This design comes from an exercise in tuning for a short achievable clock period and few clock cycles on the open sky130 flow, not from production work. Where RTL was checked, it was by simulation tests only, not by an equivalence proof against the original. Not every run is shown, and edits may drop behaviour that the tests do not exercise. Only the layout flow was run in runs 2 to 4; the RTL was not checked for function there. Power is estimated from default activity; no workload was simulated.

$ cat flow/run.sh
#!/bin/bash
# synth_recipe.tcl (not shown) runs the flow's synth.tcl, then flattens the netlist and writes it again
# the make line also repeats each setting of config.mk as NAME=value (left out here)
make -C /OpenROAD-flow-scripts/flow DESIGN_CONFIG=/design/flow/config.mk WORK_HOME=/design/flow/orfs CLKGATE_MAP_FILE= SYNTH_SCRIPT=/design/flow/synth_recipe.tcl finish
$ cat flow/config.mk
export PLATFORM = sky130hd
export DESIGN_NAME = Top
export DESIGN_NICKNAME = Top
export VERILOG_FILES = /design/flow/design.v
export SDC_FILE = /design/flow/constraint.sdc
export NUM_CORES = 4
export LEC_CHECK = 0
export CAP_MARGIN = 20
export CORE_MARGIN = 2
export CORE_UTILIZATION = 40
export PLACE_DENSITY = 0.6
export SLEW_MARGIN = 20
$ cat flow/constraint.sdc
create_clock -name core_clock -period 10.0 [get_ports {clk}]
set_input_delay 2.0000 -clock core_clock [delete_from_list [all_inputs] [get_ports {clk}]]
set_output_delay 2.0000 -clock core_clock [all_outputs]
set_load 0.01 [all_outputs]
$ cat flow/design.v
`timescale 1ns / 1ps
module ALU(
input	signed	[31:0]	ALU_A,		 
input	signed	[31:0]	ALU_B,		 
input			[2:0]	ALU_OP,		
output	reg		[31:0]	ALU_OUT,	
output	reg				zero		 
    );
parameter	A_NOP	= 3'h0;			
parameter	A_ADD	= 3'h1;			
parameter	A_SUB	= 3'h2;			
parameter	A_AND	= 3'h3;			
parameter	A_OR	= 3'h4;			
parameter	A_XOR	= 3'h5;			
parameter	A_NOR	= 3'h6;			
parameter	BGTZ	= 3'b111;
always@(*)
begin
	case(ALU_OP)
		A_NOP:		ALU_OUT = 32'h0;
		A_ADD:		ALU_OUT = ALU_A + ALU_B;
		A_SUB:		ALU_OUT = ALU_A - ALU_B;
		A_AND:		ALU_OUT = ALU_A & ALU_B;
		A_OR:		ALU_OUT = ALU_A | ALU_B;
		A_XOR:		ALU_OUT = ALU_A ^ ALU_B;
		A_NOR:		ALU_OUT = ~(ALU_A | ALU_B);
		BGTZ:		ALU_OUT = (ALU_A > 0) ? 32'h0 : 32'h1;
		default: 	ALU_OUT = 32'h0;
	endcase
end
always@(*)
begin
	zero = ALU_OUT ? 0 : 1;		 
end
endmodule
`timescale 1ns / 1ps
module Control_Unit(
input					clk,
input					rst_n,
input		[31:0]		memOut,
input					IorD,			
input					MemWrite,
input					MemtoReg,
input					IRWrite,
input					PCWrite,
input					RegWrite,
input					RegDst,
input					Branch,
input		[1:0]		PCSrc,
input		[2:0]		ALUControl,
input					ALUSrcA,
input		[1:0]		ALUSrcB,
input		[2:0]		ALUOP,
input		[31:0]		ALUResult,
input		[31:0]		r1_out,
input		[31:0]		r2_out,
input					zero,
output	reg	[7:0]		MemAddr,
output	reg	[31:0]		MemData,
output	reg	[4:0] 		r1_addr,
output	reg	[4:0]		r2_addr,
output	reg	[4:0]		r3_addr,
output	reg	[31:0]		r3_in,
output	reg	[31:0]		ALU_A,
output	reg	[31:0]		ALU_B,
output	reg	[31:0]		instr,
output	reg	[31:0]		data
    );
reg	signed	[31:0]	sign_extend;
reg			[31:0]		pc_sec;
reg			[31:0]		PC;
reg						PCEN;
reg			[31:0]		ALUOut;
always@(posedge clk or negedge rst_n)
begin
	if(~rst_n)
	begin
		instr <= 32'h0;
	end
	else
	begin
		instr <= IRWrite ? memOut : instr;
	end
end
always@(*)
begin
	if(~rst_n)
	begin
		data = 32'h0;
	end
	else
	begin
		data = memOut;
	end
end
always@(*)
begin
	sign_extend = $signed(instr[15:0]);
end
always@(*)
begin
	if(~rst_n)
	begin
		r1_addr = 5'h0;
		r2_addr = 5'h0;
		r3_addr = 5'h0;
	end
	else
	begin
		r1_addr = instr[25:21];
		r2_addr = instr[20:16];
		r3_addr = RegDst ? instr[15:11] : instr[20:16];
	end
end
always@(*)
begin
	if(~rst_n)
	begin
		ALU_A = 32'h0;
		ALU_B = 32'h0;
	end
	else
	begin
		ALU_A = ALUSrcA ? r1_out : PC;
		case(ALUSrcB)
			2'b00:	ALU_B = r2_out;
			2'b01:	ALU_B = 32'h4;
			2'b10:	ALU_B = sign_extend;
			2'b11:	ALU_B = (sign_extend << 2);
		endcase
	end
end
always@(posedge clk or negedge rst_n)
begin
	if(~rst_n)
	begin
		ALUOut <= 32'h0;
	end
	else
	begin
		ALUOut <= ALUResult;
	end
end
always@(*)
begin
	if(~rst_n)
	begin
		r3_in = 32'h0;
	end
	else
	begin
		r3_in = MemtoReg ? data : ALUOut;
	end
end
always@(*)
begin
	if(~rst_n)
	begin
		MemAddr = 8'd100;
	end
	else
	begin
		MemAddr = IorD ? (ALUOut >> 2) : (PC >> 2);		
	end
end
always@(*)
begin
	if(~rst_n)
	begin
		MemData = 32'h0;
	end
	else
	begin
		MemData = r2_out;
	end
end
always@(*)
begin
	if(~rst_n)
	begin
		pc_sec = 32'h0;
	end
	else
	begin
		case(PCSrc)
			2'b00:	pc_sec = ALUResult;
			2'b01:	pc_sec = ALUOut;
			2'b10:	pc_sec = {PC[31:28], instr[25:0], 2'b00};
			default:	pc_sec = {PC[31:28], instr[25:0], 2'b00};
		endcase
	end
end
always@(*)
begin
	if(~rst_n)
	begin
		PCEN = 0;
	end
	else
	begin
		PCEN = (zero && Branch) || PCWrite;
	end
end	
always@(posedge clk or negedge rst_n)
begin
	if(~rst_n)
	begin
		PC <= 32'h0;
	end
	else
	begin
		PC <= PCEN ? pc_sec : PC;
	end
end
endmodule
`timescale 1ns / 1ps
module Control_Unit_Signal(
input					clk,
input					rst_n,
input		[3:0]		curState,
output	reg				IorD,			 
output	reg				MemWrite,
output	reg				MemtoReg,
output	reg				IRWrite,
output	reg				PCWrite,
output	reg				RegWrite,
output	reg				RegDst,
output	reg				Branch,
output	reg	[1:0]		PCSrc,
output	reg	[2:0]		ALUControl,
output	reg				ALUSrcA,
output	reg	[1:0]		ALUSrcB,
output	reg	[2:0]		ALUOP
    );
parameter idle			= 4'b0000;
parameter fetch			= 4'b0001;		
parameter decode		= 4'b0010;		
parameter memAddress 	= 4'b0011;		
parameter memRead 		= 4'b0100;		
parameter memWriteBack	= 4'b0101;		
parameter memWrite		= 4'b0110;		
parameter execute		= 4'b0111;		
parameter ALUWriteBack	= 4'b1000;		 
parameter branch		= 4'b1001;		
parameter addiExecute	= 4'b1010;		 
parameter addiWriteBack = 4'b1011;		 
parameter jump			= 4'b1100;		
parameter suspend		= 4'b1101;
always@(*)
begin
	if(~rst_n)
	begin
		IorD		= 0;
		MemWrite	= 0;
		MemtoReg	= 0;
		IRWrite		= 0;
		PCWrite		= 0;
		RegWrite	= 0;
		RegDst		= 0;
		Branch		= 0;
		PCSrc		= 2'b00;
		ALUControl	= 3'b000;
		ALUSrcA		= 0;
		ALUSrcB		= 2'b00;
		ALUOP		= 2'b00;
	end
	else
	begin
		case(curState)
			idle:
				begin
					IorD		= 0;
					MemWrite	= 0;
					MemtoReg	= 0;
					IRWrite		= 0;
					PCWrite		= 0;
					RegWrite	= 0;
					RegDst		= 0;
					Branch		= 0;
					PCSrc		= 2'b00;
					ALUControl	= 3'b000;
					ALUSrcA		= 0;
					ALUSrcB		= 2'b00;
					ALUOP		= 2'b00;
				end
			fetch:
				begin
					IorD		= 0;
					MemWrite	= 0;
					MemtoReg	= 0;
					IRWrite		= 1;
					PCWrite		= 1;
					RegWrite	= 0;
					RegDst		= 0;
					Branch		= 0;
					PCSrc		= 2'b00;
					ALUControl	= 3'b000;
					ALUSrcA		= 0;
					ALUSrcB		= 2'b01;
					ALUOP		= 2'b001;
				end
			suspend:
				begin
					IorD		= 0;
					MemWrite	= 0;
					MemtoReg	= 0;
					IRWrite		= 1;
					PCWrite		= 0;
					RegWrite	= 0;
					RegDst		= 0;
					Branch		= 0;
					PCSrc		= 2'b00;
					ALUControl	= 3'b000;
					ALUSrcA		= 0;
					ALUSrcB		= 2'b01;
					ALUOP		= 2'b001;
				end
			decode:
				begin
					IorD		= 0;
					MemWrite	= 0;
					MemtoReg	= 0;
					IRWrite		= 0;
					PCWrite		= 0;
					RegWrite	= 0;
					RegDst		= 0;
					Branch		= 0;
					PCSrc		= 2'b00;
					ALUControl	= 3'b000;
					ALUSrcA		= 0;
					ALUSrcB		= 2'b11;
					ALUOP		= 2'b001;
				end
			memAddress:
				begin
					IorD		= 0;
					MemWrite	= 0;
					MemtoReg	= 0;
					IRWrite		= 0;
					PCWrite		= 0;
					RegWrite	= 0;
					RegDst		= 0;
					Branch		= 0;
					PCSrc		= 2'b00;
					ALUControl	= 3'b000;
					ALUSrcA		= 1;
					ALUSrcB		= 2'b10;
					ALUOP		= 2'b001;
				end
			memRead:
				begin
					IorD		= 1;
					MemWrite	= 0;
					MemtoReg	= 0;
					IRWrite		= 0;
					PCWrite		= 0;
					RegWrite	= 0;
					RegDst		= 0;
					Branch		= 0;
					PCSrc		= 2'b00;
					ALUControl	= 3'b000;
					ALUSrcA		= 0;
					ALUSrcB		= 2'b00;
					ALUOP		= 2'b001;
				end
			memWriteBack:
				begin
					IorD		= 0;
					MemWrite	= 0;
					MemtoReg	= 1;
					IRWrite		= 0;
					PCWrite		= 0;
					RegWrite	= 1;
					RegDst		= 0;
					Branch		= 0;
					PCSrc		= 2'b00;
					ALUControl	= 3'b000;
					ALUSrcA		= 0;
					ALUSrcB		= 2'b00;
					ALUOP		= 2'b001;
				end
			memWrite:
				begin
					IorD		= 1;
					MemWrite	= 1;
					MemtoReg	= 0;
					IRWrite		= 0;
					PCWrite		= 0;
					RegWrite	= 0;
					RegDst		= 0;
					Branch		= 0;
					PCSrc		= 2'b00;
					ALUControl	= 3'b000;
					ALUSrcA		= 0;
					ALUSrcB		= 2'b00;
					ALUOP		= 2'b001;
				end
			execute:
				begin
					IorD		= 0;
					MemWrite	= 0;
					MemtoReg	= 0;
					IRWrite		= 0;
					PCWrite		= 0;
					RegWrite	= 0;
					RegDst		= 0;
					Branch		= 0;
					PCSrc		= 2'b00;
					ALUControl	= 3'b000;
					ALUSrcA		= 1;
					ALUSrcB		= 2'b00;
					ALUOP		= 2'b001;
				end
			ALUWriteBack:
				begin
					IorD		= 0;
					MemWrite	= 0;
					MemtoReg	= 0;
					IRWrite		= 0;
					PCWrite		= 0;
					RegWrite	= 1;
					RegDst		= 1;
					Branch		= 0;
					PCSrc		= 2'b00;
					ALUControl	= 3'b000;
					ALUSrcA		= 0;
					ALUSrcB		= 2'b00;
					ALUOP		= 2'b001;
				end
			branch:
				begin
					IorD		= 0;
					MemWrite	= 0;
					MemtoReg	= 0;
					IRWrite		= 0;
					PCWrite		= 0;
					RegWrite	= 0;
					RegDst		= 0;
					Branch		= 1;
					PCSrc		= 2'b01;
					ALUControl	= 3'b000;
					ALUSrcA		= 1;
					ALUSrcB		= 2'b00;
					ALUOP		= 3'b111;
				end
			addiExecute:
				begin
					IorD		= 0;
					MemWrite	= 0;
					MemtoReg	= 0;
					IRWrite		= 0;
					PCWrite		= 0;
					RegWrite	= 0;
					RegDst		= 0;
					Branch		= 0;
					PCSrc		= 2'b00;
					ALUControl	= 3'b000;
					ALUSrcA		= 1;
					ALUSrcB		= 2'b10;
					ALUOP		= 2'b001;
				end
			addiWriteBack:
				begin
					IorD		= 0;
					MemWrite	= 0;
					MemtoReg	= 0;
					IRWrite		= 0;
					PCWrite		= 0;
					RegWrite	= 1;
					RegDst		= 0;
					Branch		= 0;
					PCSrc		= 2'b00;
					ALUControl	= 3'b000;
					ALUSrcA		= 0;
					ALUSrcB		= 2'b00;
					ALUOP		= 2'b001;
				end
			jump:
				begin
					IorD		= 0;
					MemWrite	= 0;
					MemtoReg	= 0;
					IRWrite		= 0;
					PCWrite		= 1;
					RegWrite	= 0;
					RegDst		= 0;
					Branch		= 0;
					PCSrc		= 2'b10;
					ALUControl	= 3'b000;
					ALUSrcA		= 0;
					ALUSrcB		= 2'b00;
					ALUOP		= 2'b001;
				end
			default:
				begin
					IorD		= 0;
					MemWrite	= 0;
					MemtoReg	= 0;
					IRWrite		= 0;
					PCWrite		= 0;
					RegWrite	= 0;
					RegDst		= 0;
					Branch		= 0;
					PCSrc		= 2'b00;
					ALUControl	= 3'b000;
					ALUSrcA		= 0;
					ALUSrcB		= 2'b00;
					ALUOP		= 2'b00;
				end
		endcase
	end
end
endmodule
`timescale 1ns / 1ps
module Finite_State_Machine(
input					clk,
input					rst_n,
input		[31:0]		In,
output	reg	[3:0]		currentState
    );
reg	[5:0]	OP;
reg	[5:0]	Funct;
reg	[3:0]	State;
reg	[3:0]	curState;
reg	[3:0]	nextState;
parameter idle			= 4'b0000;
parameter fetch			= 4'b0001;		
parameter decode		= 4'b0010;		
parameter memAddress 	= 4'b0011;		
parameter memRead 		= 4'b0100;		
parameter memWriteBack	= 4'b0101;		
parameter memWrite		= 4'b0110;		
parameter execute		= 4'b0111;		
parameter ALUWriteBack	= 4'b1000;		 
parameter branch		= 4'b1001;		
parameter addiExecute	= 4'b1010;		 
parameter addiWriteBack = 4'b1011;		 
parameter jump			= 4'b1100;		
parameter suspend		= 4'b1101;
parameter addi	= 6'b001000;
parameter add	= 6'b000000;
parameter lw	= 6'b100011;
parameter sw	= 6'b101011;
parameter bgtz	= 6'b000111;
parameter j		= 6'b000010;
always@(*)
begin
	OP = In[31:26];
	Funct = In[5:0];
end
always@(posedge clk or negedge rst_n)
begin
	if(~rst_n)
	begin
		curState <= idle;
	end
	else
	begin
		curState <= nextState;
	end
end
always@(*)
begin
	if(~rst_n)
	begin
		nextState = fetch;
	end
	else
	begin
		case(curState)
			idle:			nextState = fetch;
			fetch:			nextState = suspend;
			suspend:		nextState = decode;
			decode:
				case(OP)
					lw:		nextState = memAddress;
					sw:		nextState = memAddress;
					add:	nextState = execute;
					bgtz:	nextState = branch;
					addi:	nextState = addiExecute;
					j:		nextState = jump;
					default:	nextState = fetch;
				endcase
			memAddress:		nextState = OP == lw ? memRead : memWrite;
			memRead:		nextState = memWriteBack;
			memWriteBack:	nextState = fetch;
			memWrite:		nextState = fetch;
			execute:		nextState = ALUWriteBack;
			ALUWriteBack:	nextState = fetch;
			branch:			nextState = fetch;
			addiExecute:	nextState = addiWriteBack;
			addiWriteBack:	nextState = fetch;
			jump:			nextState = fetch;
			default:		nextState = fetch;
		endcase
	end
end
always@(*)
begin
	if(~rst_n)
	begin
		currentState = idle;
	end
	else
	begin
		currentState = curState;
	end
end
endmodule
`timescale 1ns / 1ps
module Register_File(
input							clk,
input							rst_n,
input			 		 [4:0] 	r1_addr,	 
input			 		 [4:0] 	r2_addr,	 
input					 [4:0] 	r3_addr,	
input			signed	[31:0]	r3_in,	
input							r3_we,	
output	reg 	signed	[31:0]	r1_out,	 
output	reg 	signed	[31:0]	r2_out	 
    );
reg [31:0] reg_stack [31:0];
integer i;
always@(posedge clk or negedge rst_n)
begin
	if(~rst_n)
	begin
		for(i = 0; i < 32; i = i + 1)
		begin
			reg_stack[i] <= 32'h0;
		end
	end
	else if(r3_we)
	begin
		reg_stack[r3_addr] <= r3_in;
	end
end
always@(posedge clk or negedge rst_n)
begin
	if(~rst_n)
		begin
			r1_out <= 32'h0;
			r2_out <= 32'h0;	
		end
	else
		begin
			r1_out <= reg_stack[r1_addr];
			r2_out <= reg_stack[r2_addr];
		end
end
endmodule
`timescale 1ns / 1ps
module Top(
input			clk,
input			rst_n,
output	[7:0]	mem_addr,
output	[31:0]	mem_wdata,
output			mem_we,
input	[31:0]	mem_rdata
    );
wire	[2:0]	add = 3'h1;
wire	[31:0]	memOut;
wire	[31:0]	PC;
wire			IorD;
wire			MemWrite;
wire			MemtoReg;
wire			IRWrite;
wire			PCWrite;
wire			RegWrite;
wire			RegDst;
wire			Branch;
wire	[1:0]	PCSrc;
wire	[2:0]	ALUControl;
wire			ALUSrcA;
wire	[1:0]	ALUSrcB;
wire	[2:0]	ALUOP;
wire	[31:0]	ALUResult;
wire	[31:0]	r1_out;
wire	[31:0]	r2_out;
wire	[31:0]	r3_in;
wire	[31:0]	ALU_A;
wire	[31:0]	ALU_B;
wire			zero;
wire	[7:0]	MemAddr;
wire	[31:0]	MemData;
wire	[4:0]	r1_addr;	
wire	[4:0]	r2_addr;
wire	[4:0]	r3_addr;
wire	[31:0]	data;
wire	[31:0]	instr;
wire	[3:0]	currentState;
Finite_State_Machine	u_Finite_State_Machine(
.clk		(clk),
.rst_n		(rst_n),
.In			(instr),
.currentState		(currentState)
);
ALU			u_ALU(
.ALU_A		(ALU_A),		 
.ALU_B		(ALU_B),		 
.ALU_OP		(ALUOP),		
.ALU_OUT	(ALUResult),	
.zero		(zero)		 
);
Control_Unit		u_Control_Unit(
.clk				(clk),
.rst_n				(rst_n),
.memOut				(memOut),
.IorD				(IorD),			
.MemWrite			(MemWrite),
.MemtoReg			(MemtoReg),
.IRWrite			(IRWrite),
.PCWrite			(PCWrite),
.RegWrite			(RegWrite),
.RegDst				(RegDst),
.Branch				(Branch),
.PCSrc				(PCSrc),
.ALUControl			(ALUControl),
.ALUSrcA			(ALUSrcA),
.ALUSrcB			(ALUSrcB),
.ALUOP				(ALUOP),
.ALUResult			(ALUResult),
.r1_out				(r1_out),
.r2_out				(r2_out),
.zero				(zero),
.MemAddr			(MemAddr),
.MemData			(MemData),
.r1_addr			(r1_addr),	
.r2_addr			(r2_addr),
.r3_addr			(r3_addr),
.r3_in				(r3_in),
.ALU_A				(ALU_A),
.ALU_B				(ALU_B),
.instr				(instr),
.data				(data)
);
Control_Unit_Signal		u_Control_Unit_Signal(
.clk				(clk),
.rst_n				(rst_n),
.curState			(currentState),
.IorD				(IorD),			
.MemWrite			(MemWrite),
.MemtoReg			(MemtoReg),
.IRWrite			(IRWrite),
.PCWrite			(PCWrite),
.RegWrite			(RegWrite),
.RegDst				(RegDst),
.Branch				(Branch),
.PCSrc				(PCSrc),
.ALUControl			(ALUControl),
.ALUSrcA			(ALUSrcA),
.ALUSrcB			(ALUSrcB),
.ALUOP				(ALUOP)
);
Register_File		u_Register_File(
.clk				(clk),
.rst_n				(rst_n),
.r1_addr			(r1_addr),	 
.r2_addr			(r2_addr),	 
.r3_addr			(r3_addr),	
.r3_in				(r3_in),	
.r3_we				(RegWrite),	
.r1_out				(r1_out),	 
.r2_out				(r2_out)	 
);
assign	mem_addr	= MemAddr;
assign	mem_wdata	= MemData;
assign	mem_we		= MemWrite;
assign	memOut		= mem_rdata;
endmodule
Fig. 1: run 1, ports around the boundary
Pins as bars across the die edge, other pins in gray.
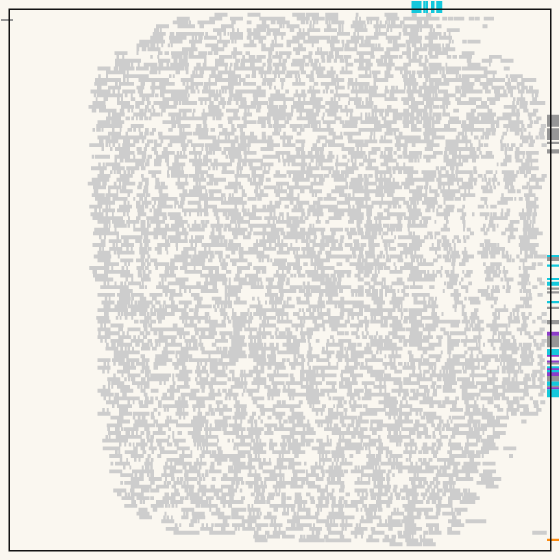
Key: `mem_rdata` = cyan [pins 32, direction input, edge 17 east, 15 north]; `mem_addr` = purple [pins 8, direction output, edge east]; `rst_n` = orange [pins 1, direction input, edge east]
All pins by edge: 59 east, 15 north, 1 west.

Fig. 2: run 1, cell classes on the final placement
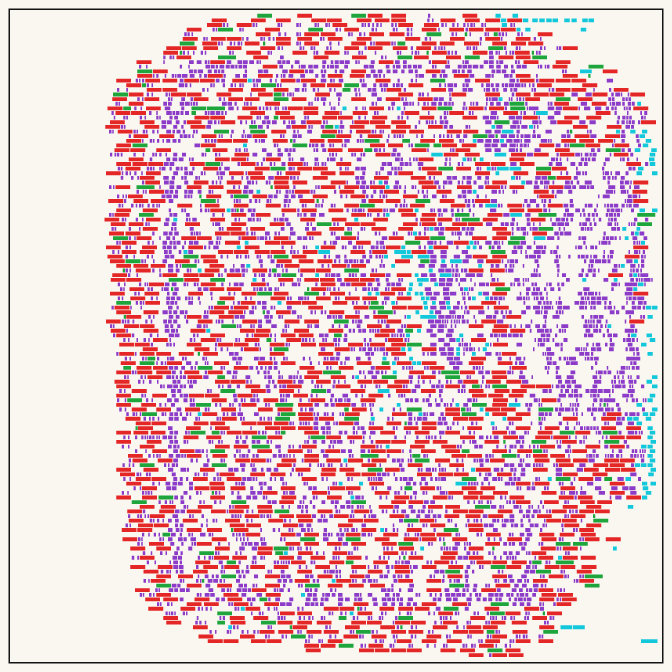
Key: clock drivers and dummy loads = green [cells 233]; registers = red [cells 1188]; remaining logic cells = purple [cells 4486]; remaining buffers and delay cells = cyan [cells 230]

==> results.sh, run 1 <==
export IMPL_static_leakage_power_nw=27.1
export IMPL_async_flop_share_pct=100
export IMPL_timing_hold_violations_final=0
export IMPL_worstRegToRegCells=25
export IMPL_p_int_mw=8.96
export IMPL_synthesis_area_per_instance_um2=9.20
export IMPL_netlist_area_mm2=0.0574
export IMPL_fraction_of_area_in_multi_input_gates_pct=40.1
export IMPL_fin_tns_setup_ps=0
export IMPL_io_buffer_count=74
export IMPL_met1_usage_pct=49.2
export IMPL_nMultiInputCombCells=4464
export IMPL_final_layout_size_suffix_gt1_share_pct=9.14
export IMPL_p_clk_mw=5.23
export IMPL_final_setup_skew_ps=42.5
export IMPL_power_switching_fraction_pct=33.7
export IMPL_combPwrFrac_pct=19.5
export IMPL_total_grt_overflow=0
export IMPL_ff_latch_area_mm2=0.0297
export IMPL_global_route_total_usage_across_every_layer_pct=39.4
export IMPL_worst_skew_pair_late_latency_ps=820
export IMPL_worstSetupStartpoint="rst_n"
export IMPL_floorplan_die_height_um=383
export IMPL_endpoint="u_Control_Unit.PC[30]"
export IMPL_synth_top_family_by_area="compound AO/OA/AOI/OAI gates"
export IMPL_n_all_inverters=22
export IMPL_placementRows=139
export IMPL_hold_path_endpoint="u_Control_Unit.PC[13]"
export IMPL_routed_wire_length_per_instance_um=36.6
export IMPL_grt_setup_unrepaired="false"
export IMPL_first_pass_iters=13
export IMPL_critical_path_slowest_cell="o41ai_1"
export IMPL_final_clk_cell_share_pct=7.01
export IMPL_power_switching_mw=4.55
export IMPL_report_power_total_mw=13.5
export IMPL_worstPathMaxFanout=120
export IMPL_status="finished clean"
export IMPL_post_cts_resized=0
export IMPL_max_flop_register="u_Register_File.reg_stack"
export IMPL_cts_htree_levels=4
export IMPL_detailed_routed_wire_length_on_met2_um=116000
export IMPL_remaining_drc_errors=0
export IMPL_routed_wl_um=295000
export IMPL_ys_types=71
export IMPL_detail_route_iter0_violations=12400
export IMPL_regToRegSetupSlack_ps=3170
export IMPL_groute_layer_met2_usage_pct=53.5
Testbench counts for the RTL of run 1, summed over its fixed seeds: cycles 123,263.
Fig. 3: run 1, metal 4
The bar under the picture is 100 um long.
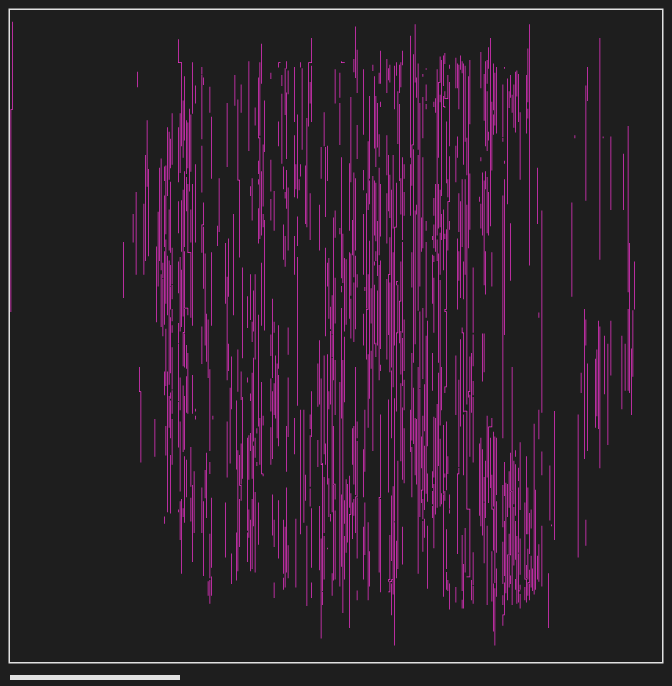
267 nets have wire on it. The layer holds 8.1% of the routed length. The layer carries 24.0 mm of wire. The longest straight run is 161 um.

Fig. 4: run 1, cells by drive strength
The bar under the picture is 100 um long.
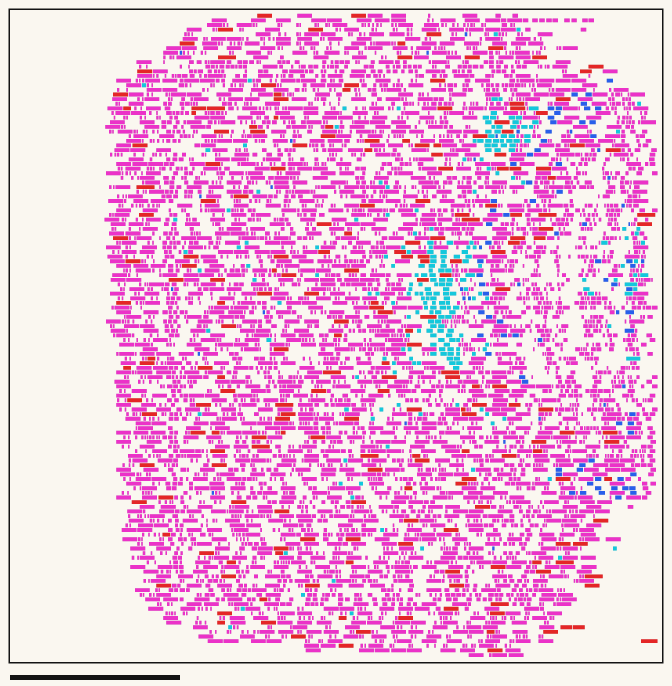
Key: x6 and larger = red [cells 215, most used clkbuf_16]; x1 and smaller = magenta [cells 5576, most used dfrtp_1]; x3 and x4 = cyan [cells 241, most used buf_4]; x2 = blue [cells 105, most used mux2_2]
Non-CTS buffers: 230
final setup slack of the worst path: 2160 ps
Layout Cell Area excl Fill: 0.0652 mm2
area delta synth->final: 13.6%

run 1: cell usage in the layout, fill, tap and decap left out, drive strengths merged, types with 16 or more instances in the layout:
| cell | netlist | routed |
|---|---|---|
| a21o | 25 | 25 |
| a21oi | 191 | 191 |
| diode | 0 | 20 |
| ha | 35 | 35 |
| dfrtp | 1188 | 1188 |
| nand4 | 140 | 140 |
| clkbuf | 509 | 186 |
| o21ai | 1087 | 1087 |
| xnor2 | 24 | 24 |
| clkdlybuf4s50 | 0 | 73 |
| o22ai | 22 | 22 |
| nand2 | 1202 | 1202 |
| mux2 | 67 | 67 |
| buf | 55 | 157 |
| a221oi | 193 | 193 |
| nor2 | 285 | 285 |
| xor2 | 22 | 22 |
| and2 | 45 | 45 |
| a222oi | 128 | 128 |
| a22oi | 389 | 389 |
| nor3 | 88 | 88 |
| nand3 | 106 | 106 |
| clkinv | 0 | 25 |
| a22o | 195 | 195 |
| mux2i | 30 | 30 |
| inv | 22 | 28 |
| o31ai | 28 | 28 |
| nor4 | 16 | 16 |
==> run 2: a larger rewrite; changed files in full <==
removed: flow/run.sh
==> flow/design.v <==
module Register_File(
input              clk,
input              rst_n,
input       [4:0]  ra1,
input       [4:0]  ra2,
output      [31:0] rd1,
output      [31:0] rd2,
input              wea,
input       [4:0]  waa,
input       [31:0] wda,
input              web,
input       [4:0]  wab,
input       [31:0] wdb
);
reg [31:0] r [0:31];
genvar g;
generate
for (g = 0; g < 32; g = g + 1) begin : regs
    always @(posedge clk or negedge rst_n) begin
        if (!rst_n)
            r[g] <= 32'h0;
        else if (wea && waa == g)
            r[g] <= wda;
        else if (web && wab == g)
            r[g] <= wdb;
    end
end
endgenerate
assign rd1 = r[ra1];
assign rd2 = r[ra2];
endmodule
module Top(
input           clk,
input           rst_n,
output  [7:0]   mem_addr,
output  [31:0]  mem_wdata,
output          mem_we,
input   [31:0]  mem_rdata
    );
reg  [7:0]  M;
reg         WE;
reg  [31:0] WD;
assign mem_addr  = M;
assign mem_we    = WE;
assign mem_wdata = WD;
reg  [7:0]  FA;          
reg         MB;          
reg         FF;          
reg         DV;          
reg         DC;          
reg  [31:0] CI;
reg  [7:0]  DPC;
reg         IRv, SKv;
reg  [31:0] IR, SK;
reg  [7:0]  IRpc, SKpc;
reg         Xv, Xalu, Xlw, Xsw, Xbr, Xpred;
reg  [4:0]  Xd;
reg  [31:0] A, B, SD;
reg  [7:0]  Xalt, Xalt1, Xalt2;
reg         A0v, A0p, A1v, A1p;
reg  [31:0] A0i, A1i;
reg  [7:0]  A0g, A1g;
reg         L1v, L2v;
reg  [4:0]  L1d, L2d;
localparam IB = 6;               
localparam NC = 1 << IB;
localparam W  = 48;              
reg  [NC-1:0] CV;
reg  [7-IB:0] CT [0:NC-1];
reg  [31:0]   CD [0:NC-1];
reg           CP [0:NC-1];
reg  [7:0]    CG [0:NC-1];
wire [IB-1:0] li   = FA[IB-1:0];
wire          hit  = CV[li] && (CT[li] == FA[7:IB]);
wire [7:0]    fa1  = FA + 8'd1;
reg  [7:0]    PF;                
reg  [7:0]    RA;                
reg           MDF;               
wire [7:0]    pfd  = PF - FA;
wire          pfbh = (pfd == 8'd0) || pfd[7];    
wire          pfin = !pfbh && (pfd <= W);
wire [31:0] sum     = A + B;
wire        taken   = ~A[31] & (|A[30:0]);
wire        flushX  = Xv && Xbr && (taken != Xpred);
wire        dataopX = Xv && (Xlw || Xsw);
wire        xwr     = Xv && Xalu;
wire [31:0] dinst = DC ? CI : mem_rdata;
reg  [31:0] RDi;
reg  [7:0]  RDa;
reg         RDv, RDd;
wire        r_j   = RDi[31:26] == 6'h02;
wire        r_bb  = (RDi[31:26] == 6'h07) && RDi[15];
wire [7:0]  r_tgt = r_j ? RDi[7:0] : (RDa + 8'd1 + RDi[7:0]);
wire        redir_r = RDd && (r_j || r_bb) && !flushX;
wire        push  = DV && !flushX && !redir_r;
wire [5:0]  op     = IR[31:26];
wire        i_add  = op == 6'h00;
wire        i_addi = op == 6'h08;
wire        i_lw   = op == 6'h23;
wire        i_sw   = op == 6'h2b;
wire        i_br   = op == 6'h07;
wire        i_j    = op == 6'h02;
wire [4:0]  rs = IR[25:21];
wire [4:0]  rt = IR[20:16];
wire        use_rs = i_add | i_addi | i_lw | i_sw | i_br;
wire        use_rt = i_add | i_sw;
wire [31:0] rf1, rf2;
wire        x_rs  = xwr && (Xd == rs);
wire        x_rt  = xwr && (Xd == rt);
wire        st_rs = (Xv && Xlw && (Xd == rs)) || (L1v && (L1d == rs) && !x_rs);
wire        st_rt = (Xv && Xlw && (Xd == rt)) || (L1v && (L1d == rt) && !x_rt);
wire [31:0] v_rs  = x_rs ? sum : ((L2v && L2d == rs) ? mem_rdata : rf1);
wire [31:0] v_rt  = x_rt ? sum : ((L2v && L2d == rt) ? mem_rdata : rf2);
wire        stall    = IRv && ((use_rs && st_rs) || (use_rt && st_rt));
wire        consumed = IRv && !stall;
wire [7:0]  pc1   = IRpc + 8'd1;
wire        pred  = i_j || (i_br && IR[15]);
wire [7:0]  btgt  = pc1 + IR[7:0];
wire [7:0]  alt   = pred ? pc1 : btgt;
wire [7:0]  alt1  = alt + 8'd1;
wire [IB-1:0] a0x = alt[IB-1:0];
wire [IB-1:0] a1x = alt1[IB-1:0];
wire        a0hit = CV[a0x] && (CT[a0x] == alt[7:IB]);
wire        a1hit = CV[a1x] && (CT[a1x] == alt1[7:IB]);
wire [1:0]  q      = {1'b0, IRv} + {1'b0, SKv} + {1'b0, DV} - {1'b0, consumed};
wire        issue  = (q <= 2'd1) && (MDF || hit);
reg  [7:0]  FA_n;
always @(*) begin
    if (flushX)
        FA_n = !A0v ? Xalt : A0p ? A0g : !A1v ? Xalt1 : A1p ? A1g : Xalt2;
    else if (redir_r)
        FA_n = r_tgt;
    else if (!issue)
        FA_n = FA;
    else if (hit && CP[li])
        FA_n = CG[li];
    else
        FA_n = fa1;
end
wire        seq    = !flushX && !redir_r && issue && !(hit && CP[li]);
wire        hold   = !flushX && !redir_r && !issue;
wire        nfree  = (seq && !pfbh && (pfd >= 8'd3)) || (hold && hit);
wire        pfgo   = nfree && pfin && !dataopX;
wire [7:0]  PFa    = pfgo ? PF + 8'd1 : PF;
Register_File u_rf(
    .clk(clk), .rst_n(rst_n),
    .ra1(rs), .ra2(rt), .rd1(rf1), .rd2(rf2),
    .wea(xwr), .waa(Xd), .wda(sum),
    .web(L2v), .wab(L2d), .wdb(mem_rdata)
);
always @(posedge clk or negedge rst_n) begin
    if (!rst_n) begin
        M <= 8'h0; WE <= 1'b0; WD <= 32'h0;
        FA <= 8'h0; MB <= 1'b0; PF <= 8'h1; RA <= 8'h0; MDF <= 1'b1; RDi <= 32'h0; RDa <= 8'h0; RDv <= 1'b0; RDd <= 1'b0; FF <= 1'b0; DV <= 1'b0; DC <= 1'b0; CI <= 32'h0; DPC <= 8'h0;
        IRv <= 1'b0; SKv <= 1'b0; IR <= 32'h0; SK <= 32'h0; IRpc <= 8'h0; SKpc <= 8'h0;
        Xv <= 1'b0; Xalu <= 1'b0; Xlw <= 1'b0; Xsw <= 1'b0; Xbr <= 1'b0; Xpred <= 1'b0;
        Xd <= 5'h0; A <= 32'h0; B <= 32'h0; SD <= 32'h0; Xalt <= 8'h0; Xalt1 <= 8'h0; Xalt2 <= 8'h0;
        A0v <= 1'b0; A0p <= 1'b0; A1v <= 1'b0; A1p <= 1'b0; A0i <= 32'h0; A1i <= 32'h0; A0g <= 8'h0; A1g <= 8'h0;
        L1v <= 1'b0; L2v <= 1'b0; L1d <= 5'h0; L2d <= 5'h0;
    end else begin
        M  <= dataopX ? sum[9:2] : (pfgo ? PF : FA_n);
        MDF <= !dataopX && !pfgo;
        RA <= M;
        RDi <= mem_rdata;
        RDa <= RA;
        RDv <= FF && !(WE && M == RA);
        RDd <= push && !DC;
        PF <= pfbh ? fa1 : PFa;
        WE <= Xv && Xsw;
        WD <= SD;
        MB <= dataopX;
        FF <= !MB;
        FA  <= FA_n;
        DPC <= FA;
        DV  <= issue && !flushX && !redir_r;
        DC  <= hit;
        CI  <= CD[li];
        if (flushX) begin
            IRv <= A0v; IR <= A0i; IRpc <= Xalt;
            SKv <= A0v && !A0p && A1v; SK <= A1i; SKpc <= Xalt1;
        end else if (!IRv || (consumed && !SKv)) begin
            IRv <= push; IR <= dinst; IRpc <= DPC;
        end else if (consumed) begin
            IR <= SK; IRpc <= SKpc;
            SKv <= push; SK <= dinst; SKpc <= DPC;
        end else if (push) begin
            SKv <= 1'b1; SK <= dinst; SKpc <= DPC;
        end
        Xv    <= consumed && !flushX;
        Xalu  <= i_add | i_addi;
        Xlw   <= i_lw;
        Xsw   <= i_sw;
        Xbr   <= i_br;
        Xpred <= pred;
        Xd    <= i_add ? IR[15:11] : rt;
        A     <= v_rs;
        B     <= i_add ? v_rt : {{16{IR[15]}}, IR[15:0]};
        SD    <= v_rt;
        Xalt  <= alt;
        Xalt1 <= alt1;
        Xalt2 <= alt1 + 8'd1;
        A0v <= a0hit; A0i <= CD[a0x]; A0p <= CP[a0x]; A0g <= CG[a0x];
        A1v <= a1hit; A1i <= CD[a1x]; A1p <= CP[a1x]; A1g <= CG[a1x];
        L1v <= Xv && Xlw;
        L1d <= Xd;
        L2v <= L1v && !(xwr && Xd == L1d);
        L2d <= L1d;
    end
end
genvar g;
generate
for (g = 0; g < NC; g = g + 1) begin : cache
    wire fill = RDv && (RDa[IB-1:0] == g);
    wire [7-IB:0] tag_after = fill ? RDa[7:IB] : CT[g];
    wire inv  = WE && (M[IB-1:0] == g) && (tag_after == M[7:IB]);
    always @(posedge clk or negedge rst_n) begin
        if (!rst_n)
            CV[g] <= 1'b0;
        else
            CV[g] <= (CV[g] | fill) & ~inv;
    end
    always @(posedge clk) begin
        if (fill) begin
            CT[g] <= RDa[7:IB];
            CD[g] <= RDi;
            CP[g] <= r_j || r_bb;
            CG[g] <= r_tgt;
        end
    end
end
endgenerate
endmodule
==> flow/flow/run.sh <==
#!/bin/bash
set -euo pipefail
cd "$(dirname "$0")/.."
bash standard.sh SETUP_SLACK_MARGIN=7 finish > flow_make.log 2>&1
==> flow/standard.sh <==
#!/bin/bash
# synth_recipe.tcl (not shown) runs the flow's synth.tcl, then flattens the netlist and writes it again
# the make line also repeats each setting of config.mk as NAME=value (left out here)
make -C /OpenROAD-flow-scripts/flow DESIGN_CONFIG=/design/flow/config.mk WORK_HOME=/design/flow/orfs CLKGATE_MAP_FILE= SYNTH_SCRIPT=/design/flow/synth_recipe.tcl "${@:-finish}"
==> flow/config.mk <==
export PLATFORM = sky130hd
export DESIGN_NAME = Top
export DESIGN_NICKNAME = Top
export VERILOG_FILES = /design/flow/design.v
export SDC_FILE = /design/flow/constraint.sdc
export NUM_CORES = 4
export LEC_CHECK = 0
export ABC_CLOCK_PERIOD_IN_PS = 2500
export CAP_MARGIN = 20
export CORE_MARGIN = 2
export CORE_UTILIZATION = 40
export PLACE_DENSITY = 0.6
export SLEW_MARGIN = 20
==> results.sh, run 2 <==
export IMPL_commonest_cells_in_the_synthesized_netlist="2700 x a22oi_1, 2624 x edfxtp_1, 1704 x nand2_1"
export IMPL_use_met3_pct=73.5
export IMPL_clk_path_buf_depth=4
export IMPL_post_cts_resized=3983
export IMPL_ys_types=109
export IMPL_synthesis_area_per_instance_um2=11.3
export IMPL_detailedPlacementHpwl_um=1100000
export IMPL_global_route_total_usage_across_every_layer_pct=80.9
export IMPL_floorplan_die_height_um=738
export IMPL_status="stopped before the end"
export IMPL_met1_usage_pct=82.2
export IMPL_clockRootBuffer="clkbuf_16"
export IMPL_clock_sinks=4300
export IMPL_cts_htree_levels=5
export IMPL_haltStage="5_1_grt"
export IMPL_first_error="[ERROR GRT-0232] Routing congestion too high. Check the congestion heatmap in the GUI."
export IMPL_ys_warn_count=7
export IMPL_total_grt_overflow=6
export IMPL_postSynthRegisterBits=4300
export IMPL_netlist_area_mm2=0.216
export IMPL_groute_layer_met2_usage_pct=89.1
export IMPL_boundaryPins=75
export IMPL_placementRows=269
export IMPL_async_flop_share_pct=36.0
export IMPL_io_buffer_count=74
==> run 2: cell types whose count changed after synthesis, moves of 660 or more <==
cell | before | now
a221oi_1 | 193 | 931
a22o_1 | 195 | 886
a22oi_1 | 389 | 2700
clkbuf_1 | 509 | 1401
edfxtp_1 | 0 | 2624
mux2i_1 | 30 | 1059
nor2_1 | 284 | 944
==> run 2: logic make-up after synthesis <==
group	count (synthesis)	share of synthesized area, %
AO/OA/AOI/OAI	6924	23.6
AND/OR/NAND/NOR	4369	9.45
flip-flops	4300	55.7
buffers and inverters	1890	3.40
multiplexers	1317	6.46
XOR/XNOR	242	0.990
adder cells (fa/ha/maj)	70	0.420
==> run 2: worst min path at each step <==
| stage | start | cells after the start | to |
|---|---|---|---|
| after CTS | SD[14] | 0 | WD[14] |
| after detailed placement | SD[14] | 0 | WD[14] |
| after global placement | SD[14] | 0 | WD[14] |
| after floorplan | SD[0] | 0 | WD[0] |
==> run 2: per-stage QoR <==
step / area [um2] / power, mW / worst slack, ps / instances
global placement: 232000 / 96.3 / 2290 / 25600
detailed placement: 232000 / 96.1 / 2280 / 25600
CTS: 282000 / 157 / 5090 / 28100
floorplan: 217000 / 58.3 / 5200 / 19100
## Run 3: what changed since run 2
--- a/flow/design.v
+++ b/flow/design.v
@@ -1 +1,51 @@
+module ALU(
+input   [31:0]  a,
+input   [31:0]  b,
+output  [31:0]  s
+);
+wire [31:0] p0 = a ^ b;
+wire [31:0] g0 = a & b;
+wire [31:0] g1, p1, g2, p2, g3, p3, g4, p4, g5, p5;
+genvar i;
+generate
+for (i = 0; i < 32; i = i + 1) begin : lvl
+    if (((i >> 0) & 1) == 1) begin : l1c
+        assign g1[i] = g0[i] | (p0[i] & g0[(i >> 1 << 1)]);
+        assign p1[i] = p0[i] & p0[(i >> 1 << 1)];
+    end else begin : l1p
+        assign g1[i] = g0[i];
+        assign p1[i] = p0[i];
+    end
+    if (((i >> 1) & 1) == 1) begin : l2c
+        assign g2[i] = g1[i] | (p1[i] & g1[(i >> 2 << 2) + 1]);
+        assign p2[i] = p1[i] & p1[(i >> 2 << 2) + 1];
+    end else begin : l2p
+        assign g2[i] = g1[i];
+        assign p2[i] = p1[i];
+    end
+    if (((i >> 2) & 1) == 1) begin : l3c
+        assign g3[i] = g2[i] | (p2[i] & g2[(i >> 3 << 3) + 3]);
+        assign p3[i] = p2[i] & p2[(i >> 3 << 3) + 3];
+    end else begin : l3p
+        assign g3[i] = g2[i];
+        assign p3[i] = p2[i];
+    end
+    if (((i >> 3) & 1) == 1) begin : l4c
+        assign g4[i] = g3[i] | (p3[i] & g3[(i >> 4 << 4) + 7]);
+        assign p4[i] = p3[i] & p3[(i >> 4 << 4) + 7];
+    end else begin : l4p
+        assign g4[i] = g3[i];
+        assign p4[i] = p3[i];
+    end
+    if (((i >> 4) & 1) == 1) begin : l5c
+        assign g5[i] = g4[i] | (p4[i] & g4[15]);
+        assign p5[i] = p4[i] & p4[15];
+    end else begin : l5p
+        assign g5[i] = g4[i];
+        assign p5[i] = p4[i];
+    end
+end
+endgenerate
+assign s = p0 ^ {g5[30:0], 1'b0};
+endmodule
 module Register_File(
@@ -64,2 +114,6 @@
 reg  [4:0]  L1d, L2d;
+reg         Yv;
+reg  [4:0]  Yd;
+reg  [31:0] Yval;
+reg  [7:0]  Mc;
 localparam IB = 6;               
@@ -81,3 +135,4 @@
 wire          pfin = !pfbh && (pfd <= W);
-wire [31:0] sum     = A + B;
+wire [31:0] sum;
+ALU u_add(.a(A), .b(B), .s(sum));
 wire        taken   = ~A[31] & (|A[30:0]);
@@ -111,4 +166,6 @@
 wire        st_rt = (Xv && Xlw && (Xd == rt)) || (L1v && (L1d == rt) && !x_rt);
-wire [31:0] v_rs  = x_rs ? sum : ((L2v && L2d == rs) ? mem_rdata : rf1);
-wire [31:0] v_rt  = x_rt ? sum : ((L2v && L2d == rt) ? mem_rdata : rf2);
+wire [31:0] o_rs  = (Yv && Yd == rs) ? Yval : ((L2v && L2d == rs) ? mem_rdata : rf1);
+wire [31:0] o_rt  = (Yv && Yd == rt) ? Yval : ((L2v && L2d == rt) ? mem_rdata : rf2);
+wire [31:0] v_rs  = x_rs ? sum : o_rs;
+wire [31:0] v_rt  = x_rt ? sum : o_rt;
 wire        stall    = IRv && ((use_rs && st_rs) || (use_rt && st_rt));
@@ -147,3 +204,3 @@
     .ra1(rs), .ra2(rt), .rd1(rf1), .rd2(rf2),
-    .wea(xwr), .waa(Xd), .wda(sum),
+    .wea(Yv), .waa(Yd), .wda(Yval),
     .web(L2v), .wab(L2d), .wdb(mem_rdata)
@@ -152,4 +209,4 @@
     if (!rst_n) begin
-        M <= 8'h0; WE <= 1'b0; WD <= 32'h0;
-        FA <= 8'h0; MB <= 1'b0; PF <= 8'h1; RA <= 8'h0; MDF <= 1'b1; RDi <= 32'h0; RDa <= 8'h0; RDv <= 1'b0; RDd <= 1'b0; FF <= 1'b0; DV <= 1'b0; DC <= 1'b0; CI <= 32'h0; DPC <= 8'h0;
+        WE <= 1'b0;
+        FA <= 8'h0; MB <= 1'b1; PF <= 8'h1; RA <= 8'h0; MDF <= 1'b0; RDi <= 32'h0; RDa <= 8'h0; RDv <= 1'b0; RDd <= 1'b0; FF <= 1'b0; DV <= 1'b0; DC <= 1'b0; CI <= 32'h0; DPC <= 8'h0;
         IRv <= 1'b0; SKv <= 1'b0; IR <= 32'h0; SK <= 32'h0; IRpc <= 8'h0; SKpc <= 8'h0;
@@ -158,10 +215,10 @@
         A0v <= 1'b0; A0p <= 1'b0; A1v <= 1'b0; A1p <= 1'b0; A0i <= 32'h0; A1i <= 32'h0; A0g <= 8'h0; A1g <= 8'h0;
-        L1v <= 1'b0; L2v <= 1'b0; L1d <= 5'h0; L2d <= 5'h0;
+        L1v <= 1'b0; L2v <= 1'b0; Yv <= 1'b0; Yd <= 5'h0; Mc <= 8'h0; L1d <= 5'h0; L2d <= 5'h0;
     end else begin
-        M  <= dataopX ? sum[9:2] : (pfgo ? PF : FA_n);
+        Mc <= dataopX ? sum[9:2] : (pfgo ? PF : FA_n);
         MDF <= !dataopX && !pfgo;
-        RA <= M;
+        RA <= Mc;
         RDi <= mem_rdata;
         RDa <= RA;
-        RDv <= FF && !(WE && M == RA);
+        RDv <= FF && !(WE && Mc == RA);
         RDd <= push && !DC;
@@ -169,3 +226,2 @@
         WE <= Xv && Xsw;
-        WD <= SD;
         MB <= dataopX;
@@ -205,3 +261,6 @@
         L1d <= Xd;
-        L2v <= L1v && !(xwr && Xd == L1d);
+        L2v <= L1v;
+        Yv  <= xwr;
+        Yd  <= Xd;
+        Yval <= sum;
         L2d <= L1d;
@@ -214,3 +273,3 @@
     wire [7-IB:0] tag_after = fill ? RDa[7:IB] : CT[g];
-    wire inv  = WE && (M[IB-1:0] == g) && (tag_after == M[7:IB]);
+    wire inv  = WE && (Mc[IB-1:0] == g) && (tag_after == Mc[7:IB]);
     always @(posedge clk or negedge rst_n) begin
@@ -231,2 +290,6 @@
 endgenerate
+always @(posedge clk) begin
+    WD <= SD;
+    M  <= dataopX ? sum[9:2] : (pfgo ? PF : FA_n);
+end
 endmodule
==> results.sh, run 3 <==
export IMPL_clock_sinks=4341
export IMPL_postSynthRegisterBits=4341
export IMPL_dpl_instance_area_mm2=0.234
export IMPL_netlist_area_leader_share_pct=36.6
export IMPL_grt_start_max_net_pins=133
export IMPL_ys_warn_count=7
export IMPL_global_route_total_usage_across_every_layer_pct=78.3
export IMPL_ys_seq_area_share_pct=55.6
export IMPL_die_x_extent_um=742
export IMPL_synthesis_area_per_instance_um2=11.2
export IMPL_total_grt_overflow=5
export IMPL_status="stopped before the end"
export IMPL_post_synth_top_count_cell="a22oi_1"
export IMPL_clk_path_buf_depth=4
export IMPL_commonest_cells_in_the_synthesized_netlist="2763 x a22oi_1, 2656 x edfxtp_1, 1515 x dfrtp_1"
export IMPL_ys_dominant_reg_cell="edfxtp_1"
export IMPL_floorplan_die_height_um=742
export IMPL_netlist_area_mm2=0.218
export IMPL_detailedPlacementHpwl_um=1120000
export IMPL_haltStage="5_1_grt"
export IMPL_ys_types=104
export IMPL_placedCellCount=26000
export IMPL_async_flop_share_pct=34.9
export IMPL_placementRows=271
export IMPL_first_error="[ERROR GRT-0232] Routing congestion too high. Check the congestion heatmap in the GUI."
export IMPL_io_buffer_count=74
export IMPL_pre_cts_ws_ps=2770
export IMPL_boundaryPins=75
export IMPL_clockRootBuffer="clkbuf_16"
export IMPL_cts_htree_levels=6
## run 3: power by group through the flow
stage	Clock (mW)	Combinational, mW	Sequential [mW]
global placement	0	68.7	27.0
CTS	20.2	96.7	26.6
floorplan	0	32.7	24.7
detailed placement	0	68.3	26.8
## run 3: worst max-delay path by stage
| stage | start | end | slack (ps) | cells past startpoint |
|---|---|---|---|---|
| CTS | IRpc[1] | A1i[10] | 5190 | 23 |
| detailed placement | IRpc[0] | A0v | 2770 | 20 |
| global placement | IRpc[0] | A0v | 2820 | 20 |
| floorplan | IR[28] | A1i[7] | 5450 | 23 |
## run 3: repair_timing
item                                    4_1_cts
endpoints found under the setup margin     3397
pin swaps                                   729
hold endpoints to repair                      0
cloned                                      196
resized for setup                          3238
setup buffers                              1213
hold buffers                                  0
## run 3: kinds of logic after synthesis
logic type / Yosys count / share of synthesized area (%)
mux: 1364 / 6.55
buf+inv: 1941 / 3.43
flops: 4341 / 55.6
xor+xnor: 235 / 0.961
compound gates: 7036 / 23.5
fa+ha+maj: 72 / 0.441
simple gates: 4509 / 9.52
## run 3: layer usage
metal  GRT usage, %  overflow
met2           87.6         0
met5           52.7         2
met1           80.3         0
met4           75.0         0
met3           68.7         3
## Run 4: what changed since run 3
--- a/flow/design.v
+++ b/flow/design.v
@@ -105,2 +105,3 @@
 reg  [7:0]  IRpc, SKpc;
+reg  [7:0]  IRalt, SKalt, IRalt1, SKalt1;    
 reg         Xv, Xalu, Xlw, Xsw, Xbr, Xpred;
@@ -126,2 +127,3 @@
 reg  [7:0]    CG [0:NC-1];
+reg           CB [0:NC-1];      
 wire [IB-1:0] li   = FA[IB-1:0];
@@ -132,2 +134,3 @@
 reg           MDF;               
+reg           PFOK, PFOKH;       
 wire [7:0]    pfd  = PF - FA;
@@ -150,2 +153,7 @@
 wire        push  = DV && !flushX && !redir_r;
+wire        d_pred = (dinst[31:26] == 6'h02) || ((dinst[31:26] == 6'h07) && dinst[15]);
+wire [7:0]  dpc1  = DPC + 8'd1;
+wire [7:0]  dpc2  = DPC + 8'd2;
+wire [7:0]  dalt  = d_pred ? dpc1 : dpc1 + dinst[7:0];
+wire [7:0]  dalt1 = d_pred ? dpc2 : dpc2 + dinst[7:0];
 wire [5:0]  op     = IR[31:26];
@@ -172,7 +180,5 @@
 wire        consumed = IRv && !stall;
-wire [7:0]  pc1   = IRpc + 8'd1;
 wire        pred  = i_j || (i_br && IR[15]);
-wire [7:0]  btgt  = pc1 + IR[7:0];
-wire [7:0]  alt   = pred ? pc1 : btgt;
-wire [7:0]  alt1  = alt + 8'd1;
+wire [7:0]  alt   = IRalt;
+wire [7:0]  alt1  = IRalt1;
 wire [IB-1:0] a0x = alt[IB-1:0];
@@ -198,4 +204,6 @@
 wire        hold   = !flushX && !redir_r && !issue;
-wire        nfree  = (seq && !pfbh && (pfd >= 8'd3)) || (hold && hit);
-wire        pfgo   = nfree && pfin && !dataopX;
+wire [7:0]  pff    = PF - Xalt2;    
+wire [7:0]  pfr    = PF - r_tgt;    
+wire        bkw    = !flushX && !redir_r && issue && hit && CP[li] && CB[li] && (FA - CG[li] <= 8'd8);
+wire        pfgo   = ((seq && PFOK) || (hold && hit && PFOKH)) && !dataopX;
 wire [7:0]  PFa    = pfgo ? PF + 8'd1 : PF;
@@ -210,3 +218,3 @@
         WE <= 1'b0;
-        FA <= 8'h0; MB <= 1'b1; PF <= 8'h1; RA <= 8'h0; MDF <= 1'b0; RDi <= 32'h0; RDa <= 8'h0; RDv <= 1'b0; RDd <= 1'b0; FF <= 1'b0; DV <= 1'b0; DC <= 1'b0; CI <= 32'h0; DPC <= 8'h0;
+        FA <= 8'h0; MB <= 1'b1; PF <= 8'h1; RA <= 8'h0; MDF <= 1'b0; PFOK <= 1'b0; PFOKH <= 1'b0; IRalt <= 8'h0; SKalt <= 8'h0; IRalt1 <= 8'h0; SKalt1 <= 8'h0; RDi <= 32'h0; RDa <= 8'h0; RDv <= 1'b0; RDd <= 1'b0; FF <= 1'b0; DV <= 1'b0; DC <= 1'b0; CI <= 32'h0; DPC <= 8'h0;
         IRv <= 1'b0; SKv <= 1'b0; IR <= 32'h0; SK <= 32'h0; IRpc <= 8'h0; SKpc <= 8'h0;
@@ -225,2 +233,6 @@
         PF <= pfbh ? fa1 : PFa;
+        PFOK <= flushX ? (A0v && !A0p && A1v && !A1p && (pff >= 8'd4) && (pff < W)) :
+                redir_r ? ((pfr >= 8'd4) && (pfr < W)) :
+                !pfbh && ((pfd >= 8'd4) || (pfd == 8'd3 && pfgo)) && (pfd < W) && (seq || hold || bkw);
+        PFOKH <= !pfbh && (hold || bkw || (pfd >= 8'd2) || pfgo) && (pfd < W) && (seq || hold || bkw);
         WE <= Xv && Xsw;
@@ -234,11 +246,11 @@
         if (flushX) begin
-            IRv <= A0v; IR <= A0i; IRpc <= Xalt;
-            SKv <= A0v && !A0p && A1v; SK <= A1i; SKpc <= Xalt1;
+            IRv <= A0v; IR <= A0i; IRpc <= Xalt; IRalt <= A0p ? Xalt1 : A0g; IRalt1 <= A0p ? Xalt2 : A0g + 8'd1;
+            SKv <= A0v && !A0p && A1v; SK <= A1i; SKpc <= Xalt1; SKalt <= A1p ? Xalt2 : A1g; SKalt1 <= A1p ? Xalt2 + 8'd1 : A1g + 8'd1;
         end else if (!IRv || (consumed && !SKv)) begin
-            IRv <= push; IR <= dinst; IRpc <= DPC;
+            IRv <= push; IR <= dinst; IRpc <= DPC; IRalt <= dalt; IRalt1 <= dalt1;
         end else if (consumed) begin
-            IR <= SK; IRpc <= SKpc;
-            SKv <= push; SK <= dinst; SKpc <= DPC;
+            IR <= SK; IRpc <= SKpc; IRalt <= SKalt; IRalt1 <= SKalt1;
+            SKv <= push; SK <= dinst; SKpc <= DPC; SKalt <= dalt; SKalt1 <= dalt1;
         end else if (push) begin
-            SKv <= 1'b1; SK <= dinst; SKpc <= DPC;
+            SKv <= 1'b1; SK <= dinst; SKpc <= DPC; SKalt <= dalt; SKalt1 <= dalt1;
         end
@@ -286,2 +298,3 @@
             CG[g] <= r_tgt;
+            CB[g] <= r_bb;
         end
--- a/flow/config.mk
+++ b/flow/config.mk
@@ -10,4 +10,4 @@
 export CORE_MARGIN = 2
-export CORE_UTILIZATION = 40
-export PLACE_DENSITY = 0.6
+export CORE_UTILIZATION = 30
+export PLACE_DENSITY = 0.5
 export SLEW_MARGIN = 20
==> results.sh, run 4 <==
export IMPL_netlist_area_mm2=0.220
export IMPL_cts_htree_levels=6
export IMPL_initial_utilization_pct=30.1
export IMPL_mappedNetlistNets=19600
export IMPL_first_error="[ERROR GRT-0232] Routing congestion too high. Check the congestion heatmap in the GUI."
export IMPL_synth_top_area_cell="edfxtp_1"
export IMPL_muxShareOfSynthArea_pct=6.86
export IMPL_post_synth_and_or_nand_nor_area_fraction_pct=9.10
export IMPL_synth_area_top_cells="edfxtp_1 37%, dfrtp_1 17%, a22oi_1 12%"
export IMPL_ys_seq_area_share_pct=56.0
export IMPL_postSynthRegisterBits=4424
export IMPL_boundaryPins=75
export IMPL_ys_warn_count=8
export IMPL_netlist_area_leader_share_pct=37.1
export IMPL_grt_start_max_net_pins=154
export IMPL_clk_path_buf_depth=4
export IMPL_synth_compound_area_share_pct=22.9
export IMPL_commonest_cells_in_the_synthesized_netlist="3551 x a22oi_1, 2720 x edfxtp_1, 1534 x dfrtp_1"
export IMPL_ys_types=108
export IMPL_routabilityCongestion=1.12
export IMPL_cts_hold_bufs=0
export IMPL_clock_sinks=4424
export IMPL_post_synth_top_count_cell="a22oi_1"
export IMPL_global_route_total_usage_across_every_layer_pct=58.4
export IMPL_yosys_area_share_xor_xnor_pct=1.09
export IMPL_io_buffer_count=74
export IMPL_syn_inst=19500
export IMPL_total_grt_overflow=2
export IMPL_cts_inserted_buffers=524
export IMPL_status="stopped before the end"
export IMPL_placementRows=314
export IMPL_ys_dominant_reg_cell="edfxtp_1"
export IMPL_synth_edf_count=2720
export IMPL_haltStage="5_1_grt"
export IMPL_yosys_area_share_adder_pct=0.628
export IMPL_synthesis_area_per_instance_um2=11.3
export IMPL_synth_top_family_by_area="compound AO/OA/AOI/OAI gates"
export IMPL_detailedPlacementHpwl_um=1100000
export IMPL_clockRootBuffer="clkbuf_16"
export IMPL_die_x_extent_um=861
export IMPL_async_flop_share_pct=34.7
export IMPL_floorplan_die_height_um=861
==> run 4: cell count changes after synthesis, moves of 78 or more <==
cell | before | now
a22oi_1 | 2763 | 3551
a22o_1 | 913 | 694
a221oi_1 | 883 | 686
a31oi_1 | 121 | 10
buf_2 | 104 | 18
nand2_1 | 1436 | 1350
a21oi_1 | 1053 | 975
==> run 4: stage by stage <==
step | setup slack, ps | hold WS [ps] | cells | area [um2]
after CTS | 5270 | 340 | 31000 | 288000
after detailed placement | 3350 | 328 | 28500 | 239000
after global placement | 2950 | 328 | 28500 | 238000
after floorplan | 5770 | 324 | 19500 | 221000
==> run 4: repair_timing <==
| action | 4_1_cts |
|---|---|
| cloned | 176 |
| buffers inserted | 1386 |
| pin swaps | 657 |
| gates resized for setup | 3116 |
| endpoints found under the setup margin | 3160 |
==> run 4: power groups by stage <==
stage / Combinational [mW] / Sequential [mW] / Clock [mW]
after floorplan: 16.0 / 25.4 / 0
after global placement: 31.2 / 27.8 / 0
after detailed placement: 31.3 / 27.7 / 0
after CTS: 42.7 / 27.4 / 20.6
==> run 4: routing by layer <==
layer / GRT overflow / track usage, %
met4: 0 / 53.8
met2: 0 / 65.7
met3: 0 / 51.7
met5: 2 / 37.4
met1: 0 / 60.2
## Run 5: what changed since run 4
--- a/flow/design.v
+++ b/flow/design.v
@@ -50,2 +50,22 @@
 endmodule
+module Lookup #(parameter IB = 5, parameter W = 32) (
+input   [(W << IB) - 1:0]   flat,
+input   [IB-1:0]            idx,
+output  [W-1:0]             out
+);
+genvar l, k;
+generate
+for (l = 0; l <= IB; l = l + 1) begin : lv
+    wire [(W << (IB - l)) - 1:0] v;
+    if (l == 0) begin : leaf
+        assign v = flat;
+    end else begin : node
+        for (k = 0; k < (1 << (IB - l)); k = k + 1) begin : m
+            assign v[k*W +: W] = idx[l-1] ? lv[l-1].v[(2*k+1)*W +: W] : lv[l-1].v[2*k*W +: W];
+        end
+    end
+end
+endgenerate
+assign out = lv[IB].v;
+endmodule
 module Register_File(
@@ -64,3 +84,4 @@
 );
-reg [31:0] r [0:31];
+reg  [31:0]   r [0:31];
+wire [1023:0] flat;
 genvar g;
@@ -76,6 +97,7 @@
     end
+    assign flat[g*32 +: 32] = r[g];
 end
 endgenerate
-assign rd1 = r[ra1];
-assign rd2 = r[ra2];
+Lookup #(.IB(5), .W(32)) u_rd1 (.flat(flat), .idx(ra1), .out(rd1));
+Lookup #(.IB(5), .W(32)) u_rd2 (.flat(flat), .idx(ra2), .out(rd2));
 endmodule
@@ -119,7 +141,7 @@
 reg  [7:0]  Mc;
-localparam IB = 6;               
+localparam IB = 5;               
 localparam NC = 1 << IB;
-localparam W  = 48;              
+localparam W  = 24;              
 reg  [NC-1:0] CV;
-reg  [7-IB:0] CT [0:NC-1];
+reg  [7:0]    CT [0:NC-1];      
 reg  [31:0]   CD [0:NC-1];
@@ -129,3 +151,13 @@
 wire [IB-1:0] li   = FA[IB-1:0];
-wire          hit  = CV[li] && (CT[li] == FA[7:IB]);
+localparam EW = 51;
+wire [(EW << IB) - 1:0] cflat;
+wire [EW-1:0] le, a0e, a1e;
+Lookup #(.IB(IB), .W(EW)) u_lk  (.flat(cflat), .idx(li),  .out(le));
+wire          l_v = le[50];
+wire          l_b = le[49];
+wire          l_p = le[48];
+wire [7:0]    l_g = le[47:40];
+wire [7:0]    l_t = le[39:32];
+wire [31:0]   l_d = le[31:0];
+wire          hit  = l_v && (l_t == FA);
 wire [7:0]    fa1  = FA + 8'd1;
@@ -185,4 +217,6 @@
 wire [IB-1:0] a1x = alt1[IB-1:0];
-wire        a0hit = CV[a0x] && (CT[a0x] == alt[7:IB]);
-wire        a1hit = CV[a1x] && (CT[a1x] == alt1[7:IB]);
+Lookup #(.IB(IB), .W(EW)) u_lk0 (.flat(cflat), .idx(a0x), .out(a0e));
+Lookup #(.IB(IB), .W(EW)) u_lk1 (.flat(cflat), .idx(a1x), .out(a1e));
+wire        a0hit = a0e[50] && (a0e[39:32] == alt);
+wire        a1hit = a1e[50] && (a1e[39:32] == alt1);
 wire [1:0]  q      = {1'b0, IRv} + {1'b0, SKv} + {1'b0, DV} - {1'b0, consumed};
@@ -197,4 +231,4 @@
         FA_n = FA;
-    else if (hit && CP[li])
-        FA_n = CG[li];
+    else if (hit && l_p)
+        FA_n = l_g;
     else
@@ -202,7 +236,6 @@
 end
-wire        seq    = !flushX && !redir_r && issue && !(hit && CP[li]);
+wire        seq    = !flushX && !redir_r && issue && !(hit && l_p);
 wire        hold   = !flushX && !redir_r && !issue;
 wire [7:0]  pff    = PF - Xalt2;    
-wire [7:0]  pfr    = PF - r_tgt;    
-wire        bkw    = !flushX && !redir_r && issue && hit && CP[li] && CB[li] && (FA - CG[li] <= 8'd8);
+wire        bkw    = !flushX && !redir_r && issue && hit && l_p && l_b;
 wire        pfgo   = ((seq && PFOK) || (hold && hit && PFOKH)) && !dataopX;
@@ -234,3 +267,3 @@
         PFOK <= flushX ? (A0v && !A0p && A1v && !A1p && (pff >= 8'd4) && (pff < W)) :
-                redir_r ? ((pfr >= 8'd4) && (pfr < W)) :
+                redir_r ? 1'b0 :
                 !pfbh && ((pfd >= 8'd4) || (pfd == 8'd3 && pfgo)) && (pfd < W) && (seq || hold || bkw);
@@ -244,3 +277,3 @@
         DC  <= hit;
-        CI  <= CD[li];
+        CI  <= l_d;
         if (flushX) begin
@@ -269,4 +302,4 @@
         Xalt2 <= alt1 + 8'd1;
-        A0v <= a0hit; A0i <= CD[a0x]; A0p <= CP[a0x]; A0g <= CG[a0x];
-        A1v <= a1hit; A1i <= CD[a1x]; A1p <= CP[a1x]; A1g <= CG[a1x];
+        A0v <= a0hit; A0i <= a0e[31:0]; A0p <= a0e[48]; A0g <= a0e[47:40];
+        A1v <= a1hit; A1i <= a1e[31:0]; A1p <= a1e[48]; A1g <= a1e[47:40];
         L1v <= Xv && Xlw;
@@ -284,4 +317,5 @@
     wire fill = RDv && (RDa[IB-1:0] == g);
-    wire [7-IB:0] tag_after = fill ? RDa[7:IB] : CT[g];
-    wire inv  = WE && (Mc[IB-1:0] == g) && (tag_after == Mc[7:IB]);
+    wire [7:0] tag_after = fill ? RDa : CT[g];
+    assign cflat[g*EW +: EW] = {CV[g], CB[g], CP[g], CG[g], CT[g], CD[g]};
+    wire inv  = WE && (Mc[IB-1:0] == g) && (tag_after == Mc);
     always @(posedge clk or negedge rst_n) begin
@@ -294,3 +328,3 @@
         if (fill) begin
-            CT[g] <= RDa[7:IB];
+            CT[g] <= RDa;
             CD[g] <= RDi;
@@ -298,3 +332,3 @@
             CG[g] <= r_tgt;
-            CB[g] <= r_bb;
+            CB[g] <= r_bb && (&RDi[15:3]);
         end
--- a/flow/config.mk
+++ b/flow/config.mk
@@ -7,7 +7,7 @@
 export LEC_CHECK = 0
-export ABC_CLOCK_PERIOD_IN_PS = 2500
+export ABC_CLOCK_PERIOD_IN_PS = 1500
 export CAP_MARGIN = 20
 export CORE_MARGIN = 2
-export CORE_UTILIZATION = 30
-export PLACE_DENSITY = 0.5
+export CORE_UTILIZATION = 35
+export PLACE_DENSITY = 0.55
 export SLEW_MARGIN = 20
Fig. 5: run 5, ports around the boundary
Pins as bars across the die edge, other pins in gray.
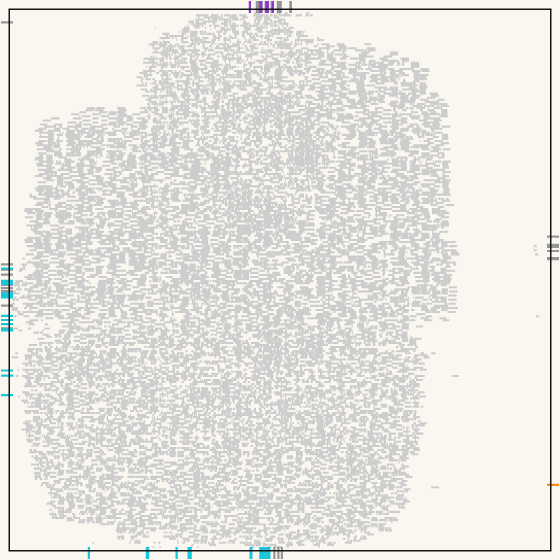
Key: `mem_addr` = purple [pins 8, direction output, edge north]; `rst_n` = orange [pins 1, direction input, edge east]; `mem_rdata` = cyan [pins 32, direction input, edge 17 south, 15 west]
All pins by edge: 27 west, 22 south, 19 north, 7 east.
die span in y: 713 um
Die X-Extent: 713 um

Fig. 6: run 5, IR drop over the die
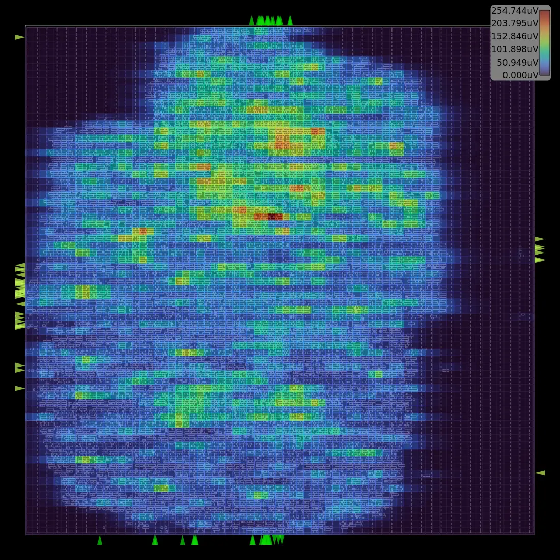
internal power: 39.1 mW
Net Switching: 27.1 mW
total power: 66.2 mW
cell area power density: 313 mW/mm2

==> results.sh, run 5 <==
export IMPL_status="finished clean"
export IMPL_netlist_area_leader_share_pct=23.5
export IMPL_final_layout_size_suffix_gt1_share_pct=31.7
export IMPL_clk_path_buf_depth=4
export IMPL_commonest_cells_in_the_synthesized_netlist="1745 x mux4_2, 1502 x dfrtp_1, 1482 x mux2i_1"
export IMPL_ys_dominant_reg_cell="dfrtp_1"
export IMPL_final_setup_skew_ps=92.2
export IMPL_clock_sinks=3176
export IMPL_critical_path_slowest_cell="dfrtp_4"
export IMPL_grt_start_max_net_pins=146
export IMPL_synthesis_area_per_instance_um2=13.0
export IMPL_muxShareOfSynthArea_pct=32.4
export IMPL_postSynthRegisterBits=3176
export IMPL_static_leakage_power_nw=76.2
export IMPL_async_flop_share_pct=47.4
export IMPL_fraction_of_area_in_multi_input_gates_pct=42.3
export IMPL_nMultiInputCombCells=8985
export IMPL_boundaryPins=75
export IMPL_timing_hold_violations_final=0
export IMPL_cts_inserted_buffers=351
export IMPL_netlist_area_mm2=0.176
export IMPL_regToRegSetupSlack_ps=6160
export IMPL_initial_utilization_pct=35.1
export IMPL_ys_seq_area_share_pct=48.3
export IMPL_routabilityCongestion=0.912
export IMPL_synth_edf_count=1376
export IMPL_cts_htree_levels=5
export IMPL_synth_top_family_by_area="multiplexers"
export IMPL_placedCellCount=19400
export IMPL_synth_top_area_cell="edfxtp_1"
export IMPL_yosys_area_share_adder_pct=0.633
export IMPL_yosys_area_share_xor_xnor_pct=1.42
export IMPL_detailedPlacementHpwl_um=403000
export IMPL_layout_non_clock_buffers=1128
export IMPL_flow_area_growth_from_synthesis_pct=20.4
export IMPL_syn_inst=13600
export IMPL_global_route_total_usage_across_every_layer_pct=29.1
export IMPL_ys_types=93
export IMPL_remaining_drc_errors=0
export IMPL_synth_compound_area_share_pct=7.39
export IMPL_worst_skew_pair_late_latency_ps=1030
export IMPL_endpoint="Mc[6]"
export IMPL_hold_path_endpoint="WD[9]"
export IMPL_worstPathMaxFanout=10
export IMPL_routed_wire_length_per_instance_um=37.1
export IMPL_detail_route_iter0_violations=20900
export IMPL_worst_slack_ps=6160
export IMPL_clockRootBuffer="clkbuf_16"
export IMPL_post_synth_top_count_cell="mux4_2"
export IMPL_first_pass_iters=6
export IMPL_dpl_instance_area_mm2=0.184
export IMPL_worstSetupStartpoint="FA[2]"
export IMPL_grt_setup_unrepaired="true"
Testbench counts for the RTL of run 5, summed over its fixed seeds: cycles 30,081.
Fig. 7: run 5, cell classes on the final placement
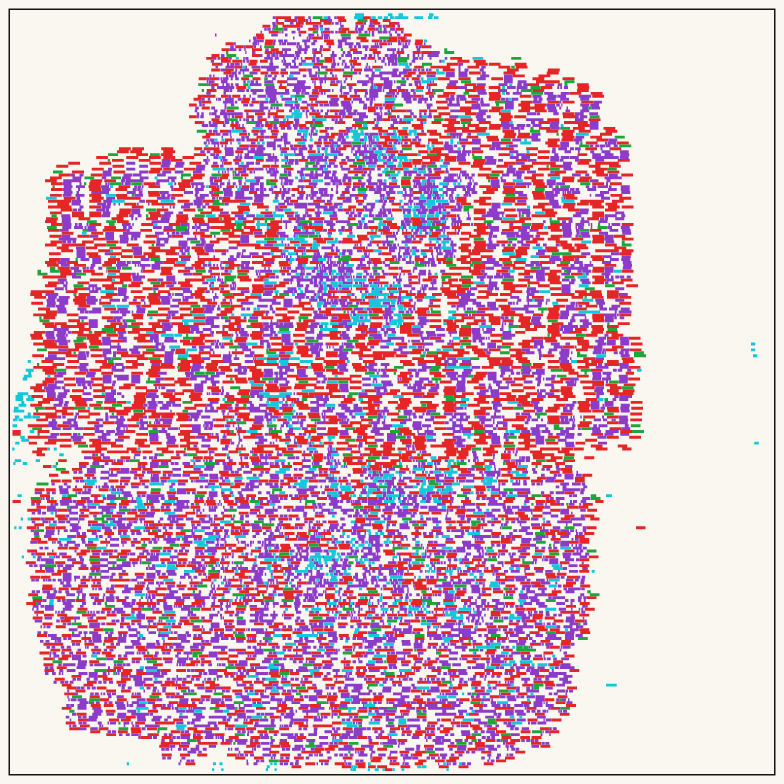
cell row count: 260
Layout Cell Area excl Fill: 0.212 mm2
Layout Utilization: 42.3%
area of the placeable core: 0.501 mm2

## run 5: changes by cell type after synthesis, sizes merged, moves of 308 or more
cell / change
a22oi: -3537
mux4: +1683
edfxtp: -1344
a22o: -688
a221oi: -681
nand4: -606
clkbuf: -513
mux2i: +317
nor2: -308
## run 5: power by group
group	switching, mW	total [mW]	internal (mW)
combinational	18.6	33.0	14.5
sequential	2.65	19.4	16.8
clock	5.92	13.8	7.89
## run 5: worst reg2reg max path: stages, from the launching register on
cell	delay [ps]
dfrtp_4	600
inv_1	580
mux2_2	440
o22ai_4	230
nor4_4	100
nor4b_4	340
and4b_4	390
buf_6	130
buf_6	110
nand2_8	90
buf_4	150
mux2i_2	240
o211a_1	210
o22ai_2	70
## run 5: routing by layer
layer / vias to the layer above / wire length [um] / GRT usage (%)
met5: - / 181 / 0
li1: 52400 / - / -
met2: 9712 / 328000 / 42.2
met3: 1983 / 102000 / 7.89
met1: 68700 / 292000 / 39.7
met4: 22 / 49400 / 15.3
## run 5: repair_timing
| action | CTS | global route |
|---|---|---|
| gates resized for setup | 1375 | 319 |
| buffers inserted | 387 | 130 |
| setup endpoints to repair | 1789 | 935 |
| pin swaps | 185 | 142 |
| gates cloned | 143 | 46 |
Fig. 8: run 5, metal 4
The bar under the picture is 200 um long.
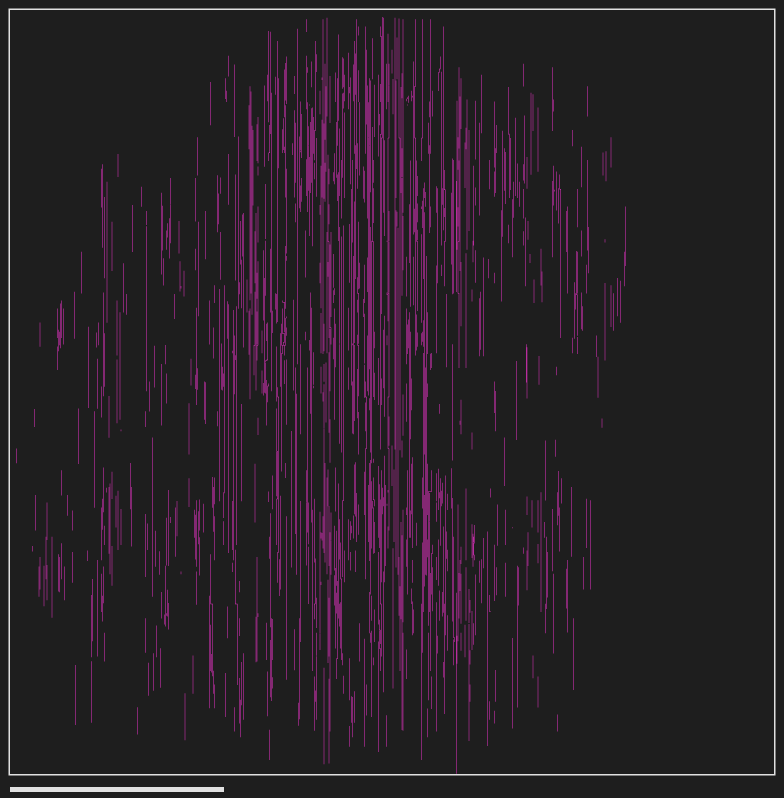

--- run 6 (changed files replaced; the others as in run 5) ---
==> flow/design.v <==
module ALU(
input   [31:0]  a,
input   [31:0]  b,
output  [31:0]  s
);
wire [31:0] p0 = a ^ b;
wire [31:0] g0 = a & b;
wire [31:0] g1, p1, g2, p2, g3, p3, g4, p4, g5, p5;
genvar i;
generate
for (i = 0; i < 32; i = i + 1) begin : lvl
    if (((i >> 0) & 1) == 1) begin : l1c
        assign g1[i] = g0[i] | (p0[i] & g0[(i >> 1 << 1)]);
        assign p1[i] = p0[i] & p0[(i >> 1 << 1)];
    end else begin : l1p
        assign g1[i] = g0[i];
        assign p1[i] = p0[i];
    end
    if (((i >> 1) & 1) == 1) begin : l2c
        assign g2[i] = g1[i] | (p1[i] & g1[(i >> 2 << 2) + 1]);
        assign p2[i] = p1[i] & p1[(i >> 2 << 2) + 1];
    end else begin : l2p
        assign g2[i] = g1[i];
        assign p2[i] = p1[i];
    end
    if (((i >> 2) & 1) == 1) begin : l3c
        assign g3[i] = g2[i] | (p2[i] & g2[(i >> 3 << 3) + 3]);
        assign p3[i] = p2[i] & p2[(i >> 3 << 3) + 3];
    end else begin : l3p
        assign g3[i] = g2[i];
        assign p3[i] = p2[i];
    end
    if (((i >> 3) & 1) == 1) begin : l4c
        assign g4[i] = g3[i] | (p3[i] & g3[(i >> 4 << 4) + 7]);
        assign p4[i] = p3[i] & p3[(i >> 4 << 4) + 7];
    end else begin : l4p
        assign g4[i] = g3[i];
        assign p4[i] = p3[i];
    end
    if (((i >> 4) & 1) == 1) begin : l5c
        assign g5[i] = g4[i] | (p4[i] & g4[15]);
        assign p5[i] = p4[i] & p4[15];
    end else begin : l5p
        assign g5[i] = g4[i];
        assign p5[i] = p4[i];
    end
end
endgenerate
assign s = p0 ^ {g5[30:0], 1'b0};
endmodule
module Lookup #(parameter IB = 5, parameter W = 32) (
input   [(W << IB) - 1:0]   flat,
input   [IB-1:0]            idx,
output  [W-1:0]             out
);
genvar l, k;
generate
for (l = 0; l <= IB; l = l + 1) begin : lv
    wire [(W << (IB - l)) - 1:0] v;
    if (l == 0) begin : leaf
        assign v = flat;
    end else begin : node
        for (k = 0; k < (1 << (IB - l)); k = k + 1) begin : m
            assign v[k*W +: W] = idx[l-1] ? lv[l-1].v[(2*k+1)*W +: W] : lv[l-1].v[2*k*W +: W];
        end
    end
end
endgenerate
assign out = lv[IB].v;
endmodule
module LookupOH #(parameter L = 5, parameter W = 32, parameter N = 1 << L) (
input   [N*W-1:0]   flat,
input   [N-1:0]     sel,
output  [W-1:0]     out
);
genvar l, k;
generate
for (l = 0; l <= L; l = l + 1) begin : lv
    wire [(N >> l) * W - 1:0] v;
    for (k = 0; k < (N >> l); k = k + 1) begin : m
        if (l == 0) begin : leaf
            assign v[k*W +: W] = flat[k*W +: W] & {W{sel[k]}};
        end else begin : node
            assign v[k*W +: W] = lv[l-1].v[2*k*W +: W] | lv[l-1].v[(2*k+1)*W +: W];
        end
    end
end
endgenerate
assign out = lv[L].v;
endmodule
module Register_File(
input              clk,
input              rst_n,
input       [31:0] ra1,      
input       [31:0] ra2,      
output      [31:0] rd1,
output      [31:0] rd2,
input              wea,
input       [4:0]  waa,
input       [31:0] wda,
input              web,
input       [4:0]  wab,
input       [31:0] wdb
);
reg  [31:0]   r [0:31];
wire [1023:0] flat;
genvar g;
generate
for (g = 0; g < 32; g = g + 1) begin : regs
    always @(posedge clk or negedge rst_n) begin
        if (!rst_n)
            r[g] <= 32'h0;
        else if (wea && waa == g)
            r[g] <= wda;
        else if (web && wab == g)
            r[g] <= wdb;
    end
    assign flat[g*32 +: 32] = r[g];
end
endgenerate
LookupOH #(.L(5), .W(32)) u_rd1 (.flat(flat), .sel(ra1), .out(rd1));
LookupOH #(.L(5), .W(32)) u_rd2 (.flat(flat), .sel(ra2), .out(rd2));
endmodule
module Top(
input           clk,
input           rst_n,
output  [7:0]   mem_addr,
output  [31:0]  mem_wdata,
output          mem_we,
input   [31:0]  mem_rdata
    );
reg  [7:0]  M;
reg         WE;
reg  [31:0] WD;
assign mem_addr  = M;
assign mem_we    = WE;
assign mem_wdata = WD;
reg  [7:0]  FA;          
reg         MB;          
reg         FF;          
reg         DV;          
reg         DC;          
reg  [31:0] CI;
reg  [7:0]  CIa, CIa1;    
reg  [7:0]  DPC;
reg         IRv, SKv;
reg  [31:0] IR, SK;
reg  [31:0] IRs1h, IRt1h, SKs1h, SKt1h;     
reg  [7:0]  IRpc, SKpc;
reg  [7:0]  IRalt, SKalt, IRalt1, SKalt1;
reg         IRaok, SKaok;                    
reg         Xv, Xalu, Xlw, Xsw, Xbr, Xpred;
reg  [4:0]  Xd;
reg  [31:0] A, B, SD;
reg  [7:0]  Xalt, Xalt1, Xalt2;
reg         A0v, A0p, A1v, A1p;
reg  [31:0] A0i, A1i;
reg  [7:0]  A0g, A1g;
reg         L1v, L2v;
reg  [4:0]  L1d, L2d;
reg         Yv;
reg  [4:0]  Yd;
reg  [31:0] Yval;
reg  [7:0]  Mc;
localparam IB = 5;               
localparam NC = 1 << IB;
localparam W  = 28;              
reg  [NC-1:0] CV;
reg  [7:0]    CT [0:NC-1];      
reg  [31:0]   CD [0:NC-1];
reg           CP [0:NC-1];
reg  [7:0]    CG [0:NC-1];
reg           CB [0:NC-1];      
wire [IB-1:0] li   = FA[IB-1:0];
localparam EW = 51;
wire [(EW << IB) - 1:0] cflat;
wire [EW-1:0] le, a0e, a1e;
reg  [NC-1:0] FAoh;             
LookupOH #(.L(IB), .W(EW)) u_lk (.flat(cflat), .sel(FAoh), .out(le));
wire          l_v = le[50];
wire          l_b = le[49];
wire          l_p = le[48];
wire [7:0]    l_g = le[47:40];
wire [7:0]    l_t = le[39:32];
wire [31:0]   l_d = le[31:0];
wire          hit  = l_v && (l_t == FA);
wire [7:0]    fa1  = FA + 8'd1;
reg  [7:0]    PF;                
reg  [7:0]    RA;                
reg           MDF;               
reg           PFOK, PFOKH;       
wire [7:0]    pfd  = PF - FA;
wire          pfbh = (pfd == 8'd0) || pfd[7];    
wire          pfin = !pfbh && (pfd <= W);
wire [31:0] sum;
ALU u_add(.a(A), .b(B), .s(sum));
wire        taken   = ~A[31] & (|A[30:0]);
wire        flushX  = Xv && Xbr && (taken != Xpred);
wire        dataopX = Xv && (Xlw || Xsw);
wire        xwr     = Xv && Xalu;
wire [31:0] dinst = DC ? CI : mem_rdata;
reg  [31:0] RDi;
reg  [7:0]  RDa;
reg         RDv, RDd;
wire        r_j   = RDi[31:26] == 6'h02;
wire        r_bb  = (RDi[31:26] == 6'h07) && RDi[15];
wire [7:0]  r_tgt = r_j ? RDi[7:0] : (RDa + 8'd1 + RDi[7:0]);
wire        redir_r = RDd && (r_j || r_bb) && !flushX;
wire        push  = DV && !flushX && !redir_r;
wire [7:0]  dalt  = CIa;
wire [7:0]  dalt1 = CIa1;
wire        daok  = DC;
wire [5:0]  op     = IR[31:26];
wire        i_add  = op == 6'h00;
wire        i_addi = op == 6'h08;
wire        i_lw   = op == 6'h23;
wire        i_sw   = op == 6'h2b;
wire        i_br   = op == 6'h07;
wire        i_j    = op == 6'h02;
wire [4:0]  rs = IR[25:21];
wire [4:0]  rt = IR[20:16];
wire        use_rs = i_add | i_addi | i_lw | i_sw | i_br;
wire        use_rt = i_add | i_sw;
wire [31:0] rf1, rf2;
wire        x_rs  = xwr && (Xd == rs);
wire        x_rt  = xwr && (Xd == rt);
wire        st_rs = (Xv && Xlw && (Xd == rs)) || (L1v && (L1d == rs) && !x_rs);
wire        st_rt = (Xv && Xlw && (Xd == rt)) || (L1v && (L1d == rt) && !x_rt);
wire [31:0] o_rs  = (Yv && Yd == rs) ? Yval : ((L2v && L2d == rs) ? mem_rdata : rf1);
wire [31:0] o_rt  = (Yv && Yd == rt) ? Yval : ((L2v && L2d == rt) ? mem_rdata : rf2);
wire [31:0] v_rs  = x_rs ? sum : o_rs;
wire [31:0] v_rt  = x_rt ? sum : o_rt;
wire        stall    = IRv && ((use_rs && st_rs) || (use_rt && st_rt));
wire        consumed = IRv && !stall;
wire        pred  = i_j || (i_br && IR[15]);
wire [7:0]  rpc1  = IRpc + 8'd1;
wire [7:0]  ralt  = pred ? rpc1 : rpc1 + IR[7:0];
wire [7:0]  alt   = IRalt;
wire [7:0]  alt1  = IRalt1;
wire [IB-1:0] a0x = alt[IB-1:0];
wire [IB-1:0] a1x = alt1[IB-1:0];
Lookup #(.IB(IB), .W(EW)) u_lk0 (.flat(cflat), .idx(a0x), .out(a0e));
Lookup #(.IB(IB), .W(EW)) u_lk1 (.flat(cflat), .idx(a1x), .out(a1e));
wire        a0hit = a0e[50] && (a0e[39:32] == alt);
wire        a1hit = a1e[50] && (a1e[39:32] == alt1);
wire        okC    = !(SKv && DV);                                   
wire        okN    = !(IRv && SKv) && !(IRv && DV) && !(SKv && DV);   
wire        sok    = consumed ? okC : okN;
wire        avail  = MDF || hit;
wire        issue  = sok && avail;
wire        nrd    = !flushX && !redir_r;
wire [7:0]  FA_r   = flushX ? (!A0v ? Xalt : A0p ? A0g : !A1v ? Xalt1 : A1p ? A1g : Xalt2) : r_tgt;
wire [7:0]  FA_n1  = !nrd ? FA_r : !avail ? FA : (hit && l_p) ? l_g : fa1;
wire [7:0]  FA_n0  = !nrd ? FA_r : FA;
wire [7:0]  FA_n   = sok ? FA_n1 : FA_n0;
wire        seq    = nrd && issue && !(hit && l_p);
wire        hold   = nrd && !issue;
wire [7:0]  pff    = PF - Xalt2;    
wire        bkw    = nrd && issue && hit && l_p && l_b;
wire        pfgo1  = ((nrd && avail && !(hit && l_p) && PFOK) || (nrd && !avail && hit && PFOKH)) && !dataopX;
wire        pfgo0  = nrd && hit && PFOKH && !dataopX;
wire        pfgo   = sok ? pfgo1 : pfgo0;
wire [7:0]  M_n1   = dataopX ? sum[9:2] : (pfgo1 ? PF : FA_n1);
wire [7:0]  M_n0   = dataopX ? sum[9:2] : (pfgo0 ? PF : FA_n0);
wire [7:0]  M_n    = sok ? M_n1 : M_n0;
wire [7:0]  PFa    = pfgo ? PF + 8'd1 : PF;
Register_File u_rf(
    .clk(clk), .rst_n(rst_n),
    .ra1(IRs1h), .ra2(IRt1h), .rd1(rf1), .rd2(rf2),
    .wea(Yv), .waa(Yd), .wda(Yval),
    .web(L2v), .wab(L2d), .wdb(mem_rdata)
);
wire [NC-1:0] dec_fa;
wire [31:0]   d_s1h, d_t1h, a0_s1h, a0_t1h, a1_s1h, a1_t1h;
genvar h;
generate
for (h = 0; h < NC; h = h + 1) begin : dfa
    assign dec_fa[h] = FA_n[IB-1:0] == h;
end
for (h = 0; h < 32; h = h + 1) begin : dreg
    assign d_s1h[h]  = dinst[25:21] == h;
    assign d_t1h[h]  = dinst[20:16] == h;
    assign a0_s1h[h] = A0i[25:21] == h;
    assign a0_t1h[h] = A0i[20:16] == h;
    assign a1_s1h[h] = A1i[25:21] == h;
    assign a1_t1h[h] = A1i[20:16] == h;
end
endgenerate
always @(posedge clk or negedge rst_n) begin
    if (!rst_n) begin
        WE <= 1'b0;
        FA <= 8'h0; FAoh <= {{(NC-1){1'b0}}, 1'b1}; IRs1h <= 32'h1; IRt1h <= 32'h1; SKs1h <= 32'h1; SKt1h <= 32'h1; MB <= 1'b1; PF <= 8'h1; RA <= 8'h0; MDF <= 1'b0; PFOK <= 1'b0; PFOKH <= 1'b0; IRalt <= 8'h0; SKalt <= 8'h0; IRalt1 <= 8'h0; SKalt1 <= 8'h0; IRaok <= 1'b0; SKaok <= 1'b0; CIa <= 8'h0; CIa1 <= 8'h0; RDi <= 32'h0; RDa <= 8'h0; RDv <= 1'b0; RDd <= 1'b0; FF <= 1'b0; DV <= 1'b0; DC <= 1'b0; CI <= 32'h0; DPC <= 8'h0;
        IRv <= 1'b0; SKv <= 1'b0; IR <= 32'h0; SK <= 32'h0; IRpc <= 8'h0; SKpc <= 8'h0;
        Xv <= 1'b0; Xalu <= 1'b0; Xlw <= 1'b0; Xsw <= 1'b0; Xbr <= 1'b0; Xpred <= 1'b0;
        Xd <= 5'h0; A <= 32'h0; B <= 32'h0; SD <= 32'h0; Xalt <= 8'h0; Xalt1 <= 8'h0; Xalt2 <= 8'h0;
        A0v <= 1'b0; A0p <= 1'b0; A1v <= 1'b0; A1p <= 1'b0; A0i <= 32'h0; A1i <= 32'h0; A0g <= 8'h0; A1g <= 8'h0;
        L1v <= 1'b0; L2v <= 1'b0; Yv <= 1'b0; Yd <= 5'h0; Mc <= 8'h0; L1d <= 5'h0; L2d <= 5'h0;
    end else begin
        Mc <= M_n;
        MDF <= !dataopX && !pfgo;
        RA <= Mc;
        RDi <= mem_rdata;
        RDa <= RA;
        RDv <= FF && !(WE && Mc == RA);
        RDd <= push && !DC;
        PF <= pfbh ? fa1 : PFa;
        PFOK <= flushX ? (A0v && !A0p && A1v && !A1p && (pff >= 8'd4) && (pff < W)) :
                redir_r ? 1'b0 :
                !pfbh && ((pfd >= 8'd4) || (pfd == 8'd3 && pfgo)) && (pfd < W) && (seq || hold || bkw);
        PFOKH <= !pfbh && (hold || bkw || (pfd >= 8'd2) || pfgo) && (pfd < W) && (seq || hold || bkw);
        WE <= Xv && Xsw;
        MB <= dataopX;
        FF <= !MB;
        FA  <= FA_n;
        FAoh <= dec_fa;
        DPC <= FA;
        DV  <= issue && !flushX && !redir_r;
        DC  <= hit;
        CI  <= l_d;
        CIa  <= l_p ? fa1 : l_g;
        CIa1 <= l_p ? FA + 8'd2 : l_g + 8'd1;
        if (flushX) begin
            IRv <= A0v; IR <= A0i; IRs1h <= a0_s1h; IRt1h <= a0_t1h; IRpc <= Xalt; IRalt <= A0p ? Xalt1 : A0g; IRalt1 <= A0p ? Xalt2 : A0g + 8'd1; IRaok <= 1'b1;
            SKv <= A0v && !A0p && A1v; SK <= A1i; SKs1h <= a1_s1h; SKt1h <= a1_t1h; SKpc <= Xalt1; SKalt <= A1p ? Xalt2 : A1g; SKalt1 <= A1p ? Xalt2 + 8'd1 : A1g + 8'd1; SKaok <= 1'b1;
        end else if (!IRv || (consumed && !SKv)) begin
            IRv <= push; IR <= dinst; IRs1h <= d_s1h; IRt1h <= d_t1h; IRpc <= DPC; IRalt <= dalt; IRalt1 <= dalt1; IRaok <= daok;
        end else if (consumed) begin
            IR <= SK; IRs1h <= SKs1h; IRt1h <= SKt1h; IRpc <= SKpc; IRalt <= SKalt; IRalt1 <= SKalt1; IRaok <= SKaok;
            SKv <= push; SK <= dinst; SKs1h <= d_s1h; SKt1h <= d_t1h; SKpc <= DPC; SKalt <= dalt; SKalt1 <= dalt1; SKaok <= daok;
        end else if (push) begin
            SKv <= 1'b1; SK <= dinst; SKs1h <= d_s1h; SKt1h <= d_t1h; SKpc <= DPC; SKalt <= dalt; SKalt1 <= dalt1; SKaok <= daok;
        end
        Xv    <= consumed && !flushX;
        Xalu  <= i_add | i_addi;
        Xlw   <= i_lw;
        Xsw   <= i_sw;
        Xbr   <= i_br;
        Xpred <= pred;
        Xd    <= i_add ? IR[15:11] : rt;
        A     <= v_rs;
        B     <= i_add ? v_rt : {{16{IR[15]}}, IR[15:0]};
        SD    <= v_rt;
        Xalt  <= IRaok ? alt : ralt;
        Xalt1 <= alt1;
        Xalt2 <= alt1 + 8'd1;
        A0v <= a0hit && IRaok; A0i <= a0e[31:0]; A0p <= a0e[48]; A0g <= a0e[47:40];
        A1v <= a1hit; A1i <= a1e[31:0]; A1p <= a1e[48]; A1g <= a1e[47:40];
        L1v <= Xv && Xlw;
        L1d <= Xd;
        L2v <= L1v;
        Yv  <= xwr;
        Yd  <= Xd;
        Yval <= sum;
        L2d <= L1d;
    end
end
genvar g;
generate
for (g = 0; g < NC; g = g + 1) begin : cache
    wire fill = RDv && (RDa[IB-1:0] == g);
    wire [7:0] tag_after = fill ? RDa : CT[g];
    assign cflat[g*EW +: EW] = {CV[g], CB[g], CP[g], CG[g], CT[g], CD[g]};
    wire inv  = WE && (Mc[IB-1:0] == g) && (tag_after == Mc);
    always @(posedge clk or negedge rst_n) begin
        if (!rst_n)
            CV[g] <= 1'b0;
        else
            CV[g] <= (CV[g] | fill) & ~inv;
    end
    always @(posedge clk) begin
        if (fill) begin
            CT[g] <= RDa;
            CD[g] <= RDi;
            CP[g] <= r_j || r_bb;
            CG[g] <= r_tgt;
            CB[g] <= r_bb && (&RDi[15:3]);
        end
    end
end
endgenerate
always @(posedge clk) begin
    WD <= SD;
    M  <= M_n;
end
endmodule
==> flow/config.mk <==
export PLATFORM = sky130hd
export DESIGN_NAME = Top
export DESIGN_NICKNAME = Top
export VERILOG_FILES = /design/flow/design.v
export SDC_FILE = /design/flow/constraint.sdc
export NUM_CORES = 4
export LEC_CHECK = 0
export ABC_CLOCK_PERIOD_IN_PS = 1500
export CAP_MARGIN = 20
export CORE_MARGIN = 2
export CORE_UTILIZATION = 35
export PLACE_DENSITY = 0.55
export SLEW_MARGIN = 20
export TNS_END_PERCENT = 5
Fig. 9: run 6, metal 4
The bar under the picture is 200 um long.
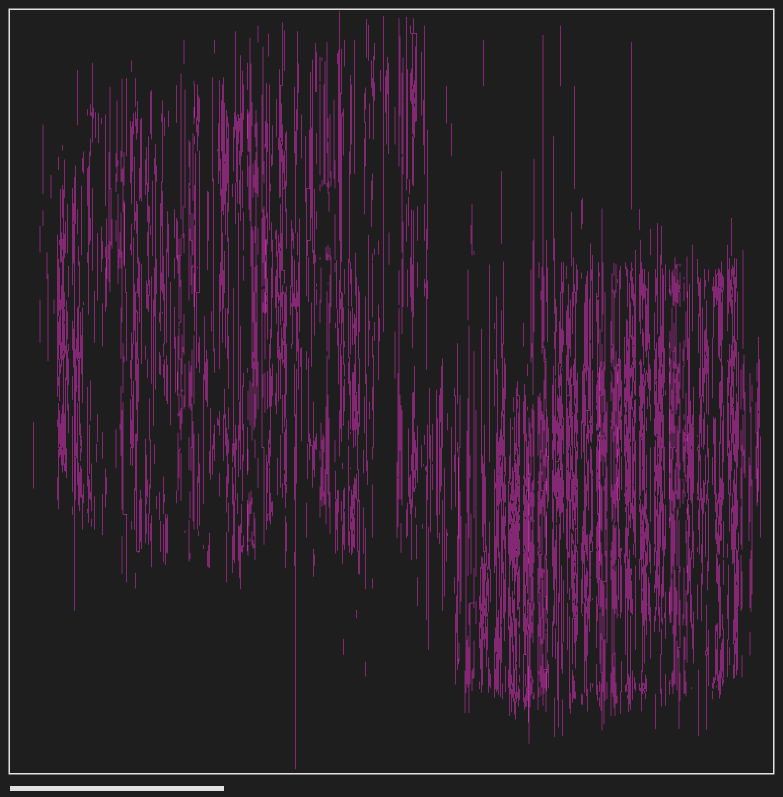
The layer carries 91.3 mm of wire. The wires run mostly vertical. 954 nets have wire on it. The longest straight run is 405 um. The layer holds 9.4% of the routed length.
Vias: 157000
Routed WL: 970000 um

Fig. 10: run 6, ports around the boundary
Pins as bars across the die edge, other pins in gray.
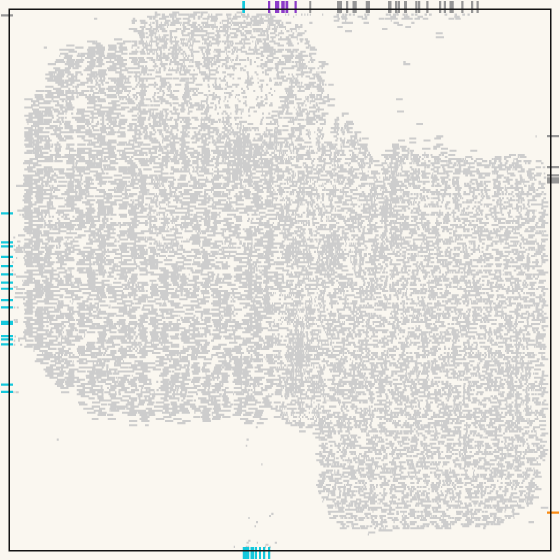
Key: `mem_rdata` = cyan [pins 32, direction input, edge 18 west, 12 south, 2 north]; `rst_n` = orange [pins 1, direction input, edge east]; `mem_addr` = purple [pins 8, direction output, edge north]
All pins by edge: 37 north, 19 west, 12 south, 7 east.
die span in y: 712 um
total of buffers placed on input and output ports: 74
Die X-Extent: 712 um

==> results.sh, run 6 <==
export IMPL_clockRootBuffer="clkbuf_16"
export IMPL_ys_types=87
export IMPL_final_layout_size_suffix_gt1_share_pct=22.5
export IMPL_synth_top_family_by_area="multiplexers"
export IMPL_p_int_mw=42.0
export IMPL_initial_utilization_pct=35.1
export IMPL_detail_route_iter0_violations=32300
export IMPL_report_power_total_mw=78.5
export IMPL_muxShareOfSynthArea_pct=19.4
export IMPL_yosys_area_share_adder_pct=0.573
export IMPL_total_grt_overflow=0
export IMPL_clock_sinks=3370
export IMPL_fraction_of_area_in_multi_input_gates_pct=40.2
export IMPL_routabilityCongestion=0.991
export IMPL_mappedNetlistNets=15100
export IMPL_layout_non_clock_buffers=1059
export IMPL_netlist_area_mm2=0.175
export IMPL_cts_hold_bufs=0
export IMPL_floorplan_core_area_mm2=0.500
export IMPL_placementRows=260
export IMPL_seq_power_mw=23.1
export IMPL_worst_skew_pair_late_latency_ps=1090
export IMPL_mostFrequentLayoutCells="1547 x dfrtp_1, 1419 x a22oi_1, 1376 x edfxtp_1, 1305 x nand2_1, 1138 x mux2i_1"
export IMPL_hold_path_endpoint="WD[25]"
export IMPL_static_leakage_power_nw=75.1
export IMPL_final_setup_skew_ps=117
export IMPL_async_flop_share_pct=50.4
export IMPL_post_synth_and_or_nand_nor_area_fraction_pct=9.19
export IMPL_n_all_inverters=120
export IMPL_nMultiInputCombCells=10100
export IMPL_p_clk_mw=14.7
export IMPL_worstRegToRegCells=14
export IMPL_status="finished clean"
export IMPL_share_of_power_burned_in_registers_pct=29.5
export IMPL_p_clk_share_pct=18.7
export IMPL_syn_inst=15000
export IMPL_clk_path_buf_depth=4
export IMPL_boundaryPins=75
export IMPL_synth_compound_area_share_pct=14.8
export IMPL_routed_wire_length_per_instance_um=43.8
export IMPL_commonest_cells_in_the_synthesized_netlist="1691 x dfrtp_1, 1437 x a22oi_1, 1376 x edfxtp_1"
export IMPL_endpoint="FAoh[22]"
export IMPL_postSynthRegisterBits=3370
export IMPL_power_per_cell_area_mw_per_mm2=378
export IMPL_worstPathMaxFanout=6
export IMPL_post_route_util_pct=41.5
export IMPL_layout_cells_most_common="dfrtp_1"
export IMPL_critical_path_slowest_cell="nor4_4"
export IMPL_first_pass_iters=13
Testbench counts for the RTL of run 6, summed over its fixed seeds: cycles 29,814.
Fig. 11: run 6, cell classes on the final placement
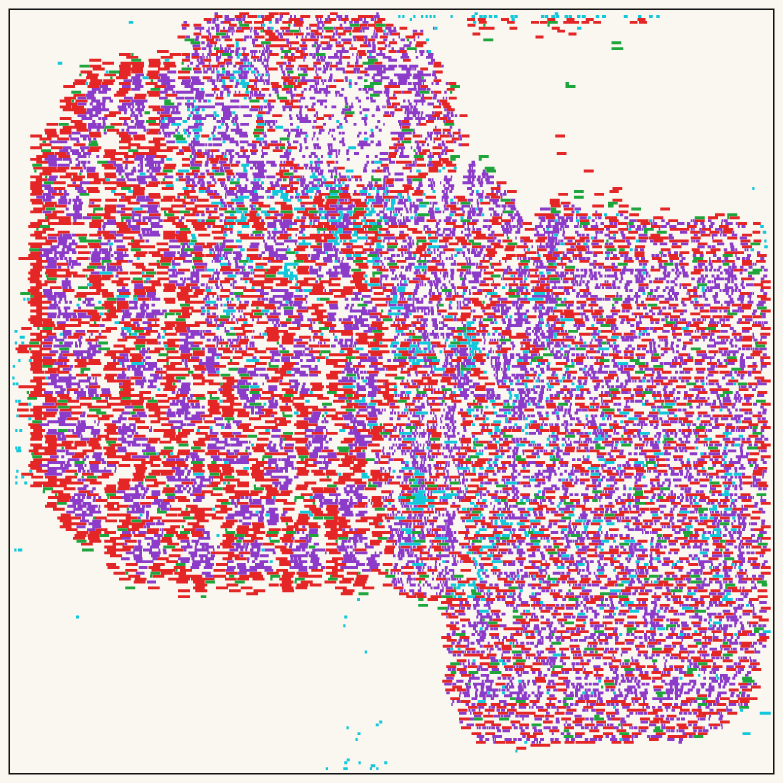
Key: clock drivers and dummy loads = green [cells 711]; remaining logic cells = purple [cells 10240]; registers = red [cells 3370]; remaining buffers and delay cells = cyan [cells 1059]

-- run 6: routing by layer --
layer	routed length [um]	GRT usage [%]	share of wire (%)
met4	91300	25.7	9.4
met2	387000	49.9	40
met1	330000	44.6	34
met3	160000	16.9	17
met5	990	0.537	0.10
-- run 6: through the flow --
stage / area (um2) / cells
after floorplan: 176000 / 15000
after detailed placement: 184000 / 20900
final: 208000 / 22200
after CTS: 202000 / 21800
after global placement: 184000 / 20900
after global routing: 207000 / 22100
-- run 6: repair_timing --
item | in CTS | in global routing
pin swaps | 87 | 158
buffers inserted | 194 | 216
setup endpoints to repair | 2218 | 2258
resized for setup | 563 | 726
endpoints found under the hold margin | 0 | 0
cloned | 43 | 20
-- run 6: cells by family (layout without fill, tap and decap cells) --
| logic type | after synthesis | after routing |
|---|---|---|
| AO/OA/AOI/OAI | 3931 | 3933 |
| buffers and inverters | 1558 | 1890 |
| other | 0 | 97 |
| flip-flops | 3370 | 3370 |
| AND/OR/NAND/NOR | 3587 | 3593 |
| adder cells (fa/ha/maj) | 75 | 75 |
| multiplexers | 2215 | 2215 |
| XOR/XNOR | 304 | 304 |

## re-timing with driven ports
How much do the figures lean on ideal ports? The routed layouts below were timed once more, with nothing changed but the port constraints. Step 1 sets driving cells, clkbuf_16 on the clock port and buf_2 on the other inputs (assumed; they add their load-dependent delay and slew). Step 2 times the ports against the registers' clock, not the clock port: input delays grow and output delays shrink by t, the midpoint of the rising clock arrivals with the driver on. Slacks: ideal / step 1 / step 2; pairs: ideal / step 1.
| run | t, ns | setup slack, ns | worst setup path after step 2 | worst register clock-pin slew, ns |
|---|---|---|---|---|
| run 1 | 0.876 | 2.158 / 2.149 / 1.273 | input to register | 0.07 / 0.07 |
| run 5 | 1.119 | 6.163 / 6.156 / 5.329 | input to register | 0.07 / 0.07 |
| run 6 | 1.165 | 6.230 / 6.230 / 5.441 | input to register | 0.07 / 0.07 |
After both steps setup and hold are still met in every run listed. The setup slack of run 1, which loses most, moves by -0.009 ns with the drivers and by -0.885 ns with both steps.
